Source: an optimization exercise on an open RTL-to-GDS flow (aim: small area and a short achievable clock period). Production flows keep margins and buffers that such runs may drop.
RTL that was checked went through simulation tests only; none was proved equivalent to the original.
Some runs may be left out. An edit can pass the tests and still lose a function that they never use.
The RTL of runs 2 and 3 was laid out without a check of its function.

$ cat design/flow/design.v
module intt4point(
    input clk, rst,
    input [15:0] in0, in1, in2, in3,
    output reg [15:0] out0, out1, out2, out3
);
    wire [15:0] q_val = 16'd7681;
    wire [15:0] phim1 = 16'd1213;
    wire [15:0] phim2 = 16'd4298;
    wire [15:0] phim3 = 16'd5756;
    wire [15:0] temp0, temp1, temp2, temp3;
    wire [15:0] y0, y1, y2, y3;
    wire [15:0] n_inv = 16'd5761;  
    wire [15:0] z0, z1, z2, z3;
    gsbf u0(.in_up(in0), .in_down(in2), .twf(phim1), .q(q_val), .out_up(temp0), .out_down(temp1)); 
    gsbf u1(.in_up(in1), .in_down(in3), .twf(phim3), .q(q_val), .out_up(temp2), .out_down(temp3)); 
    gsbf u2(.in_up(temp0), .in_down(temp2), .twf(phim2), .q(q_val), .out_up(y0), .out_down(y2));
    gsbf u3(.in_up(temp1), .in_down(temp3), .twf(phim2), .q(q_val), .out_up(y1), .out_down(y3));
    modmul s0(.a(y0), .b(n_inv), .q(q_val), .y(z0));
    modmul s1(.a(y1), .b(n_inv), .q(q_val), .y(z1));
    modmul s2(.a(y2), .b(n_inv), .q(q_val), .y(z2));
    modmul s3(.a(y3), .b(n_inv), .q(q_val), .y(z3));
    always @(posedge clk) begin
      if (rst) begin
        out0 <= 0;
        out1 <= 0;
        out2 <= 0;
        out3 <= 0;
      end else begin
        out0 <= z0;  
        out1 <= z1;
        out2 <= z2;
        out3 <= z3;
      end
    end
endmodule
module gsbf(
  input [15:0] in_up, in_down, twf, q,
  output [15:0] out_up, out_down
);
  wire [15:0] temp;
  modadd ma(.a(in_up), .b(in_down), .q(q), .y(out_up));
  modsub ms(.a(in_up), .b(in_down), .q(q), .y(temp));
  modmul mm(.a(temp), .b(twf), .q(q), .y(out_down));
endmodule
module modadd(
    input [15:0] a, b, q,
    output [15:0] y
);
    wire [16:0] sum;
    assign sum = a + b;
    assign y = (sum >= q) ? sum - q : sum;
endmodule
module modsub(
    input [15:0] a, b, q,
    output [15:0] y
);
    wire [16:0] qplusa;
    assign qplusa = q + a;
    assign y = (a >= b) ? (a - b) : (qplusa - b);
endmodule
module modmul(
    input [15:0] a, b, q,
    output [15:0] y
);
    wire [31:0] result;
    assign result = a * b;
    assign y = result % q;
endmodule
$ cat design/flow/run.sh
#!/bin/bash
# synth_recipe.tcl (not shown) runs the flow's synth.tcl, then flattens the netlist and writes it again
# the make line also repeats each setting of config.mk as NAME=value (left out here)
make -C /OpenROAD-flow-scripts/flow DESIGN_CONFIG=/design/flow/config.mk WORK_HOME=/design/flow/orfs CLKGATE_MAP_FILE= SYNTH_SCRIPT=/design/flow/synth_recipe.tcl finish
$ cat design/flow/config.mk
export PLATFORM = sky130hd
export DESIGN_NAME = intt4point
export DESIGN_NICKNAME = intt4point
export VERILOG_FILES = /design/flow/design.v
export SDC_FILE = /design/flow/constraint.sdc
export NUM_CORES = 4
export LEC_CHECK = 0
export CAP_MARGIN = 20
export CORE_MARGIN = 2
export CORE_UTILIZATION = 40
export SLEW_MARGIN = 20
$ cat design/flow/constraint.sdc
create_clock -name core_clock -period 110.0 [get_ports {clk}]
set_input_delay 22.0000 -clock core_clock [delete_from_list [all_inputs] [get_ports {clk}]]
set_output_delay 22.0000 -clock core_clock [all_outputs]
set_load 0.01 [all_outputs]
Run 1, M2 wires:
Scale bar: 200 um.
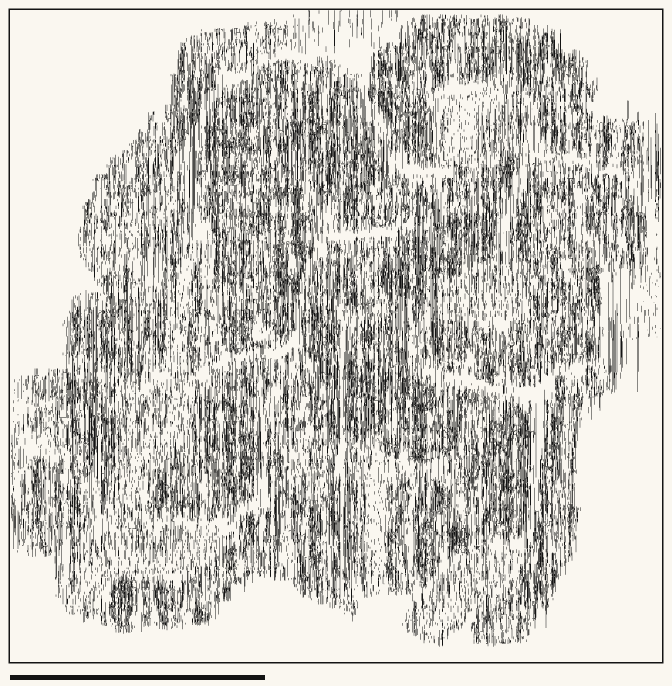
- nets with wire on the layer: 12,817
- main direction: vertical

Run 1, supply voltage drop heat map:
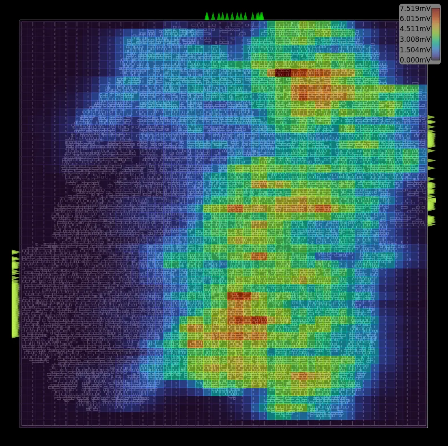

==> metrics.md, run 1 <==
| Metric | Value |
|---|---|
| Post-Layout Cell Count | between 15,000 and 20,000 |
| CTS tree | yes |
| H-tree level count | 3 |
| DIE WIDTH | roughly 510 um |
| Nets@finish | between 15,000 and 20,000 |
| Critical Path AT | between 100 and 150 ns |
| Sequential-to-total area share from yosys stat | 0.0125 |
| DRT iter0 DRCs | roughly 6,900 |
| Crit path max-delay cell type | or4b_2 |
| DP Cell Count | about 17,000 |
| First-pass GRT wire length | around 500,000 um |
| Die extent in y | ~510 um |
| Routability cong. | between 0.9 and 1 |
| Outcome | timing/DRC/antenna clean |
| Post-synthesis simple-gate area fraction | 0.274 |
| Reg clk slew, reported paths | about 0.09 ns |
| Core footprint | between 200,000 and 300,000 um2 |
| Grt total ovfl | 0 |
| Largest family of logic cells by synthesized area | compound AO/OA/AOI/OAI gates |
| Crit Path Max Fanout | 13 |
| Port bufs | around 130 |
| Compound-cell area share of the yosys netlist | 0.275 |
| Synth unique cells | roughly 240 |
| YS warnings | 1 |
| CTS root buf | clkbuf_16 |
| Maximum clock insertion buffer count | 2 |
| # rows | ~190 |
| Post-synthesis xor/xnor area fraction | 0.148 |
| Share of post-route cells with drive strength above 1 | 0.165 |
| GRT Resource Usage Total | 0.222 |
| N_diodes | 0 |
| Cells after synthesis | ~14,000 |
| Part of the cycle the worst path needs | 0.956 |
| Synth Area in Adders | 0.189 |
| Worst Setup Start Kind | input port |
| Fin. Hold Viols | 0 |
| Placed cell areas | 108,000 um2 |
| Relative slew slack | 0.256 |
| Initial core utilization | 0.401 |
| Vias in the first global route | roughly 94,000 |
| Multiplexer share of the synthesized area | 0.0255 |
| Max frequency | about 9.5 MHz |
| Fillers | 26,300 |
| DP Wirelength | approximately 260,000 um |
| Mapped Avg Cell Area | between 7 and 8 um2 |
| CP bufs+invs | 32 |
| Critical Path Most Common Cell | a21oi_1 |
| Final ANT Viol Nets | 0 |
| Post-synth EDFFs | 0 |
| Critical Path Max Stage Delay | 0.75 ns |
| Via/cell ratio | ~5.8 |
| Fin Setup TNS | 0 ns |
| Critical Path RT | between 100 and 150 ns |
| Top FF cell, synth | dfxtp_1 |
| Initial antenna violation count | 1 |
| CTS sink count | 64 |
| CP endpoint kind | register |
| DR DRC count | 0 |
| Post-synthesis register bit count | 64 |
| Final wirelength | ~300,000 um |
| Synth Cell Area | about 100,000 um2 |
| Drt wl/cell | around 18 um |
| Least-Margin Pin Slew | between 1 and 1.5 ns |
| Tmin final | ~110 ns |
| IO Pins | 130 |
| HP Class | input port to register |
Run 1, sizing map:
Scale bar: 200 um.
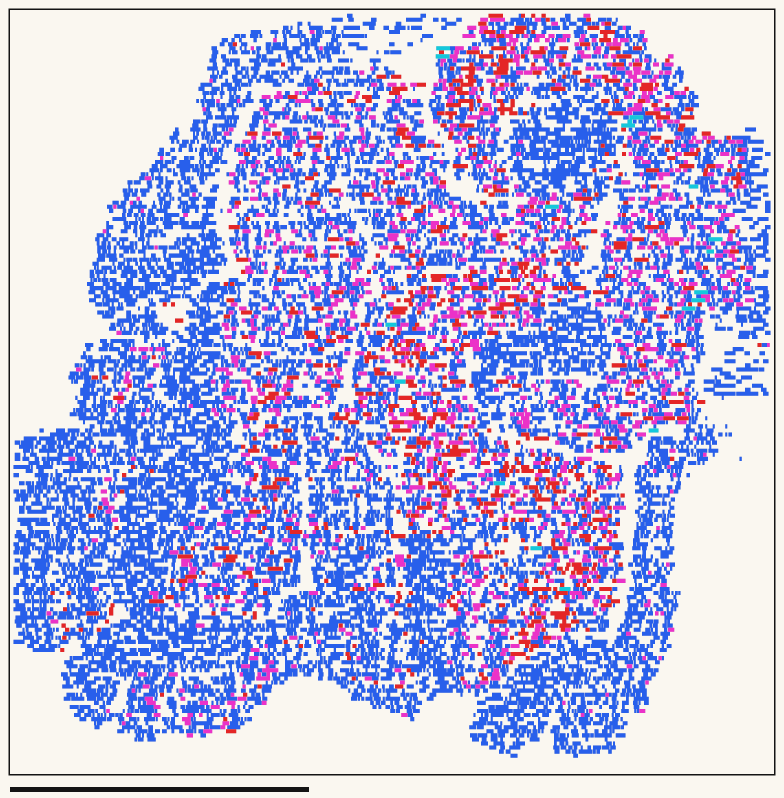
- cyan: x6 and larger (cells 18; most used clkbuf_16)
- blue: x1 and smaller (cells 11,611; most used nor2_1)
- magenta: x2 (cells 1,415; most used or2_2)
- red: x3 and x4 (cells 863; most used buf_4)
Worst Setup Slack, final: 4.89 ns
fin area: 111,000 um2
Area growth syn-to-layout: 7.77%
Buffers excl. clock: 629

[run 1: through the flow]
step	utilization	setup slack [ns]	hold slack (ns)
6_report	0.433	4.89	22.26
5_1_grt	0.433	-0.402	22.29
4_1_cts	0.425	0.176	22.27
3_5_place_dp	0.423	-2.60	22.68
3_3_place_gp	0.423	-1.87	22.68
2_1_floorplan	-	5.79	22.22
[run 1: final timing paths]
kind	start	cells past startpoint	slack, ns	to
setup / recovery	in3[2]	346	4.89	out3[15]$_SDFF_PP0_
hold / removal	rst	3	22.26	out2[7]$_SDFF_PP0_
[run 1: state kept, by name (all words and copies together) (netlist names)]
signal	cells
out2	16
out0	16
out1	16
out3	16
[run 1: placed cells by master (no fill, tap or decap), types with 131 or more instances in the layout]
| cell type | instances |
|---|---|
| xor2_1 | 435 |
| o21ai_0 | 496 |
| fa_1 | 369 |
| buf_4 | 496 |
| o211ai_1 | 136 |
| a31oi_1 | 152 |
| nand2b_1 | 157 |
| nor2_1 | 1288 |
| or2_2 | 134 |
| nor3_1 | 444 |
| inv_1 | 1228 |
| nand4_1 | 160 |
| a21oi_1 | 632 |
| xnor2_1 | 1070 |
| mux2i_1 | 131 |
| ha_1 | 927 |
| nand3_1 | 410 |
| nand2_1 | 971 |
[run 1: repair_timing]
action	CTS	global route
hold buffers	0	0
gates resized for setup	20	255
gates cloned	1	3
buffers inserted	2	84
pin swaps	2	50
endpoints found under the setup margin	16	16
[run 1: layer usage]
metal / track usage / wire length (um) / share of wire
met1: 0.313 / 147000 / 0.48
met2: 0.376 / 141000 / 0.46
met3: 0.0111 / 12500 / 0.041
met4: 0.0346 / 4800 / 0.016
met5: 0 / 0 / 0
[run 1: tightest hold or removal path, cell delays in order]
cell	delay, ns
buf_2	0.10
buf_4	0.33
nor2_1	0.17
[run 1: synthesized netlist by cell type, drive strengths merged (64+ instances only)]
| library cell | n | area, um2 |
|---|---|---|
| mux2i | 151 | 1570 |
| a21oi | 725 | 4000 |
| o31ai | 126 | 1140 |
| o21ai | 651 | 3540 |
| nor4 | 162 | 1200 |
| a21o | 155 | 1230 |
| or2 | 184 | 1180 |
| buf | 195 | 1910 |
| dfxtp | 64 | 1280 |
| mux2 | 87 | 1030 |
| o2111ai | 88 | 925 |
| xor2 | 482 | 4460 |
| nor2b | 101 | 657 |
| a21boi | 88 | 736 |
| a2111oi | 67 | 897 |
| ha | 928 | 11600 |
| xnor2 | 1161 | 10700 |
| inv | 1234 | 4630 |
| or4 | 74 | 623 |
| nor2 | 1341 | 5210 |
| and2 | 238 | 1640 |
| o21a | 148 | 1170 |
| nand2 | 1001 | 3870 |
| o21bai | 134 | 1040 |
| clkbuf | 150 | 1080 |
| nor3b | 68 | 563 |
| and3 | 188 | 1280 |
| or3 | 173 | 1180 |
| nor3 | 491 | 2720 |
| fa | 369 | 7390 |
| nand3 | 440 | 2410 |
| a31oi | 184 | 1410 |
| nand2b | 165 | 1070 |
| o211ai | 163 | 1430 |
| a211oi | 172 | 1650 |
| nand4 | 175 | 1220 |
[run 1: final cells by class]
type / instances / area, um2 / area share
flip-flops and latches: 64 / 1280 / 0.0116
multi-input cells: 12000 / 95300 / 0.859
inverters: 1242 / 4690 / 0.0423
clock inverters: 6 / 43.8 / 0.000395
repair buffers: 629 / 5090 / 0.0459
clock buffers: 10 / 239 / 0.00216
well taps: 3384 / 4230 / 0.0382
[run 1: kinds of logic after synthesis]
logic type | count (synthesis)
DFF | 64
AOI/OAI and AO/OA | 3580
and+or+nand+nor | 5148
xor gates and xnor gates | 1646
adders and majority gates | 1339
muxes | 239
buffers and inverters | 1604
--- run 2 (changed files replaced; the others as in run 1) ---
removed: design/flow/run.sh
==> design/flow/design.v <==
module intt4point(
    input clk, rst,
    input [15:0] in0, in1, in2, in3,
    output [15:0] out0, out1, out2, out3
);
  wire [12:0] z0, z1, z2, z3;
  reg [14:0] rs0;
  reg [14:0] rs2;
  reg [13:0] rb;
  reg [13:0] rd;
  wire [12:0] g0 = in0[12:0] & {13{~rst}};
  wire [12:0] g1 = in1[12:0] & {13{~rst}};
  wire [12:0] g2 = in2[12:0] & {13{~rst}};
  wire [12:0] g3 = in3[12:0] & {13{~rst}};
  wire s1, c2;
  ha_m us1 (.a(g0[0]), .b(g2[0]), .s(s1), .co(c2));
  wire s3, c4;
  fa_m us3 (.a(g0[1]), .b(g2[1]), .c(c2), .s(s3), .co(c4));
  wire s5, c6;
  fa_m us5 (.a(g0[2]), .b(g2[2]), .c(c4), .s(s5), .co(c6));
  wire s7, c8;
  fa_m us7 (.a(g0[3]), .b(g2[3]), .c(c6), .s(s7), .co(c8));
  wire s9, c10;
  fa_m us9 (.a(g0[4]), .b(g2[4]), .c(c8), .s(s9), .co(c10));
  wire s11, c12;
  fa_m us11 (.a(g0[5]), .b(g2[5]), .c(c10), .s(s11), .co(c12));
  wire s13, c14;
  fa_m us13 (.a(g0[6]), .b(g2[6]), .c(c12), .s(s13), .co(c14));
  wire s15, c16;
  fa_m us15 (.a(g0[7]), .b(g2[7]), .c(c14), .s(s15), .co(c16));
  wire s17, c18;
  fa_m us17 (.a(g0[8]), .b(g2[8]), .c(c16), .s(s17), .co(c18));
  wire s19, c20;
  fa_m us19 (.a(g0[9]), .b(g2[9]), .c(c18), .s(s19), .co(c20));
  wire s21, c22;
  fa_m us21 (.a(g0[10]), .b(g2[10]), .c(c20), .s(s21), .co(c22));
  wire s23, c24;
  fa_m us23 (.a(g0[11]), .b(g2[11]), .c(c22), .s(s23), .co(c24));
  wire s25, c26;
  fa_m us25 (.a(g0[12]), .b(g2[12]), .c(c24), .s(s25), .co(c26));
  wire s27, c28;
  ha_m us27 (.a(g1[0]), .b(g3[0]), .s(s27), .co(c28));
  wire s29, c30;
  fa_m us29 (.a(g1[1]), .b(g3[1]), .c(c28), .s(s29), .co(c30));
  wire s31, c32;
  fa_m us31 (.a(g1[2]), .b(g3[2]), .c(c30), .s(s31), .co(c32));
  wire s33, c34;
  fa_m us33 (.a(g1[3]), .b(g3[3]), .c(c32), .s(s33), .co(c34));
  wire s35, c36;
  fa_m us35 (.a(g1[4]), .b(g3[4]), .c(c34), .s(s35), .co(c36));
  wire s37, c38;
  fa_m us37 (.a(g1[5]), .b(g3[5]), .c(c36), .s(s37), .co(c38));
  wire s39, c40;
  fa_m us39 (.a(g1[6]), .b(g3[6]), .c(c38), .s(s39), .co(c40));
  wire s41, c42;
  fa_m us41 (.a(g1[7]), .b(g3[7]), .c(c40), .s(s41), .co(c42));
  wire s43, c44;
  fa_m us43 (.a(g1[8]), .b(g3[8]), .c(c42), .s(s43), .co(c44));
  wire s45, c46;
  fa_m us45 (.a(g1[9]), .b(g3[9]), .c(c44), .s(s45), .co(c46));
  wire s47, c48;
  fa_m us47 (.a(g1[10]), .b(g3[10]), .c(c46), .s(s47), .co(c48));
  wire s49, c50;
  fa_m us49 (.a(g1[11]), .b(g3[11]), .c(c48), .s(s49), .co(c50));
  wire s51, c52;
  fa_m us51 (.a(g1[12]), .b(g3[12]), .c(c50), .s(s51), .co(c52));
  wire i53 = ~g2[0];
  wire s54, c55;
  xn_m us54 (.a(g0[0]), .b(i53), .y(s54));
  or_m uc55 (.a(g0[0]), .b(i53), .y(c55));
  wire i56 = ~g2[1];
  wire s57, c58;
  fa_m us57 (.a(g0[1]), .b(i56), .c(c55), .s(s57), .co(c58));
  wire i59 = ~g2[2];
  wire s60, c61;
  fa_m us60 (.a(g0[2]), .b(i59), .c(c58), .s(s60), .co(c61));
  wire i62 = ~g2[3];
  wire s63, c64;
  fa_m us63 (.a(g0[3]), .b(i62), .c(c61), .s(s63), .co(c64));
  wire i65 = ~g2[4];
  wire s66, c67;
  fa_m us66 (.a(g0[4]), .b(i65), .c(c64), .s(s66), .co(c67));
  wire i68 = ~g2[5];
  wire s69, c70;
  fa_m us69 (.a(g0[5]), .b(i68), .c(c67), .s(s69), .co(c70));
  wire i71 = ~g2[6];
  wire s72, c73;
  fa_m us72 (.a(g0[6]), .b(i71), .c(c70), .s(s72), .co(c73));
  wire i74 = ~g2[7];
  wire s75, c76;
  fa_m us75 (.a(g0[7]), .b(i74), .c(c73), .s(s75), .co(c76));
  wire i77 = ~g2[8];
  wire s78, c79;
  fa_m us78 (.a(g0[8]), .b(i77), .c(c76), .s(s78), .co(c79));
  wire i80 = ~g2[9];
  wire s81, c82;
  fa_m us81 (.a(g0[9]), .b(i80), .c(c79), .s(s81), .co(c82));
  wire i83 = ~g2[10];
  wire s84, c85;
  fa_m us84 (.a(g0[10]), .b(i83), .c(c82), .s(s84), .co(c85));
  wire i86 = ~g2[11];
  wire s87, c88;
  fa_m us87 (.a(g0[11]), .b(i86), .c(c85), .s(s87), .co(c88));
  wire i89 = ~g2[12];
  wire s90, c91;
  fa_m us90 (.a(g0[12]), .b(i89), .c(c88), .s(s90), .co(c91));
  wire i92 = ~g3[0];
  wire s93, c94;
  xn_m us93 (.a(g1[0]), .b(i92), .y(s93));
  or_m uc94 (.a(g1[0]), .b(i92), .y(c94));
  wire i95 = ~g3[1];
  wire s96, c97;
  fa_m us96 (.a(g1[1]), .b(i95), .c(c94), .s(s96), .co(c97));
  wire i98 = ~g3[2];
  wire s99, c100;
  fa_m us99 (.a(g1[2]), .b(i98), .c(c97), .s(s99), .co(c100));
  wire i101 = ~g3[3];
  wire s102, c103;
  fa_m us102 (.a(g1[3]), .b(i101), .c(c100), .s(s102), .co(c103));
  wire i104 = ~g3[4];
  wire s105, c106;
  fa_m us105 (.a(g1[4]), .b(i104), .c(c103), .s(s105), .co(c106));
  wire i107 = ~g3[5];
  wire s108, c109;
  fa_m us108 (.a(g1[5]), .b(i107), .c(c106), .s(s108), .co(c109));
  wire i110 = ~g3[6];
  wire s111, c112;
  fa_m us111 (.a(g1[6]), .b(i110), .c(c109), .s(s111), .co(c112));
  wire i113 = ~g3[7];
  wire s114, c115;
  fa_m us114 (.a(g1[7]), .b(i113), .c(c112), .s(s114), .co(c115));
  wire i116 = ~g3[8];
  wire s117, c118;
  fa_m us117 (.a(g1[8]), .b(i116), .c(c115), .s(s117), .co(c118));
  wire i119 = ~g3[9];
  wire s120, c121;
  fa_m us120 (.a(g1[9]), .b(i119), .c(c118), .s(s120), .co(c121));
  wire i122 = ~g3[10];
  wire s123, c124;
  fa_m us123 (.a(g1[10]), .b(i122), .c(c121), .s(s123), .co(c124));
  wire i125 = ~g3[11];
  wire s126, c127;
  fa_m us126 (.a(g1[11]), .b(i125), .c(c124), .s(s126), .co(c127));
  wire i128 = ~g3[12];
  wire s129, c130;
  fa_m us129 (.a(g1[12]), .b(i128), .c(c127), .s(s129), .co(c130));
  wire s131, c132;
  ha_m us131 (.a(s1), .b(s27), .s(s131), .co(c132));
  wire s133, c134;
  fa_m us133 (.a(s3), .b(s29), .c(c132), .s(s133), .co(c134));
  wire s135, c136;
  fa_m us135 (.a(s5), .b(s31), .c(c134), .s(s135), .co(c136));
  wire s137, c138;
  fa_m us137 (.a(s7), .b(s33), .c(c136), .s(s137), .co(c138));
  wire s139, c140;
  fa_m us139 (.a(s9), .b(s35), .c(c138), .s(s139), .co(c140));
  wire s141, c142;
  fa_m us141 (.a(s11), .b(s37), .c(c140), .s(s141), .co(c142));
  wire s143, c144;
  fa_m us143 (.a(s13), .b(s39), .c(c142), .s(s143), .co(c144));
  wire s145, c146;
  fa_m us145 (.a(s15), .b(s41), .c(c144), .s(s145), .co(c146));
  wire s147, c148;
  fa_m us147 (.a(s17), .b(s43), .c(c146), .s(s147), .co(c148));
  wire s149, c150;
  fa_m us149 (.a(s19), .b(s45), .c(c148), .s(s149), .co(c150));
  wire s151, c152;
  fa_m us151 (.a(s21), .b(s47), .c(c150), .s(s151), .co(c152));
  wire s153, c154;
  fa_m us153 (.a(s23), .b(s49), .c(c152), .s(s153), .co(c154));
  wire s155, c156;
  fa_m us155 (.a(s25), .b(s51), .c(c154), .s(s155), .co(c156));
  wire s157, c158;
  fa_m us157 (.a(c26), .b(c52), .c(c156), .s(s157), .co(c158));
  wire i159 = ~s27;
  wire s160, c161;
  xn_m us160 (.a(s1), .b(i159), .y(s160));
  or_m uc161 (.a(s1), .b(i159), .y(c161));
  wire i162 = ~s29;
  wire s163, c164;
  fa_m us163 (.a(s3), .b(i162), .c(c161), .s(s163), .co(c164));
  wire i165 = ~s31;
  wire s166, c167;
  fa_m us166 (.a(s5), .b(i165), .c(c164), .s(s166), .co(c167));
  wire i168 = ~s33;
  wire s169, c170;
  fa_m us169 (.a(s7), .b(i168), .c(c167), .s(s169), .co(c170));
  wire i171 = ~s35;
  wire s172, c173;
  fa_m us172 (.a(s9), .b(i171), .c(c170), .s(s172), .co(c173));
  wire i174 = ~s37;
  wire s175, c176;
  fa_m us175 (.a(s11), .b(i174), .c(c173), .s(s175), .co(c176));
  wire i177 = ~s39;
  wire s178, c179;
  fa_m us178 (.a(s13), .b(i177), .c(c176), .s(s178), .co(c179));
  wire i180 = ~s41;
  wire s181, c182;
  fa_m us181 (.a(s15), .b(i180), .c(c179), .s(s181), .co(c182));
  wire i183 = ~s43;
  wire s184, c185;
  fa_m us184 (.a(s17), .b(i183), .c(c182), .s(s184), .co(c185));
  wire i186 = ~s45;
  wire s187, c188;
  fa_m us187 (.a(s19), .b(i186), .c(c185), .s(s187), .co(c188));
  wire i189 = ~s47;
  wire s190, c191;
  fa_m us190 (.a(s21), .b(i189), .c(c188), .s(s190), .co(c191));
  wire i192 = ~s49;
  wire s193, c194;
  fa_m us193 (.a(s23), .b(i192), .c(c191), .s(s193), .co(c194));
  wire i195 = ~s51;
  wire s196, c197;
  fa_m us196 (.a(s25), .b(i195), .c(c194), .s(s196), .co(c197));
  wire i198 = ~c52;
  wire s199, c200;
  fa_m us199 (.a(c26), .b(i198), .c(c197), .s(s199), .co(c200));
  wire [14:0] rs0_d = {c158, s157, s155, s153, s151, s149, s147, s145, s143, s141, s139, s137, s135, s133, s131};
  wire [14:0] rs2_d = {c200, s199, s196, s193, s190, s187, s184, s181, s178, s175, s172, s169, s166, s163, s160};
  wire [13:0] rb_d = {c91, s90, s87, s84, s81, s78, s75, s72, s69, s66, s63, s60, s57, s54};
  wire [13:0] rd_d = {c130, s129, s126, s123, s120, s117, s114, s111, s108, s105, s102, s99, s96, s93};
  wire i201 = ~rs0[1];
  wire s202, c203;
  ha_m us202 (.a(i201), .b(rs0[14]), .s(s202), .co(c203));
  wire s204, c205;
  ha_m us204 (.a(rs0[0]), .b(rs0[9]), .s(s204), .co(c205));
  wire s206, c207;
  fa_m us206 (.a(rs0[1]), .b(rs0[10]), .c(c205), .s(s206), .co(c207));
  wire s208, c209;
  ha_m us208 (.a(rs0[11]), .b(c207), .s(s208), .co(c209));
  wire s210, c211;
  ha_m us210 (.a(rs0[12]), .b(c209), .s(s210), .co(c211));
  wire s212, c213;
  fa_m us212 (.a(rs0[13]), .b(rs0[0]), .c(c211), .s(s212), .co(c213));
  wire i214 = ~rs0[0];
  wire s215, c216;
  fa_m us215 (.a(i214), .b(s202), .c(c213), .s(s215), .co(c216));
  wire s217, c218;
  xn_m us217 (.a(c203), .b(c216), .y(s217));
  or_m uc218 (.a(c203), .b(c216), .y(c218));
  wire [12:0] w219 = {s215, s212, s210, s208, s206, s204, rs0[8], rs0[7], rs0[6], rs0[5], rs0[4], rs0[3], rs0[2]};
  assign z0 = s217 ? w219 + 13'd7681 : w219;
  wire i220 = ~rs2[14];
  wire s221, c222;
  fa_m us221 (.a(rs2[1]), .b(i220), .c(rs2[7]), .s(s221), .co(c222));
  wire s223, c224;
  fa_m us223 (.a(rs2[2]), .b(rs2[8]), .c(c222), .s(s223), .co(c224));
  wire s225, c226;
  fa_m us225 (.a(rs2[3]), .b(rs2[9]), .c(rs2[0]), .s(s225), .co(c226));
  wire i227 = ~s225;
  wire s228, c229;
  ha_m us228 (.a(rs2[7]), .b(i227), .s(s228), .co(c229));
  wire s230, c231;
  ha_m us230 (.a(rs2[4]), .b(rs2[10]), .s(s230), .co(c231));
  wire s232, c233;
  fa_m us232 (.a(rs2[1]), .b(c226), .c(s230), .s(s232), .co(c233));
  wire s234, c235;
  ha_m us234 (.a(rs2[8]), .b(c229), .s(s234), .co(c235));
  wire s236, c237;
  fa_m us236 (.a(rs2[2]), .b(rs2[5]), .c(rs2[11]), .s(s236), .co(c237));
  wire s238, c239;
  fa_m us238 (.a(c231), .b(s236), .c(c233), .s(s238), .co(c239));
  wire s240, c241;
  fa_m us240 (.a(rs2[0]), .b(rs2[9]), .c(c235), .s(s240), .co(c241));
  wire s242, c243;
  fa_m us242 (.a(rs2[3]), .b(rs2[6]), .c(rs2[12]), .s(s242), .co(c243));
  wire i244 = ~c237;
  wire s245, c246;
  fa_m us245 (.a(rs2[1]), .b(rs2[10]), .c(i244), .s(s245), .co(c246));
  wire i247 = ~s245;
  wire s248, c249;
  fa_m us248 (.a(s242), .b(i247), .c(c239), .s(s248), .co(c249));
  wire s250, c251;
  fa_m us250 (.a(rs2[2]), .b(rs2[11]), .c(rs2[0]), .s(s250), .co(c251));
  wire s252, c253;
  fa_m us252 (.a(rs2[4]), .b(rs2[7]), .c(rs2[13]), .s(s252), .co(c253));
  wire i254 = ~s250;
  wire s255, c256;
  fa_m us255 (.a(c243), .b(i254), .c(s252), .s(s255), .co(c256));
  wire i257 = ~s255;
  wire s258, c259;
  ha_m us258 (.a(c246), .b(i257), .s(s258), .co(c259));
  wire s260, c261;
  xn_m us260 (.a(rs2[3]), .b(rs2[12]), .y(s260));
  or_m uc261 (.a(rs2[3]), .b(rs2[12]), .y(c261));
  wire s262, c263;
  fa_m us262 (.a(rs2[5]), .b(rs2[8]), .c(rs2[14]), .s(s262), .co(c263));
  wire s264, c265;
  fa_m us264 (.a(rs2[1]), .b(c251), .c(s260), .s(s264), .co(c265));
  wire s266, c267;
  fa_m us266 (.a(c253), .b(s262), .c(c256), .s(s266), .co(c267));
  wire s268, c269;
  ha_m us268 (.a(s264), .b(c259), .s(s268), .co(c269));
  wire s270, c271;
  ha_m us270 (.a(rs2[0]), .b(rs2[9]), .s(s270), .co(c271));
  wire s272, c273;
  fa_m us272 (.a(rs2[2]), .b(rs2[4]), .c(rs2[13]), .s(s272), .co(c273));
  wire s274, c275;
  fa_m us274 (.a(rs2[0]), .b(rs2[6]), .c(c263), .s(s274), .co(c275));
  wire s276, c277;
  fa_m us276 (.a(c261), .b(s272), .c(c265), .s(s276), .co(c277));
  wire s278, c279;
  fa_m us278 (.a(s270), .b(s274), .c(c267), .s(s278), .co(c279));
  wire s280, c281;
  ha_m us280 (.a(s276), .b(c269), .s(s280), .co(c281));
  wire s282, c283;
  ha_m us282 (.a(rs2[1]), .b(rs2[10]), .s(s282), .co(c283));
  wire s284, c285;
  fa_m us284 (.a(c271), .b(s282), .c(c275), .s(s284), .co(c285));
  wire s286, c287;
  fa_m us286 (.a(rs2[3]), .b(c273), .c(c277), .s(s286), .co(c287));
  wire i288 = ~c281;
  wire s289, c290;
  fa_m us289 (.a(s284), .b(c279), .c(i288), .s(s289), .co(c290));
  wire s291, c292;
  ha_m us291 (.a(rs2[2]), .b(rs2[11]), .s(s291), .co(c292));
  wire s293, c294;
  fa_m us293 (.a(c283), .b(s291), .c(c285), .s(s293), .co(c294));
  wire i295 = ~s293;
  wire s296, c297;
  fa_m us296 (.a(rs2[4]), .b(c287), .c(i295), .s(s296), .co(c297));
  wire s298, c299;
  fa_m us298 (.a(rs2[3]), .b(rs2[12]), .c(c292), .s(s298), .co(c299));
  wire i300 = ~rs2[5];
  wire s301, c302;
  fa_m us301 (.a(i300), .b(s298), .c(c294), .s(s301), .co(c302));
  wire i303 = ~rs2[4];
  wire s304, c305;
  xn_m us304 (.a(rs2[0]), .b(i303), .y(s304));
  or_m uc305 (.a(rs2[0]), .b(i303), .y(c305));
  wire i306 = ~rs2[13];
  wire s307, c308;
  fa_m us307 (.a(i306), .b(rs2[6]), .c(s304), .s(s307), .co(c308));
  wire i309 = ~c299;
  wire s310, c311;
  ha_m us310 (.a(i309), .b(s307), .s(s310), .co(c311));
  wire s312, c313;
  ha_m us312 (.a(c305), .b(c308), .s(s312), .co(c313));
  wire i314 = ~s221;
  wire s315, c316;
  ha_m us315 (.a(rs2[5]), .b(i314), .s(s315), .co(c316));
  wire i317 = ~s223;
  wire s318, c319;
  fa_m us318 (.a(rs2[6]), .b(i317), .c(c316), .s(s318), .co(c319));
  wire i320 = ~c224;
  wire s321, c322;
  fa_m us321 (.a(i320), .b(s228), .c(c319), .s(s321), .co(c322));
  wire i323 = ~s232;
  wire s324, c325;
  fa_m us324 (.a(i323), .b(s234), .c(c322), .s(s324), .co(c325));
  wire i326 = ~s238;
  wire s327, c328;
  fa_m us327 (.a(i326), .b(s240), .c(c325), .s(s327), .co(c328));
  wire i329 = ~s248;
  wire s330, c331;
  xn_m us330 (.a(c241), .b(i329), .y(s330));
  or_m uc331 (.a(c241), .b(i329), .y(c331));
  wire i332 = ~c249;
  wire s333, c334;
  ha_m us333 (.a(s258), .b(i332), .s(s333), .co(c334));
  wire i335 = ~s266;
  wire s336, c337;
  ha_m us336 (.a(i335), .b(s268), .s(s336), .co(c337));
  wire i338 = ~s278;
  wire s339, c340;
  ha_m us339 (.a(i338), .b(s280), .s(s339), .co(c340));
  wire s341, c342;
  fa_m us341 (.a(s315), .b(s286), .c(c340), .s(s341), .co(c342));
  wire s343, c344;
  fa_m us343 (.a(s318), .b(s296), .c(c342), .s(s343), .co(c344));
  wire s345, c346;
  fa_m us345 (.a(s321), .b(c297), .c(c344), .s(s345), .co(c346));
  wire i347 = ~c302;
  wire s348, c349;
  fa_m us348 (.a(s310), .b(i347), .c(s324), .s(s348), .co(c349));
  wire i350 = ~s315;
  wire s351, c352;
  xn_m us351 (.a(i350), .b(c311), .y(s351));
  or_m uc352 (.a(i350), .b(c311), .y(c352));
  wire s353, c354;
  fa_m us353 (.a(s312), .b(s351), .c(s327), .s(s353), .co(c354));
  wire i355 = ~s318;
  wire s356, c357;
  xn_m us356 (.a(c313), .b(i355), .y(s356));
  or_m uc357 (.a(c313), .b(i355), .y(c357));
  wire s358, c359;
  ha_m us358 (.a(c352), .b(s356), .s(s358), .co(c359));
  wire i360 = ~s321;
  wire s361, c362;
  xn_m us361 (.a(i360), .b(c357), .y(s361));
  or_m uc362 (.a(i360), .b(c357), .y(c362));
  wire s363, c364;
  ha_m us363 (.a(c328), .b(s330), .s(s363), .co(c364));
  wire s365, c366;
  fa_m us365 (.a(c331), .b(s333), .c(c364), .s(s365), .co(c366));
  wire s367, c368;
  fa_m us367 (.a(c334), .b(s336), .c(c366), .s(s367), .co(c368));
  wire s369, c370;
  fa_m us369 (.a(c337), .b(s339), .c(c368), .s(s369), .co(c370));
  wire i371 = ~s289;
  wire s372, c373;
  fa_m us372 (.a(i371), .b(s341), .c(c370), .s(s372), .co(c373));
  wire i374 = ~c290;
  wire s375, c376;
  fa_m us375 (.a(i374), .b(s343), .c(c373), .s(s375), .co(c376));
  wire i377 = ~s301;
  wire s378, c379;
  fa_m us378 (.a(i377), .b(s345), .c(c376), .s(s378), .co(c379));
  wire s380, c381;
  fa_m us380 (.a(c346), .b(s348), .c(c379), .s(s380), .co(c381));
  wire s382, c383;
  fa_m us382 (.a(c349), .b(s353), .c(c381), .s(s382), .co(c383));
  wire s384, c385;
  fa_m us384 (.a(c354), .b(s358), .c(c383), .s(s384), .co(c385));
  wire s386, c387;
  fa_m us386 (.a(c359), .b(s361), .c(c385), .s(s386), .co(c387));
  wire s388, c389;
  fa_m us388 (.a(c362), .b(s324), .c(c387), .s(s388), .co(c389));
  wire i390 = ~s324;
  wire s391, c392;
  fa_m us391 (.a(i390), .b(s327), .c(c389), .s(s391), .co(c392));
  wire i393 = ~s327;
  wire s394, c395;
  xn_m us394 (.a(i393), .b(c392), .y(s394));
  or_m uc395 (.a(i393), .b(c392), .y(c395));
  wire [12:0] w396 = {s391, s388, s386, s384, s382, s380, s378, s375, s372, s369, s367, s365, s363};
  assign z2 = s394 ? w396 + 13'd7681 : w396;
  wire s397, c398;
  xn_m us397 (.a(rb[4]), .b(rb[0]), .y(s397));
  or_m uc398 (.a(rb[4]), .b(rb[0]), .y(c398));
  wire s399, c400;
  fa_m us399 (.a(rb[5]), .b(rb[1]), .c(c398), .s(s399), .co(c400));
  wire s401, c402;
  ha_m us401 (.a(rb[6]), .b(rb[2]), .s(s401), .co(c402));
  wire s403, c404;
  fa_m us403 (.a(rb[0]), .b(s401), .c(c400), .s(s403), .co(c404));
  wire s405, c406;
  fa_m us405 (.a(rb[7]), .b(rb[3]), .c(rb[1]), .s(s405), .co(c406));
  wire s407, c408;
  fa_m us407 (.a(c402), .b(s405), .c(c404), .s(s407), .co(c408));
  wire s409, c410;
  ha_m us409 (.a(rd[9]), .b(rd[0]), .s(s409), .co(c410));
  wire s411, c412;
  fa_m us411 (.a(rb[8]), .b(rb[4]), .c(rb[2]), .s(s411), .co(c412));
  wire s413, c414;
  fa_m us413 (.a(rd[10]), .b(rd[1]), .c(c410), .s(s413), .co(c414));
  wire s415, c416;
  fa_m us415 (.a(c406), .b(s411), .c(c408), .s(s415), .co(c416));
  wire s417, c418;
  fa_m us417 (.a(rb[0]), .b(rb[9]), .c(rb[5]), .s(s417), .co(c418));
  wire s419, c420;
  fa_m us419 (.a(rb[3]), .b(rd[0]), .c(c412), .s(s419), .co(c420));
  wire s421, c422;
  fa_m us421 (.a(rd[2]), .b(rd[11]), .c(c414), .s(s421), .co(c422));
  wire s423, c424;
  fa_m us423 (.a(s417), .b(s419), .c(c416), .s(s423), .co(c424));
  wire s425, c426;
  fa_m us425 (.a(rb[1]), .b(rb[10]), .c(rb[6]), .s(s425), .co(c426));
  wire s427, c428;
  fa_m us427 (.a(rb[4]), .b(rb[0]), .c(rd[1]), .s(s427), .co(c428));
  wire s429, c430;
  fa_m us429 (.a(c418), .b(s425), .c(s427), .s(s429), .co(c430));
  wire s431, c432;
  fa_m us431 (.a(rd[3]), .b(rd[12]), .c(c422), .s(s431), .co(c432));
  wire s433, c434;
  fa_m us433 (.a(c420), .b(s429), .c(c424), .s(s433), .co(c434));
  wire i435 = ~rb[2];
  wire s436, c437;
  xn_m us436 (.a(i435), .b(rd[4]), .y(s436));
  or_m uc437 (.a(i435), .b(rd[4]), .y(c437));
  wire s438, c439;
  fa_m us438 (.a(rb[11]), .b(rb[7]), .c(rb[5]), .s(s438), .co(c439));
  wire s440, c441;
  fa_m us440 (.a(rb[1]), .b(rd[2]), .c(rd[0]), .s(s440), .co(c441));
  wire s442, c443;
  fa_m us442 (.a(c426), .b(c428), .c(s438), .s(s442), .co(c443));
  wire s444, c445;
  fa_m us444 (.a(s440), .b(c430), .c(s442), .s(s444), .co(c445));
  wire s446, c447;
  fa_m us446 (.a(rd[13]), .b(s436), .c(c432), .s(s446), .co(c447));
  wire i448 = ~s444;
  wire s449, c450;
  ha_m us449 (.a(i448), .b(s446), .s(s449), .co(c450));
  wire s451, c452;
  fa_m us451 (.a(rb[12]), .b(rb[8]), .c(rb[6]), .s(s451), .co(c452));
  wire s453, c454;
  fa_m us453 (.a(rb[2]), .b(rd[3]), .c(rd[1]), .s(s453), .co(c454));
  wire s455, c456;
  fa_m us455 (.a(c439), .b(c441), .c(s451), .s(s455), .co(c456));
  wire s457, c458;
  fa_m us457 (.a(s453), .b(c443), .c(s455), .s(s457), .co(c458));
  wire i459 = ~c437;
  wire s460, c461;
  fa_m us460 (.a(i459), .b(c445), .c(s457), .s(s460), .co(c461));
  wire i462 = ~s460;
  wire s463, c464;
  ha_m us463 (.a(i462), .b(c447), .s(s463), .co(c464));
  wire s465, c466;
  fa_m us465 (.a(rd[2]), .b(rb[13]), .c(rb[9]), .s(s465), .co(c466));
  wire s467, c468;
  fa_m us467 (.a(rb[7]), .b(rb[3]), .c(rd[4]), .s(s467), .co(c468));
  wire s469, c470;
  fa_m us469 (.a(c452), .b(c454), .c(s465), .s(s469), .co(c470));
  wire s471, c472;
  fa_m us471 (.a(s467), .b(c456), .c(s469), .s(s471), .co(c472));
  wire s473, c474;
  fa_m us473 (.a(c458), .b(s471), .c(c461), .s(s473), .co(c474));
  wire s475, c476;
  ha_m us475 (.a(rb[0]), .b(c464), .s(s475), .co(c476));
  wire s477, c478;
  fa_m us477 (.a(rd[3]), .b(rb[10]), .c(rb[8]), .s(s477), .co(c478));
  wire s479, c480;
  fa_m us479 (.a(rb[4]), .b(rd[5]), .c(c466), .s(s479), .co(c480));
  wire s481, c482;
  fa_m us481 (.a(c468), .b(s477), .c(c470), .s(s481), .co(c482));
  wire s483, c484;
  fa_m us483 (.a(s479), .b(c472), .c(s481), .s(s483), .co(c484));
  wire i485 = ~rb[1];
  wire s486, c487;
  fa_m us486 (.a(i485), .b(s483), .c(c474), .s(s486), .co(c487));
  wire s488, c489;
  fa_m us488 (.a(rd[4]), .b(rb[11]), .c(rb[9]), .s(s488), .co(c489));
  wire s490, c491;
  fa_m us490 (.a(rb[5]), .b(rd[6]), .c(c478), .s(s490), .co(c491));
  wire s492, c493;
  fa_m us492 (.a(s488), .b(c480), .c(s490), .s(s492), .co(c493));
  wire s494, c495;
  fa_m us494 (.a(c482), .b(s492), .c(c484), .s(s494), .co(c495));
  wire i496 = ~s494;
  wire s497, c498;
  ha_m us497 (.a(rb[2]), .b(i496), .s(s497), .co(c498));
  wire s499, c500;
  fa_m us499 (.a(rb[12]), .b(rb[10]), .c(rb[6]), .s(s499), .co(c500));
  wire s501, c502;
  fa_m us501 (.a(rd[7]), .b(c489), .c(s499), .s(s501), .co(c502));
  wire s503, c504;
  fa_m us503 (.a(c491), .b(s501), .c(c493), .s(s503), .co(c504));
  wire s505, c506;
  xn_m us505 (.a(s503), .b(c495), .y(s505));
  or_m uc506 (.a(s503), .b(c495), .y(c506));
  wire s507, c508;
  ha_m us507 (.a(rb[13]), .b(rb[11]), .s(s507), .co(c508));
  wire s509, c510;
  fa_m us509 (.a(rb[7]), .b(rd[8]), .c(c500), .s(s509), .co(c510));
  wire s511, c512;
  fa_m us511 (.a(s507), .b(c502), .c(s509), .s(s511), .co(c512));
  wire s513, c514;
  xn_m us513 (.a(s511), .b(c504), .y(s513));
  or_m uc514 (.a(s511), .b(c504), .y(c514));
  wire s515, c516;
  fa_m us515 (.a(rb[12]), .b(rb[8]), .c(rd[9]), .s(s515), .co(c516));
  wire s517, c518;
  fa_m us517 (.a(c508), .b(s515), .c(c510), .s(s517), .co(c518));
  wire s519, c520;
  xn_m us519 (.a(c512), .b(s517), .y(s519));
  or_m uc520 (.a(c512), .b(s517), .y(c520));
  wire s521, c522;
  fa_m us521 (.a(rb[13]), .b(rb[9]), .c(rd[10]), .s(s521), .co(c522));
  wire s523, c524;
  fa_m us523 (.a(c516), .b(s521), .c(c518), .s(s523), .co(c524));
  wire s525, c526;
  ha_m us525 (.a(rb[10]), .b(rd[11]), .s(s525), .co(c526));
  wire s527, c528;
  xn_m us527 (.a(c522), .b(s525), .y(s527));
  or_m uc528 (.a(c522), .b(s525), .y(c528));
  wire s529, c530;
  ha_m us529 (.a(rb[11]), .b(rd[12]), .s(s529), .co(c530));
  wire s531, c532;
  xn_m us531 (.a(c526), .b(s529), .y(s531));
  or_m uc532 (.a(c526), .b(s529), .y(c532));
  wire s533, c534;
  fa_m us533 (.a(rb[12]), .b(rd[13]), .c(c530), .s(s533), .co(c534));
  wire i535 = ~rb[3];
  wire s536, c537;
  ha_m us536 (.a(i535), .b(rd[5]), .s(s536), .co(c537));
  wire i538 = ~s397;
  wire s539, c540;
  fa_m us539 (.a(rd[6]), .b(i538), .c(c537), .s(s539), .co(c540));
  wire i541 = ~s399;
  wire s542, c543;
  fa_m us542 (.a(rd[7]), .b(i541), .c(c540), .s(s542), .co(c543));
  wire i544 = ~s403;
  wire s545, c546;
  fa_m us545 (.a(rd[8]), .b(i544), .c(c543), .s(s545), .co(c546));
  wire i547 = ~s407;
  wire s548, c549;
  fa_m us548 (.a(i547), .b(s409), .c(c546), .s(s548), .co(c549));
  wire i550 = ~s415;
  wire s551, c552;
  fa_m us551 (.a(s413), .b(i550), .c(c549), .s(s551), .co(c552));
  wire i553 = ~s423;
  wire s554, c555;
  fa_m us554 (.a(s421), .b(i553), .c(c552), .s(s554), .co(c555));
  wire i556 = ~s433;
  wire s557, c558;
  fa_m us557 (.a(s431), .b(i556), .c(c555), .s(s557), .co(c558));
  wire i559 = ~c434;
  wire s560, c561;
  xn_m us560 (.a(s449), .b(i559), .y(s560));
  or_m uc561 (.a(s449), .b(i559), .y(c561));
  wire s562, c563;
  fa_m us562 (.a(s536), .b(s463), .c(c450), .s(s562), .co(c563));
  wire s564, c565;
  fa_m us564 (.a(s539), .b(s475), .c(c563), .s(s564), .co(c565));
  wire s566, c567;
  fa_m us566 (.a(s542), .b(c476), .c(c565), .s(s566), .co(c567));
  wire i568 = ~c487;
  wire s569, c570;
  fa_m us569 (.a(s545), .b(s497), .c(i568), .s(s569), .co(c570));
  wire i571 = ~s536;
  wire s572, c573;
  xn_m us572 (.a(i571), .b(s548), .y(s572));
  or_m uc573 (.a(i571), .b(s548), .y(c573));
  wire s574, c575;
  fa_m us574 (.a(s572), .b(c498), .c(c570), .s(s574), .co(c575));
  wire s576, c577;
  fa_m us576 (.a(s539), .b(s513), .c(c506), .s(s576), .co(c577));
  wire s578, c579;
  fa_m us578 (.a(s551), .b(c573), .c(c575), .s(s578), .co(c579));
  wire s580, c581;
  fa_m us580 (.a(s542), .b(s519), .c(c514), .s(s580), .co(c581));
  wire i582 = ~s554;
  wire s583, c584;
  fa_m us583 (.a(s580), .b(c577), .c(i582), .s(s583), .co(c584));
  wire s585, c586;
  fa_m us585 (.a(c520), .b(s545), .c(s523), .s(s585), .co(c586));
  wire s587, c588;
  fa_m us587 (.a(s585), .b(c581), .c(c584), .s(s587), .co(c588));
  wire s589, c590;
  ha_m us589 (.a(s527), .b(c524), .s(s589), .co(c590));
  wire s591, c592;
  fa_m us591 (.a(s548), .b(c586), .c(s589), .s(s591), .co(c592));
  wire s593, c594;
  ha_m us593 (.a(c528), .b(s531), .s(s593), .co(c594));
  wire s595, c596;
  fa_m us595 (.a(s593), .b(c590), .c(s551), .s(s595), .co(c596));
  wire s597, c598;
  ha_m us597 (.a(c532), .b(s533), .s(s597), .co(c598));
  wire s599, c600;
  fa_m us599 (.a(c594), .b(s597), .c(c596), .s(s599), .co(c600));
  wire s601, c602;
  ha_m us601 (.a(rb[13]), .b(c534), .s(s601), .co(c602));
  wire s603, c604;
  fa_m us603 (.a(c598), .b(s601), .c(c600), .s(s603), .co(c604));
  wire s605, c606;
  ha_m us605 (.a(c558), .b(s560), .s(s605), .co(c606));
  wire s607, c608;
  fa_m us607 (.a(c561), .b(s562), .c(c606), .s(s607), .co(c608));
  wire i609 = ~s473;
  wire s610, c611;
  fa_m us610 (.a(i609), .b(s564), .c(c608), .s(s610), .co(c611));
  wire i612 = ~s486;
  wire s613, c614;
  fa_m us613 (.a(i612), .b(s566), .c(c611), .s(s613), .co(c614));
  wire s615, c616;
  fa_m us615 (.a(c567), .b(s569), .c(c614), .s(s615), .co(c616));
  wire i617 = ~s505;
  wire s618, c619;
  fa_m us618 (.a(i617), .b(s574), .c(c616), .s(s618), .co(c619));
  wire i620 = ~s576;
  wire s621, c622;
  fa_m us621 (.a(i620), .b(s578), .c(c619), .s(s621), .co(c622));
  wire i623 = ~s583;
  wire s624, c625;
  fa_m us624 (.a(c579), .b(i623), .c(c622), .s(s624), .co(c625));
  wire i626 = ~s587;
  wire s627, c628;
  fa_m us627 (.a(s557), .b(i626), .c(c625), .s(s627), .co(c628));
  wire i629 = ~c628;
  wire s630, c631;
  fa_m us630 (.a(c588), .b(s591), .c(i629), .s(s630), .co(c631));
  wire s632, c633;
  fa_m us632 (.a(c592), .b(s595), .c(c631), .s(s632), .co(c633));
  wire s634, c635;
  fa_m us634 (.a(s554), .b(s599), .c(c633), .s(s634), .co(c635));
  wire s636, c637;
  fa_m us636 (.a(s557), .b(s603), .c(c635), .s(s636), .co(c637));
  wire s638, c639;
  fa_m us638 (.a(c602), .b(c604), .c(c637), .s(s638), .co(c639));
  wire [14:0] w640 = {c639, ~s638, ~s636, ~s634, ~s632, ~s630, s627, s624, s621, s618, s615, s613, s610, s607, s605};
  wire i641 = ~c639;
  wire n642 = i641 & (w640[13:0] >= 14'd7681);
  wire n643 = c639 | n642;
  wire i644 = ~s630;
  wire i645 = ~s632;
  wire i646 = ~s634;
  wire i647 = ~s636;
  wire [12:0] w648 = {i647, i646, i645, i644, s627, s624, s621, s618, s615, s613, s610, s607, s605};
  assign z1 = c639 ? w648 + 13'd7681 : (n642 ? w648 + 13'd511 : w648);
  wire i649 = ~rd[4];
  wire s650, c651;
  ha_m us650 (.a(rb[6]), .b(i649), .s(s650), .co(c651));
  wire i652 = ~rb[7];
  wire s653, c654;
  fa_m us653 (.a(i652), .b(rd[5]), .c(rd[1]), .s(s653), .co(c654));
  wire i655 = ~rd[6];
  wire s656, c657;
  xn_m us656 (.a(rb[8]), .b(i655), .y(s656));
  or_m uc657 (.a(rb[8]), .b(i655), .y(c657));
  wire s658, c659;
  fa_m us658 (.a(rd[2]), .b(rd[0]), .c(c654), .s(s658), .co(c659));
  wire s660, c661;
  fa_m us660 (.a(rd[7]), .b(rd[3]), .c(rd[1]), .s(s660), .co(c661));
  wire s662, c663;
  fa_m us662 (.a(rb[0]), .b(rb[9]), .c(c657), .s(s662), .co(c663));
  wire s664, c665;
  xn_m us664 (.a(s660), .b(c659), .y(s664));
  or_m uc665 (.a(s660), .b(c659), .y(c665));
  wire s666, c667;
  fa_m us666 (.a(rd[8]), .b(rd[4]), .c(rd[2]), .s(s666), .co(c667));
  wire s668, c669;
  fa_m us668 (.a(rb[1]), .b(rb[10]), .c(c663), .s(s668), .co(c669));
  wire s670, c671;
  fa_m us670 (.a(c661), .b(s666), .c(c665), .s(s670), .co(c671));
  wire s672, c673;
  fa_m us672 (.a(rd[0]), .b(rb[0]), .c(rd[9]), .s(s672), .co(c673));
  wire s674, c675;
  fa_m us674 (.a(rd[5]), .b(rd[3]), .c(c667), .s(s674), .co(c675));
  wire s676, c677;
  fa_m us676 (.a(rb[2]), .b(rb[11]), .c(c669), .s(s676), .co(c677));
  wire s678, c679;
  fa_m us678 (.a(s672), .b(s674), .c(c671), .s(s678), .co(c679));
  wire s680, c681;
  fa_m us680 (.a(rd[1]), .b(rb[1]), .c(rd[10]), .s(s680), .co(c681));
  wire s682, c683;
  fa_m us682 (.a(rd[6]), .b(rd[4]), .c(rd[0]), .s(s682), .co(c683));
  wire s684, c685;
  fa_m us684 (.a(c673), .b(s680), .c(s682), .s(s684), .co(c685));
  wire i686 = ~c675;
  wire s687, c688;
  fa_m us687 (.a(rb[3]), .b(rb[12]), .c(i686), .s(s687), .co(c688));
  wire i689 = ~s684;
  wire s690, c691;
  fa_m us690 (.a(i689), .b(s687), .c(c677), .s(s690), .co(c691));
  wire i692 = ~rb[0];
  wire s693, c694;
  xn_m us693 (.a(i692), .b(rb[13]), .y(s693));
  or_m uc694 (.a(i692), .b(rb[13]), .y(c694));
  wire s695, c696;
  fa_m us695 (.a(rb[2]), .b(rd[11]), .c(rd[7]), .s(s695), .co(c696));
  wire s697, c698;
  fa_m us697 (.a(rd[5]), .b(rd[1]), .c(rd[2]), .s(s697), .co(c698));
  wire s699, c700;
  fa_m us699 (.a(c681), .b(c683), .c(s695), .s(s699), .co(c700));
  wire s701, c702;
  fa_m us701 (.a(s697), .b(c685), .c(s699), .s(s701), .co(c702));
  wire s703, c704;
  fa_m us703 (.a(rb[4]), .b(s693), .c(c688), .s(s703), .co(c704));
  wire i705 = ~s701;
  wire s706, c707;
  ha_m us706 (.a(i705), .b(s703), .s(s706), .co(c707));
  wire s708, c709;
  fa_m us708 (.a(rb[1]), .b(rb[3]), .c(rd[12]), .s(s708), .co(c709));
  wire s710, c711;
  fa_m us710 (.a(rd[8]), .b(rd[6]), .c(rd[2]), .s(s710), .co(c711));
  wire s712, c713;
  fa_m us712 (.a(c696), .b(c698), .c(s708), .s(s712), .co(c713));
  wire s714, c715;
  fa_m us714 (.a(s710), .b(c700), .c(s712), .s(s714), .co(c715));
  wire s716, c717;
  fa_m us716 (.a(c694), .b(c704), .c(c707), .s(s716), .co(c717));
  wire s718, c719;
  xn_m us718 (.a(c702), .b(s714), .y(s718));
  or_m uc719 (.a(c702), .b(s714), .y(c719));
  wire s720, c721;
  fa_m us720 (.a(rb[2]), .b(rb[4]), .c(rd[13]), .s(s720), .co(c721));
  wire s722, c723;
  fa_m us722 (.a(rd[9]), .b(rd[7]), .c(rd[3]), .s(s722), .co(c723));
  wire s724, c725;
  fa_m us724 (.a(c709), .b(c711), .c(s720), .s(s724), .co(c725));
  wire s726, c727;
  fa_m us726 (.a(s722), .b(c713), .c(s724), .s(s726), .co(c727));
  wire s728, c729;
  fa_m us728 (.a(c715), .b(s726), .c(c719), .s(s728), .co(c729));
  wire i730 = ~s728;
  wire s731, c732;
  ha_m us731 (.a(rd[0]), .b(i730), .s(s731), .co(c732));
  wire s733, c734;
  fa_m us733 (.a(rb[3]), .b(rb[5]), .c(rd[10]), .s(s733), .co(c734));
  wire s735, c736;
  fa_m us735 (.a(rd[8]), .b(rd[4]), .c(c721), .s(s735), .co(c736));
  wire s737, c738;
  fa_m us737 (.a(c723), .b(s733), .c(c725), .s(s737), .co(c738));
  wire s739, c740;
  fa_m us739 (.a(s735), .b(c727), .c(s737), .s(s739), .co(c740));
  wire i741 = ~rd[1];
  wire s742, c743;
  fa_m us742 (.a(i741), .b(s739), .c(c729), .s(s742), .co(c743));
  wire s744, c745;
  fa_m us744 (.a(rb[4]), .b(rb[6]), .c(rd[11]), .s(s744), .co(c745));
  wire s746, c747;
  fa_m us746 (.a(rd[9]), .b(rd[5]), .c(c734), .s(s746), .co(c747));
  wire s748, c749;
  fa_m us748 (.a(s744), .b(c736), .c(s746), .s(s748), .co(c749));
  wire s750, c751;
  fa_m us750 (.a(c738), .b(s748), .c(c740), .s(s750), .co(c751));
  wire i752 = ~s750;
  wire s753, c754;
  ha_m us753 (.a(rd[2]), .b(i752), .s(s753), .co(c754));
  wire s755, c756;
  fa_m us755 (.a(rb[7]), .b(rd[12]), .c(rd[10]), .s(s755), .co(c756));
  wire s757, c758;
  fa_m us757 (.a(rd[6]), .b(c745), .c(s755), .s(s757), .co(c758));
  wire s759, c760;
  fa_m us759 (.a(c747), .b(s757), .c(c749), .s(s759), .co(c760));
  wire s761, c762;
  xn_m us761 (.a(s759), .b(c751), .y(s761));
  or_m uc762 (.a(s759), .b(c751), .y(c762));
  wire s763, c764;
  ha_m us763 (.a(rb[8]), .b(rd[13]), .s(s763), .co(c764));
  wire s765, c766;
  fa_m us765 (.a(rd[11]), .b(rd[7]), .c(c756), .s(s765), .co(c766));
  wire s767, c768;
  fa_m us767 (.a(s763), .b(c758), .c(s765), .s(s767), .co(c768));
  wire s769, c770;
  xn_m us769 (.a(s767), .b(c760), .y(s769));
  or_m uc770 (.a(s767), .b(c760), .y(c770));
  wire s771, c772;
  fa_m us771 (.a(rb[9]), .b(rd[12]), .c(rd[8]), .s(s771), .co(c772));
  wire s773, c774;
  fa_m us773 (.a(c764), .b(s771), .c(c766), .s(s773), .co(c774));
  wire s775, c776;
  xn_m us775 (.a(c768), .b(s773), .y(s775));
  or_m uc776 (.a(c768), .b(s773), .y(c776));
  wire s777, c778;
  fa_m us777 (.a(rb[10]), .b(rd[13]), .c(rd[9]), .s(s777), .co(c778));
  wire s779, c780;
  fa_m us779 (.a(c772), .b(s777), .c(c774), .s(s779), .co(c780));
  wire s781, c782;
  ha_m us781 (.a(rb[11]), .b(rd[10]), .s(s781), .co(c782));
  wire s783, c784;
  xn_m us783 (.a(c778), .b(s781), .y(s783));
  or_m uc784 (.a(c778), .b(s781), .y(c784));
  wire s785, c786;
  ha_m us785 (.a(rb[12]), .b(rd[11]), .s(s785), .co(c786));
  wire s787, c788;
  xn_m us787 (.a(c782), .b(s785), .y(s787));
  or_m uc788 (.a(c782), .b(s785), .y(c788));
  wire s789, c790;
  fa_m us789 (.a(rb[13]), .b(rd[12]), .c(c786), .s(s789), .co(c790));
  wire i791 = ~rd[3];
  wire s792, c793;
  ha_m us792 (.a(rb[5]), .b(i791), .s(s792), .co(c793));
  wire i794 = ~rd[0];
  wire s795, c796;
  fa_m us795 (.a(i794), .b(s650), .c(c793), .s(s795), .co(c796));
  wire i797 = ~s653;
  wire s798, c799;
  fa_m us798 (.a(c651), .b(i797), .c(c796), .s(s798), .co(c799));
  wire i800 = ~s658;
  wire s801, c802;
  fa_m us801 (.a(s656), .b(i800), .c(c799), .s(s801), .co(c802));
  wire i803 = ~s664;
  wire s804, c805;
  fa_m us804 (.a(s662), .b(i803), .c(c802), .s(s804), .co(c805));
  wire i806 = ~s670;
  wire s807, c808;
  fa_m us807 (.a(s668), .b(i806), .c(c805), .s(s807), .co(c808));
  wire i809 = ~s678;
  wire s810, c811;
  fa_m us810 (.a(s676), .b(i809), .c(c808), .s(s810), .co(c811));
  wire i812 = ~c679;
  wire s813, c814;
  fa_m us813 (.a(i812), .b(s690), .c(c811), .s(s813), .co(c814));
  wire s815, c816;
  xn_m us815 (.a(s706), .b(c691), .y(s815));
  or_m uc816 (.a(s706), .b(c691), .y(c816));
  wire s817, c818;
  fa_m us817 (.a(s792), .b(s716), .c(c816), .s(s817), .co(c818));
  wire s819, c820;
  fa_m us819 (.a(s795), .b(c717), .c(s731), .s(s819), .co(c820));
  wire s821, c822;
  fa_m us821 (.a(s798), .b(c732), .c(c820), .s(s821), .co(c822));
  wire s823, c824;
  fa_m us823 (.a(s801), .b(s753), .c(c822), .s(s823), .co(c824));
  wire i825 = ~s792;
  wire s826, c827;
  xn_m us826 (.a(i825), .b(s804), .y(s826));
  or_m uc827 (.a(i825), .b(s804), .y(c827));
  wire i828 = ~s761;
  wire s829, c830;
  fa_m us829 (.a(i828), .b(s826), .c(c754), .s(s829), .co(c830));
  wire s831, c832;
  fa_m us831 (.a(s795), .b(s769), .c(c762), .s(s831), .co(c832));
  wire s833, c834;
  fa_m us833 (.a(s807), .b(c827), .c(c830), .s(s833), .co(c834));
  wire s835, c836;
  fa_m us835 (.a(s798), .b(s775), .c(c770), .s(s835), .co(c836));
  wire i837 = ~s810;
  wire s838, c839;
  fa_m us838 (.a(s835), .b(i837), .c(c832), .s(s838), .co(c839));
  wire s840, c841;
  fa_m us840 (.a(c776), .b(s801), .c(s779), .s(s840), .co(c841));
  wire s842, c843;
  fa_m us842 (.a(s840), .b(c836), .c(c839), .s(s842), .co(c843));
  wire s844, c845;
  ha_m us844 (.a(s783), .b(c780), .s(s844), .co(c845));
  wire s846, c847;
  fa_m us846 (.a(s804), .b(c841), .c(s844), .s(s846), .co(c847));
  wire s848, c849;
  ha_m us848 (.a(c784), .b(s787), .s(s848), .co(c849));
  wire s850, c851;
  fa_m us850 (.a(s848), .b(c845), .c(s807), .s(s850), .co(c851));
  wire s852, c853;
  ha_m us852 (.a(c788), .b(s789), .s(s852), .co(c853));
  wire s854, c855;
  fa_m us854 (.a(c849), .b(s852), .c(s810), .s(s854), .co(c855));
  wire s856, c857;
  ha_m us856 (.a(rd[13]), .b(c790), .s(s856), .co(c857));
  wire s858, c859;
  fa_m us858 (.a(c853), .b(s856), .c(s813), .s(s858), .co(c859));
  wire s860, c861;
  ha_m us860 (.a(c814), .b(s815), .s(s860), .co(c861));
  wire i862 = ~s718;
  wire s863, c864;
  fa_m us863 (.a(i862), .b(s817), .c(c861), .s(s863), .co(c864));
  wire s865, c866;
  fa_m us865 (.a(c818), .b(s819), .c(c864), .s(s865), .co(c866));
  wire i867 = ~s742;
  wire s868, c869;
  fa_m us868 (.a(i867), .b(s821), .c(c866), .s(s868), .co(c869));
  wire i870 = ~c743;
  wire s871, c872;
  fa_m us871 (.a(i870), .b(s823), .c(c869), .s(s871), .co(c872));
  wire s873, c874;
  fa_m us873 (.a(c824), .b(s829), .c(c872), .s(s873), .co(c874));
  wire i875 = ~s831;
  wire s876, c877;
  fa_m us876 (.a(i875), .b(s833), .c(c874), .s(s876), .co(c877));
  wire i878 = ~s838;
  wire s879, c880;
  fa_m us879 (.a(c834), .b(i878), .c(c877), .s(s879), .co(c880));
  wire i881 = ~s842;
  wire s882, c883;
  fa_m us882 (.a(s813), .b(i881), .c(c880), .s(s882), .co(c883));
  wire i884 = ~c883;
  wire s885, c886;
  fa_m us885 (.a(c843), .b(s846), .c(i884), .s(s885), .co(c886));
  wire s887, c888;
  fa_m us887 (.a(c847), .b(s850), .c(c886), .s(s887), .co(c888));
  wire s889, c890;
  fa_m us889 (.a(c851), .b(s854), .c(c888), .s(s889), .co(c890));
  wire s891, c892;
  fa_m us891 (.a(c855), .b(s858), .c(c890), .s(s891), .co(c892));
  wire s893, c894;
  fa_m us893 (.a(c857), .b(c859), .c(c892), .s(s893), .co(c894));
  wire [14:0] w895 = {c894, ~s893, ~s891, ~s889, ~s887, ~s885, s882, s879, s876, s873, s871, s868, s865, s863, s860};
  wire i896 = ~c894;
  wire n897 = i896 & (w895[13:0] >= 14'd7681);
  wire n898 = c894 | n897;
  wire i899 = ~s885;
  wire i900 = ~s887;
  wire i901 = ~s889;
  wire i902 = ~s891;
  wire [12:0] w903 = {i902, i901, i900, i899, s882, s879, s876, s873, s871, s868, s865, s863, s860};
  assign z3 = c894 ? w903 + 13'd7681 : (n897 ? w903 + 13'd511 : w903);
  always @(posedge clk) begin
    rs0 <= rs0_d;
    rs2 <= rs2_d;
    rb <= rb_d;
    rd <= rd_d;
  end
  assign out0 = {3'b000, z0};
  assign out1 = {3'b000, z1};
  assign out2 = {3'b000, z2};
  assign out3 = {3'b000, z3};
endmodule
module fa_m(input a, b, c, output s, co);
  assign s = a ^ b ^ c;
  assign co = (a & b) | (a & c) | (b & c);
endmodule
module ha_m(input a, b, output s, co);
  assign s = a ^ b;
  assign co = a & b;
endmodule
module xn_m(input a, b, output y);
  assign y = ~(a ^ b);
endmodule
module or_m(input a, b, output y);
  assign y = a | b;
endmodule
==> design/flow/flow/run.sh <==
#!/bin/bash
set -e
export BUFFER_PORTS_ARGS="-buffer_cell sky130_fd_sc_hd__buf_1"
bash standard.sh > standard.log 2>&1
==> design/flow/standard.sh <==
#!/bin/bash
# synth_recipe.tcl (not shown) runs the flow's synth.tcl, then flattens the netlist and writes it again
# the make line also repeats each setting of config.mk as NAME=value (left out here)
make -C /OpenROAD-flow-scripts/flow DESIGN_CONFIG=/design/flow/config.mk WORK_HOME=/design/flow/orfs CLKGATE_MAP_FILE= SYNTH_SCRIPT=/design/flow/synth_recipe.tcl "${@:-finish}"
==> design/flow/config.mk <==
export PLATFORM = sky130hd
export DESIGN_NAME = intt4point
export DESIGN_NICKNAME = intt4point
export VERILOG_FILES = /design/flow/design.v
export SDC_FILE = /design/flow/constraint.sdc
export NUM_CORES = 4
export LEC_CHECK = 0
export CAP_MARGIN = 20
export CORE_MARGIN = 2
export CORE_UTILIZATION = 40
export SLEW_MARGIN = 20
export SYNTH_HIERARCHICAL = 1
export SYNTH_MINIMUM_KEEP_SIZE = 0
Run 2, sizing map:
Scale bar: 50 um.
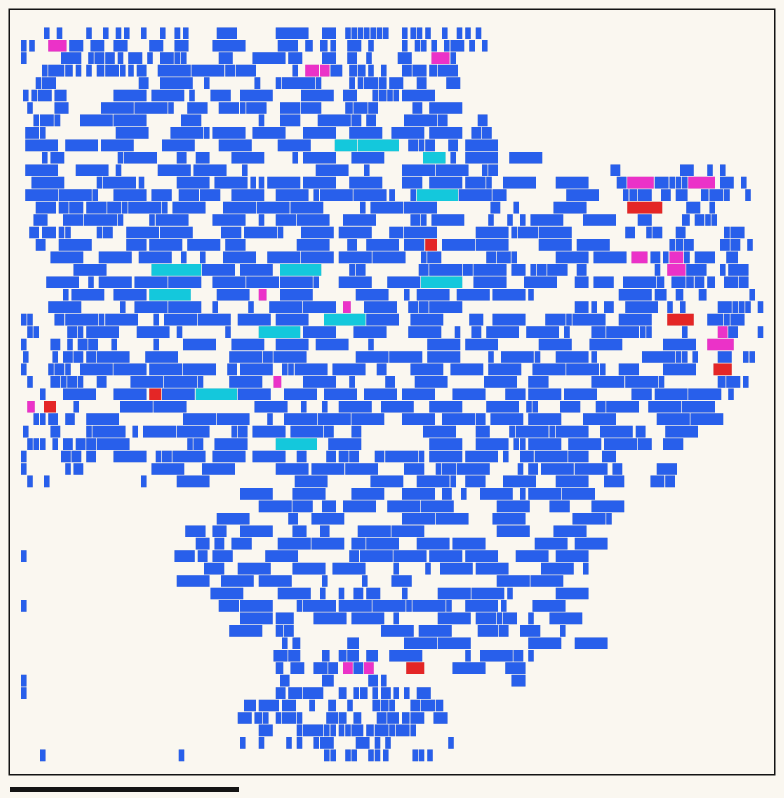
- red: x3 and x4 (cells 7; most used buf_4)
- magenta: x2 (cells 17)
- blue: x1 and smaller (cells 958; most used fa_1)
- cyan: x6 and larger (cells 12; most used clkbuf_16)

Run 2, clock network drawn from the DEF:
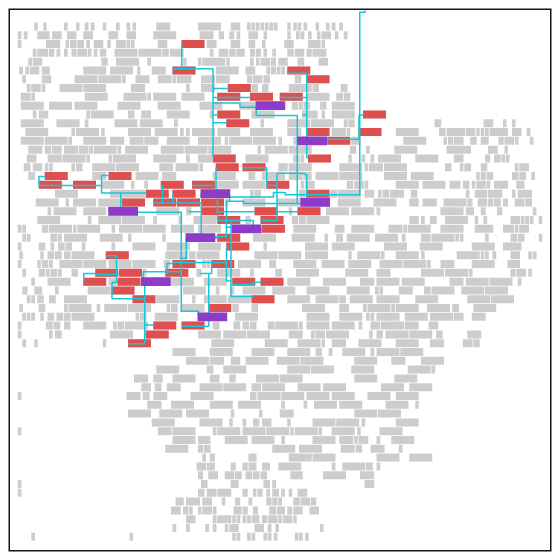
- purple: clock-net drivers (count 9)
- cyan: clock wires (length 843 um)
- red: flip-flops (count 58)
- routed clock nets: 10

Run 2, congestion heat map:
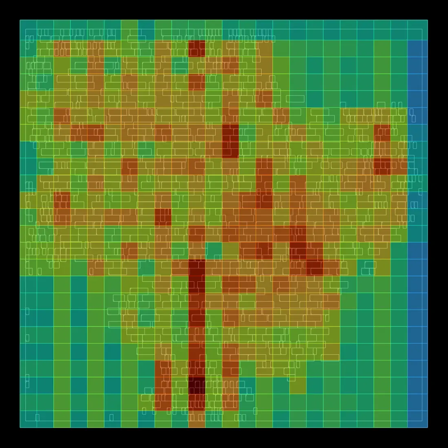
drt wl/cell: 16.9 um
met3 usage: 0.0204
GRT Resource Usage Total: 0.174
busiest layer in global routing: met2
GR Layer Usage met1: 0.239

==> run 2 against run 1 <==
  * Count of clock-buffer cells in the layout increased by 1
  * Utilization rose by 1.4 points
  * First-iteration DRC count shrank 96%
  * Die area is 89% lower
  * Setup slack improved by 73 ns
  * Maximum frequency grew to 3.3 times the previous value
  * Sequential cell count is 6 lower
  * Area after synthesis decreased by 90%
  * Hold slack lost 0.27 ns
==> metrics.md, run 2 <==
| Metric | Value |
|---|---|
| Port bufs | ~110 |
| Cells after synthesis | about 900 |
| DP Wirelength | 20,200 um |
| Most frequent cells in the layout | 296 x fa_1, 132 x inv_1, 104 x buf_1 |
| HP Class | input port to register |
| Share of post-route cells with drive strength above 1 | 0.0362 |
| Final wirelength | 22,500 um |
| Maximum clock insertion buffer count | 2 |
| Outcome | timing/DRC/antenna clean |
| Post-synth EDFFs | 0 |
| Vias in the first global route | approximately 7,200 |
| Post-synthesis register bit count | 58 |
| Routability cong. | 0.877 |
| Grt total ovfl | 0 |
| Via/cell ratio | a little under 5 |
| Synth Cell Area | roughly 11,000 um2 |
| Tmin final | 32.13 ns |
| Relative slew slack | 0.514 |
| Area growth syn-to-layout | 9.65% |
| # rows | 59 |
| Cell taking the most area after synthesis | fa_1 |
| Fin. Hold Viols | 0 |
| Initial antenna violation count | 0 |
| Critical Path Most Common Cell | fa_1 |
| Sequential-to-total area share from yosys stat | 0.109 |
| Postcts setup bufs | 0 |
| DIE WIDTH | 167 um |
| YS warnings | 7 |
| Top cells by area, synth | fa_1 56%, dfxtp_1 11%, ha_1 7.1% |
| Nets@finish | 1,411 |
| H-tree level count | 3 |
| Synth unique cells | 56 |
| Synth top area share | 0.558 |
| Critical Path RT | between 80 and 90 ns |
| Post-Layout Cell Count | roughly 1,300 |
| Max frequency | 31.1 MHz |
| Core footprint | around 26,000 um2 |
| Final ANT Viol Nets | 0 |
| CP endpoint kind | primary output |
| CTS tree | yes |
| Reg clk slew, reported paths | 0.05 ns |
| DP Cell Count | ~1,300 |
| Commonest non-fill, non-tap cell in the layout | fa_1 |
| Crit path max-delay cell type | dfxtp_1 |
| Count leader, synth | fa_1 |
| Critical Path AT | roughly 10 ns |
| Worst Setup Start Kind | register |
| # hold bufs at CTS | 0 |
| DRT iter0 DRCs | approximately 300 |
| IO Pins | 130 |
| Mapped Avg Cell Area | roughly 12 um2 |
| N_diodes | 0 |
| Top flop regs | rs0 x15, rs2 x15 |
| Least-Margin Pin Slew | 0.724 ns |
| Critical Path Max Stage Delay | ~0.67 ns |
[run 2: cell types whose count changed in the layout (fill, tap and decap cells not counted), moves of 148 or more]
cell and change:
ha_1 -867, inv_1 -1096, o21ai_0 -485, nand4_1 -148, nor2_1 -1269, nand2_1 -944, xor2_1 -411, a21oi_1 -631
buf_4 -494, nand3_1 -392, xnor2_1 -1017, nor3_1 -438
[run 2: metal layers]
| metal | GRT usage | vias up | wire length (um) |
|---|---|---|---|
| met5 | 0 | - | 0 |
| met2 | 0.294 | 157 | 11300 |
| met3 | 0.0204 | 31 | 1120 |
| li1 | - | 2919 | - |
| met1 | 0.239 | 3348 | 9580 |
| met4 | 0.0454 | 0 | 511 |
[run 2: kinds of logic (layout without fill, tap and decap cells)]
logic type      count (synthesis)  count (layout)  synth area share
fa+ha+maj                     356             356             0.629
mux                             3               3           0.00306
compound gates                 40              40            0.0295
buf+inv                       159             255            0.0609
flops                          58              58             0.109
other cells                     1              12          0.000353
xor+xnor                       77              77            0.0635
simple gates                  193             193             0.105
[run 2: area by class of cell]
cell class                      count  area (um2)  share of cell area
Clock buffer                       11         253              0.0217
Clock inverter                      5        52.6             0.00451
Inverter                          132         495              0.0426
Multi-Input combinational cell    681        8850               0.760
Sequential cell                    58        1160              0.0997
Tap cell                          335         419              0.0360
Timing Repair Buffer              107         410              0.0352
[run 2: modules after synthesis, one instance, submodules excluded]
module      area (um2)  cells inside
intt4point        3590           479
xn_m              8.76             1
fa_m              20.0             1
or_m              6.26             1
ha_m              12.5             1
[run 2: stage by stage]
step	utilization	setup WS (ns)	hold slack (ns)	area (um2)
final	0.447	77.87	21.99	11600
after global routing	0.447	77.45	22.02	11600
after CTS	0.447	77.80	22.00	11600
after detailed placement	0.435	78.17	22.35	11300
after global placement	0.435	78.20	22.35	11300
after floorplan	-	78.94	22.21	10700
[run 2: worst paths after layout]
kind / start / cells past startpoint / slack (ns) / endpoint
worst max-delay path: rd[4]$_DFF_P_ / 29 / 77.87 / out3[5]
worst min-delay path: in3[0] / 3 / 21.99 / rd[0]$_DFF_P_
[run 2: tightest hold or removal path: stages]
cell	delay (ns)
buf_1	0.08
nand2b_1	0.11
xnor2_1	0.08
--- run 3: outline of the changes from run 2 ---
design/flow/design.v: 981 -> 979 lines; modules unchanged: 4
  intt4point: edited, 967 -> 965 lines
Run 3, supply voltage drop heat map:
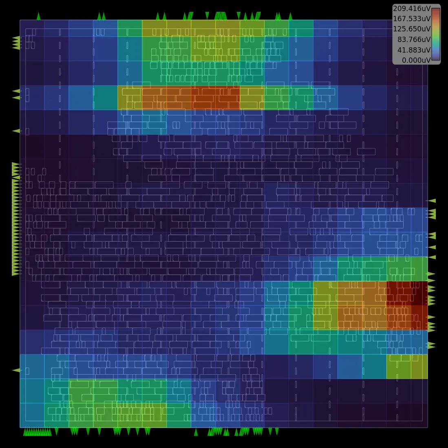

Run 3, pin placement:
Scale bar: 50 um. Pins as bars across the die edge, other pins in gray.
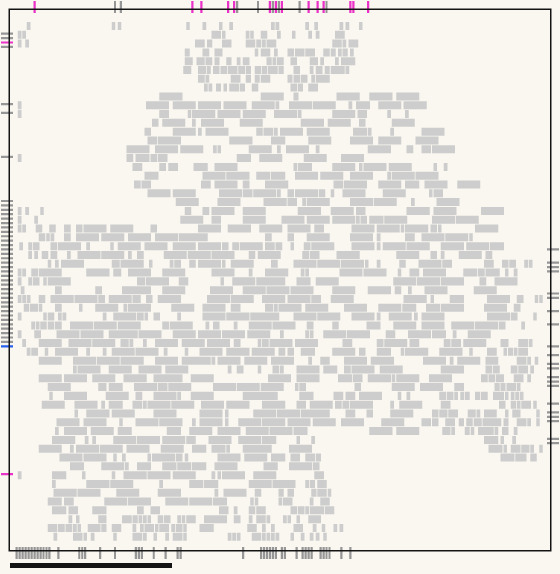
- blue: clk (pins 1; direction input; edge west)
- magenta: out1 (pins 16; direction output; edge 14 north, 2 west)
- all pins by edge: 45 south, 42 west, 22 north, 21 east
port bufs: 105
DIE WIDTH: 167 um

Run 3, M2 wires:
Scale bar: 50 um.
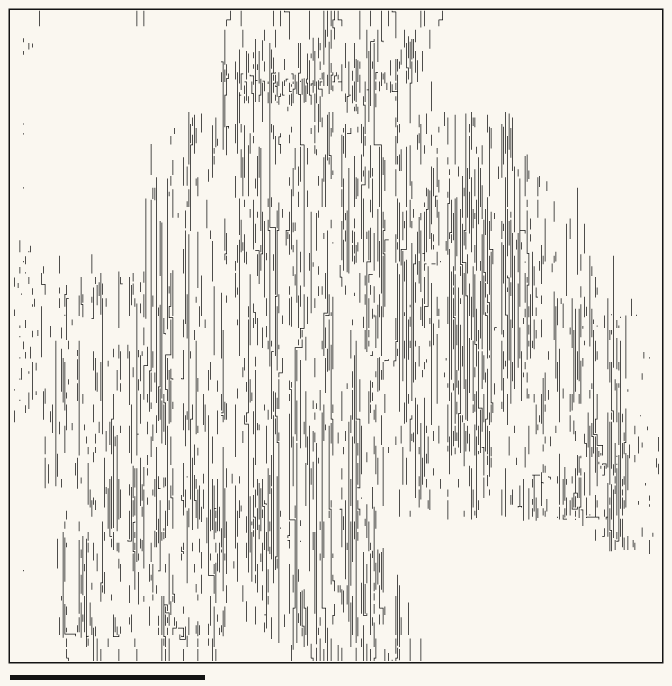
- share of all routed wire: 50%
- wire length on this layer: 11,300 um
- longest straight run: 57.6 um
- nets with wire on the layer: 1,223
grt met2 use: 0.292
final wirelength: 22,700 um
detailed-route via count: 6,500

==> run 3 against run 2 <==
  * Maximum frequency down 2.0%
  * Critical path depth down 1
  * Design area about the same
  * Hold slack better by 0.045 ns
  * Critical endpoint is now out3[12]
  * Largest cell class unchanged
==> metrics.md, run 3 <==
| Metric | Value |
|---|---|
| Outcome | timing/DRC/antenna clean |
| CP endpoint kind | primary output |
| Area growth syn-to-layout | 9.85% |
| Critical Path RT | ~88 ns |
| Least-Margin Pin Slew | around 0.7 ns |
| Worst Setup Start Kind | register |
| Synth top area share | 0.557 |
| Reg clk slew, reported paths | 0.05 ns |
| WHS | 22.04 ns |
| Share of post-route cells with drive strength above 1 | 0.0300 |
| Max frequency | roughly 30 MHz |
| Post-CTS resize count | 0 |
| Cell taking the most area after synthesis | fa_1 |
| YS warnings | 7 |
| Sequential-to-total area share from yosys stat | 0.110 |
| Commonest non-fill, non-tap cell in the layout | fa_1 |
| Postcts setup bufs | 0 |
| Die ar. | approximately 28,000 um2 |
| Drt wl/cell | 17.0 um |
| DRT iter0 DRCs | ~360 |
| N_diodes | 0 |
| Crit Path Max Fanout | 6 |
| GRT Resource Usage Total | 0.174 |
| Most frequent cells in the layout | 295 x fa_1, 125 x inv_1, 104 x buf_1 |
| Post-synth EDFFs | 0 |
| IO Pins | 130 |
| Fin Setup TNS | 0 ns |
| Crit path max-delay cell type | dfxtp_1 |
| Initial antenna violation count | 0 |
| FF+latch area | 1160 um2 |
| Initial core utilization | 0.407 |
| Core footprint | 26,100 um2 |
| Critical Path Max Stage Delay | ~0.63 ns |
| DR DRC count | 0 |
| Cells after synthesis | about 890 |
| Relative slew slack | 0.537 |
| Tmin final | ~33 ns |
| H-tree level count | 3 |
| Maximum clock insertion buffer count | 2 |
| Top FF cell, synth | dfxtp_1 |
| Routability cong. | between 0.8 and 0.9 |
| Nets@finish | ~1,400 |
| HP Class | input port to register |
| Fillers | 2,466 |
| CTS sink count | 58 |
| Part of the cycle the worst path needs | 0.298 |
| Vias in the first global route | 7,139 |
| Area of the multi-input gates | 8850 um2 |
| Critical Path Most Common Cell | fa_1 |
| Synth unique cells | roughly 50 |
| First-pass GRT wire length | between 30,000 and 40,000 um |
| Count leader, synth | fa_1 |
| Mapped Avg Cell Area | 11.9 um2 |
| Top cells by area, synth | fa_1 56%, dfxtp_1 11%, ha_1 6.6% |
| Critical Path AT | between 10 and 15 ns |
| CTS tree | yes |
| # rows | 59 |
| Synth top cells by count | 295 x fa_1, 125 x inv_1, 61 x xnor2_1, 58 x dfxtp_1, 56 x ha_1 |
| Final ANT Viol Nets | 0 |
| Max Transition Viols Final | 0 |
| Synth Cell Area | approximately 11,000 um2 |
| Via/cell ratio | between 4 and 5 |
| Fin. Hold Viols | 0 |
==> run 3: worst max-delay path, delay by kind of cell, from the launching register on <==
family	cells	cell delay (ns)
adders and majority gates	22	8.64
DFF	1	0.63
AOI/OAI and AO/OA	3	0.77
buffers and inverters	2	0.28
xor gates and xnor gates	1	0.17
==> run 3: cell families (layout without fill, tap and decap cells) <==
kind of cell             Yosys count  count (layout)  synth area share
AO/OA/AOI/OAI                     40              40            0.0259
XOR/XNOR                          85              85            0.0702
adder cells (fa/ha/maj)          351             351             0.623
buffers and inverters            152             251            0.0588
flip-flops                        58              58             0.110
multiplexers                       2               2           0.00212
other                              1              12          0.000354
AND/OR/NAND/NOR                  202             202             0.110
==> run 3: per-layer routing <==
layer | part of all wire | global-route usage | vias up
met5 | 0 | 0 | -
met3 | 0.056 | 0.0314 | 14
met4 | 0.012 | 0.0289 | 0
li1 | - | - | 2937
met2 | 0.50 | 0.292 | 166
met1 | 0.43 | 0.242 | 3383
==> run 3: per-module statistics from Yosys, one instance, submodules excluded <==
module,cell area [um2],cells inside
fa_m,20.0,1
ha_m,12.5,1
intt4point,3530,473
or_m,6.26,1
xn_m,8.76,1
==> run 3: final timing paths <==
kind | start | endpoint | slack (ns) | cells after the start
min | in0[12] | rb[12]$_DFF_P_ | 22.04 | 3
max | rb[6]$_DFF_P_ | out3[12] | 77.20 | 28
==> run 3: cell type report <==
| cell class | count | area share |
|---|---|---|
| Inverter | 125 | 0.0403 |
| Timing Repair Buffer | 110 | 0.0372 |
| Tap cell | 335 | 0.0360 |
| Clock inverter | 7 | 0.00677 |
| Sequential cell | 58 | 0.0997 |
| Clock buffer | 9 | 0.0193 |
| Multi-Input combinational cell | 692 | 0.761 |
==> run 3: per-stage QoR <==
step | util | cells | area, um2 | setup slack, ns
final | 0.447 | 1336 | 11600 | 77.20
after global routing | 0.447 | 1336 | 11600 | 76.78
after CTS | 0.447 | 1336 | 11600 | 77.16
after detailed placement | 0.435 | 1320 | 11300 | 77.52
after global placement | 0.435 | 1320 | 11300 | 77.61
after floorplan | - | 902 | 10600 | 78.31
## Run 4: large edit since run 3, in outline
design/flow/design.v: 979 -> 1252 lines; modules unchanged: 4
  intt4point: edited, 965 -> 1238 lines
==> design/flow/run.sh (new file) <==
#!/bin/bash
# synth_recipe.tcl (not shown) runs the flow's synth.tcl, then flattens the netlist and writes it again
# the make line also repeats each setting of config.mk as NAME=value (left out here)
make -C /OpenROAD-flow-scripts/flow DESIGN_CONFIG=/design/flow/config.mk WORK_HOME=/design/flow/orfs CLKGATE_MAP_FILE= SYNTH_SCRIPT=/design/flow/synth_recipe.tcl finish
removed: design/flow/flow/run.sh
removed: design/flow/standard.sh
Run 4, sizing map:
Scale bar: 50 um.
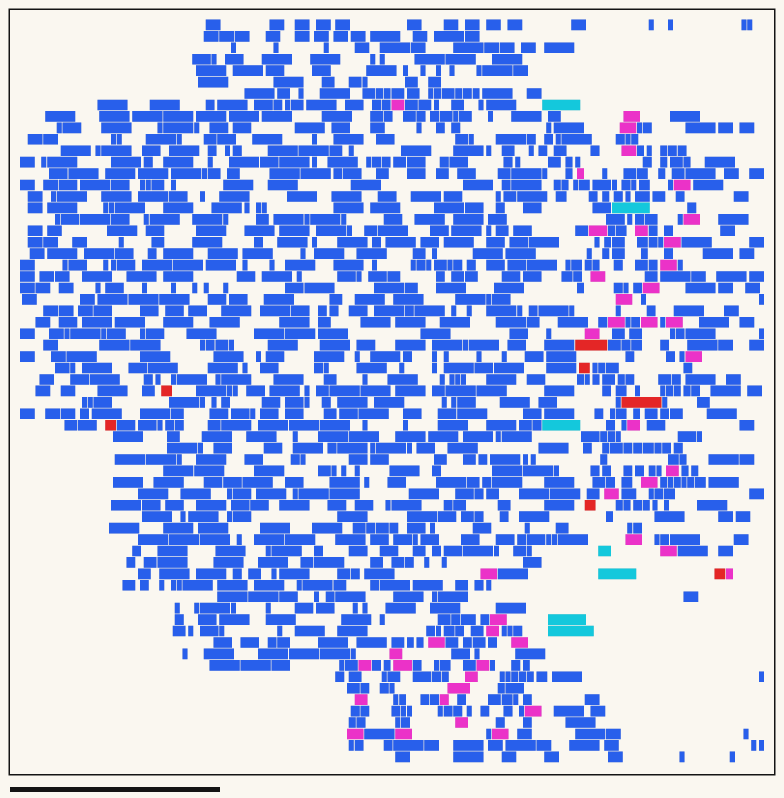
- magenta: x2 (cells 44; most used mux2_2)
- blue: x1 and smaller (cells 1,183; most used fa_1)
- cyan: x6 and larger (cells 7; most used clkbuf_16)
- red: x3 and x4 (cells 7; most used buf_4)

Run 4, supply voltage drop heat map:
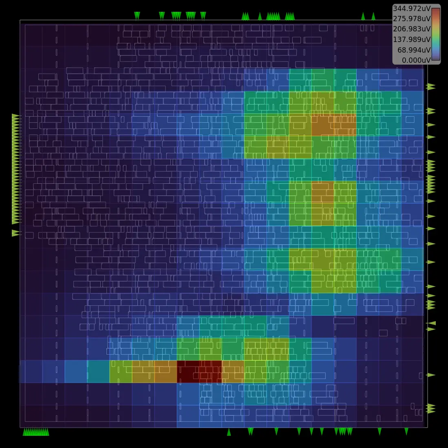

Run 4, clock network drawn from the DEF:
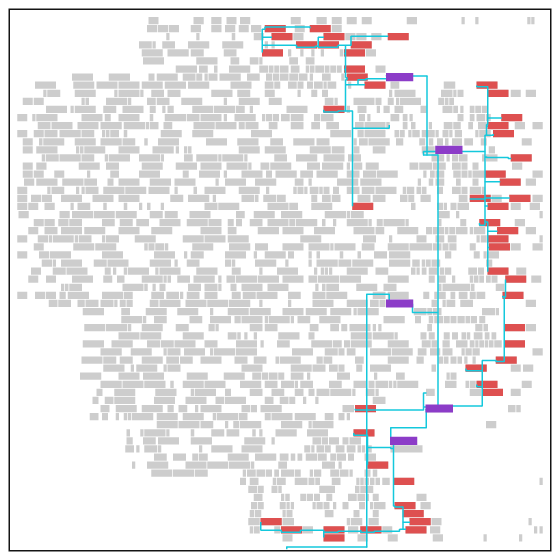
- purple: clock-net drivers (count 5)
- red: flip-flops (count 52)
- cyan: clock wires (length 834 um)
- routed clock nets: 6

==> run 4 against run 3 <==
  * Still clean
  * Critical path depth up 16
  * Hold slack better by 0.34 ns
  * Count of clock-buffer cells in the layout down 3
  * Design area up 22%
  * Die area up 19%
  * Sequential cell count down 6
  * Critical path type is now input port to register
  * Largest cell class unchanged
==> metrics.md, run 4 <==
| Metric | Value |
|---|---|
| Final wirelength | ~28,000 um |
| Post-synthesis register bit count | 52 |
| Critical Path Most Common Cell | fa_1 |
| Drt wl/cell | between 15 and 20 um |
| Met3 usage | 0.0142 |
| CP bufs+invs | 4 |
| N_diodes | 0 |
| Nets@finish | between 1,500 and 2,000 |
| WHS Endpoint | r0[0]$_SDFF_PP0_ |
| # hold bufs at CTS | 0 |
| Synth top cells by count | 292 x fa_1, 171 x inv_1, 137 x ha_1, 69 x xnor2_1, 60 x or2_1 |
| Area of the multi-input gates | approximately 11,000 um2 |
| Mapped Avg Cell Area | 10.9 um2 |
| Fin. Hold Viols | 0 |
| DRT iter0 DRCs | between 500 and 600 |
| Critical Path AT | ~38 ns |
| Initial core utilization | 0.403 |
| CTS root buf | clkbuf_16 |
| Synth Cell Area | 12,600 um2 |
| CTS sink count | between 50 and 60 |
| DIE WIDTH | 182 um |
| Relative slew slack | 0.264 |
| Post-CTS resize count | 0 |
| Cells after synthesis | ~1,200 |
| CP endpoint kind | register |
| Detailed-route via count | slightly above 8,000 |
| Busiest layer in global routing | met2 |
| Fin area | 14,200 um2 |
| Crit Path Max Fanout | 10 |
| DP Cell Count | around 1,600 |
| Hold Crit Start | rst |
| Tmin final | around 38 ns |
| Fin Setup TNS | 0 ns |
| Hold Path Depth | 3 |
| Initial antenna violation count | 0 |
| GRT Resource Usage Total | 0.179 |
| Max frequency | approximately 26 MHz |
| H-tree level count | 2 |
| Port bufs | 105 |
| DP Wirelength | between 20,000 and 30,000 um |
| First-pass DRT Iterations | 5 |
| Delay-heaviest family, CP | adder cells |
| Top cells by area, synth | fa_1 46%, ha_1 14%, dfxtp_1 8.2% |
| Grt total ovfl | 0 |
| Routability cong. | about 0.9 |
| GR Layer Usage met1 | 0.271 |
| Synth top area share | 0.463 |
| # rows | 65 |
| Least-Margin Pin Slew | ~1.1 ns |
| Commonest non-fill, non-tap cell in the layout | fa_1 |
| Post-synth EDFFs | 0 |
| Final ANT Viol Nets | 0 |
| Share of post-route cells with drive strength above 1 | 0.0467 |
| Crit path max-delay cell type | or4b_2 |
| Postcts setup bufs | 0 |
| Count leader, synth | fa_1 |
| Top FF cell, synth | dfxtp_1 |
| Synth unique cells | slightly below 60 |
| Fillers | 2,891 |
| Worst Setup Start Kind | input port |
| Grt met2 use | 0.275 |
| Vias in the first global route | a little under 9,000 |
| Maximum clock insertion buffer count | 2 |
| Outcome | timing/DRC/antenna clean |
| Sequential-to-total area share from yosys stat | 0.0824 |
| IO Pins | 130 |
| HP Class | input port to register |
| YS warnings | 7 |
| Post-Layout Cell Count | roughly 1,600 |
| FF+latch area | around 1000 um2 |
| CTS tree | yes |
| Critical Path RT | roughly 110 ns |
| Die ar. | around 33,000 um2 |
| Core footprint | 31,300 um2 |
| Part of the cycle the worst path needs | 0.346 |
| Via/cell ratio | slightly above 5 |
| Cell taking the most area after synthesis | fa_1 |
| Most frequent cells in the layout | 292 x fa_1, 171 x inv_1, 137 x ha_1 |
## run 4: cell count changes after synthesis, moves of 16 or more
cell,delta
inv_1,+46
nor2_1,+31
nand2b_1,-25
ha_1,+81
xor2_1,-16
mux2_2,+21
or2_1,+23
a31oi_1,+16
## run 4: kinds of logic after synthesis
family,synth area share
AND/OR/NAND/NOR,0.127
flip-flops,0.0824
adder cells (fa/ha/maj),0.598
buffers and inverters,0.0684
multiplexers,0.0213
other,0.000297
XOR/XNOR,0.0534
AO/OA/AOI/OAI,0.0483
## run 4: how the worst max path moves through the flow
stage / depth (start not counted) / endpoint / slack [ns] / startpoint
finish: 44 / r2[12]$_SDFF_PP0_ / 71.94 / in0[0]
global route: 44 / r2[12]$_SDFF_PP0_ / 71.30 / in0[0]
CTS: 43 / r2[12]$_SDFF_PP0_ / 71.79 / in0[0]
detailed placement: 43 / r2[12]$_SDFF_PP0_ / 71.49 / in0[0]
global placement: 43 / r2[12]$_SDFF_PP0_ / 71.62 / in0[0]
floorplan: 42 / r2[5]$_SDFF_PP0_ / 73.34 / in0[0]
## run 4: tightest hold or removal path: stages
cell,delay [ns]
buf_2,0.09
buf_4,0.34
nor2_1,0.17
## run 4: layout make-up
class | instances | area share
Tap cell | 402 | 0.0354
Clock inverter | 2 | 0.00273
Timing Repair Buffer | 111 | 0.0766
Inverter | 171 | 0.0452
Sequential cell | 52 | 0.0733
Multi-Input combinational cell | 899 | 0.758
Clock buffer | 6 | 0.00907
## run 4: routing by layer
layer / vias to the layer above / part of all wire
met5: - / 0
met4: 0 / 0.021
met3: 21 / 0.038
met2: 202 / 0.44
met1: 4175 / 0.50
li1: 3897 / -
## run 4: Yosys stat by module, one instance, submodules excluded
module | cell area (um2) | flip-flops and latches
fa_m | 20.0 | 0
ha_m | 12.5 | 0
intt4point | 4240 | 52
or_m | 6.26 | 0
xn_m | 8.76 | 0
## run 4: per-stage QoR
stage	setup slack, ns	hold WS [ns]	utilization
6_report	71.94	22.38	0.454
2_1_floorplan	73.34	22.30	-
4_1_cts	71.79	22.37	0.454
3_5_place_dp	71.49	22.69	0.448
3_3_place_gp	71.62	22.69	0.448
5_1_grt	71.30	22.43	0.454

[re-timing with driven ports]
The flow's constraints put no driver on any port. The routed layouts listed below were extracted and timed again, unchanged, in two steps.
Step 1: set_driving_cell puts a clkbuf_16 on clk and a buf_2 on each other input, an assumption about the parent block.
Step 2 times the ports against the registers' clock, not the clock port: input delays grow and output delays shrink by t, the midpoint of the rising clock arrivals with the driver on.
Three values: ideal, step 1, step 2; two values: the first two.
run | t, ns | setup slack, ns | worst register clock-pin slew, ns | worst slew at a driven data input, ns
run 1 | 0.457 | 4.891 / 4.928 / 4.471 | 0.09 / 0.09 | 0.06
run 2 | 0.362 | 77.865 / 77.826 / 78.188 | 0.05 / 0.05 | 0.08
run 3 | 0.354 | 77.198 / 77.167 / 77.521 | 0.06 / 0.06 | 0.04
run 4 | 0.347 | 71.937 / 71.953 / 71.607 | 0.08 / 0.08 | 0.04
After both steps setup and hold are still met in every run listed. The setup slack of run 1, which loses most, moves by +0.037 ns with the drivers and by -0.420 ns with both steps.
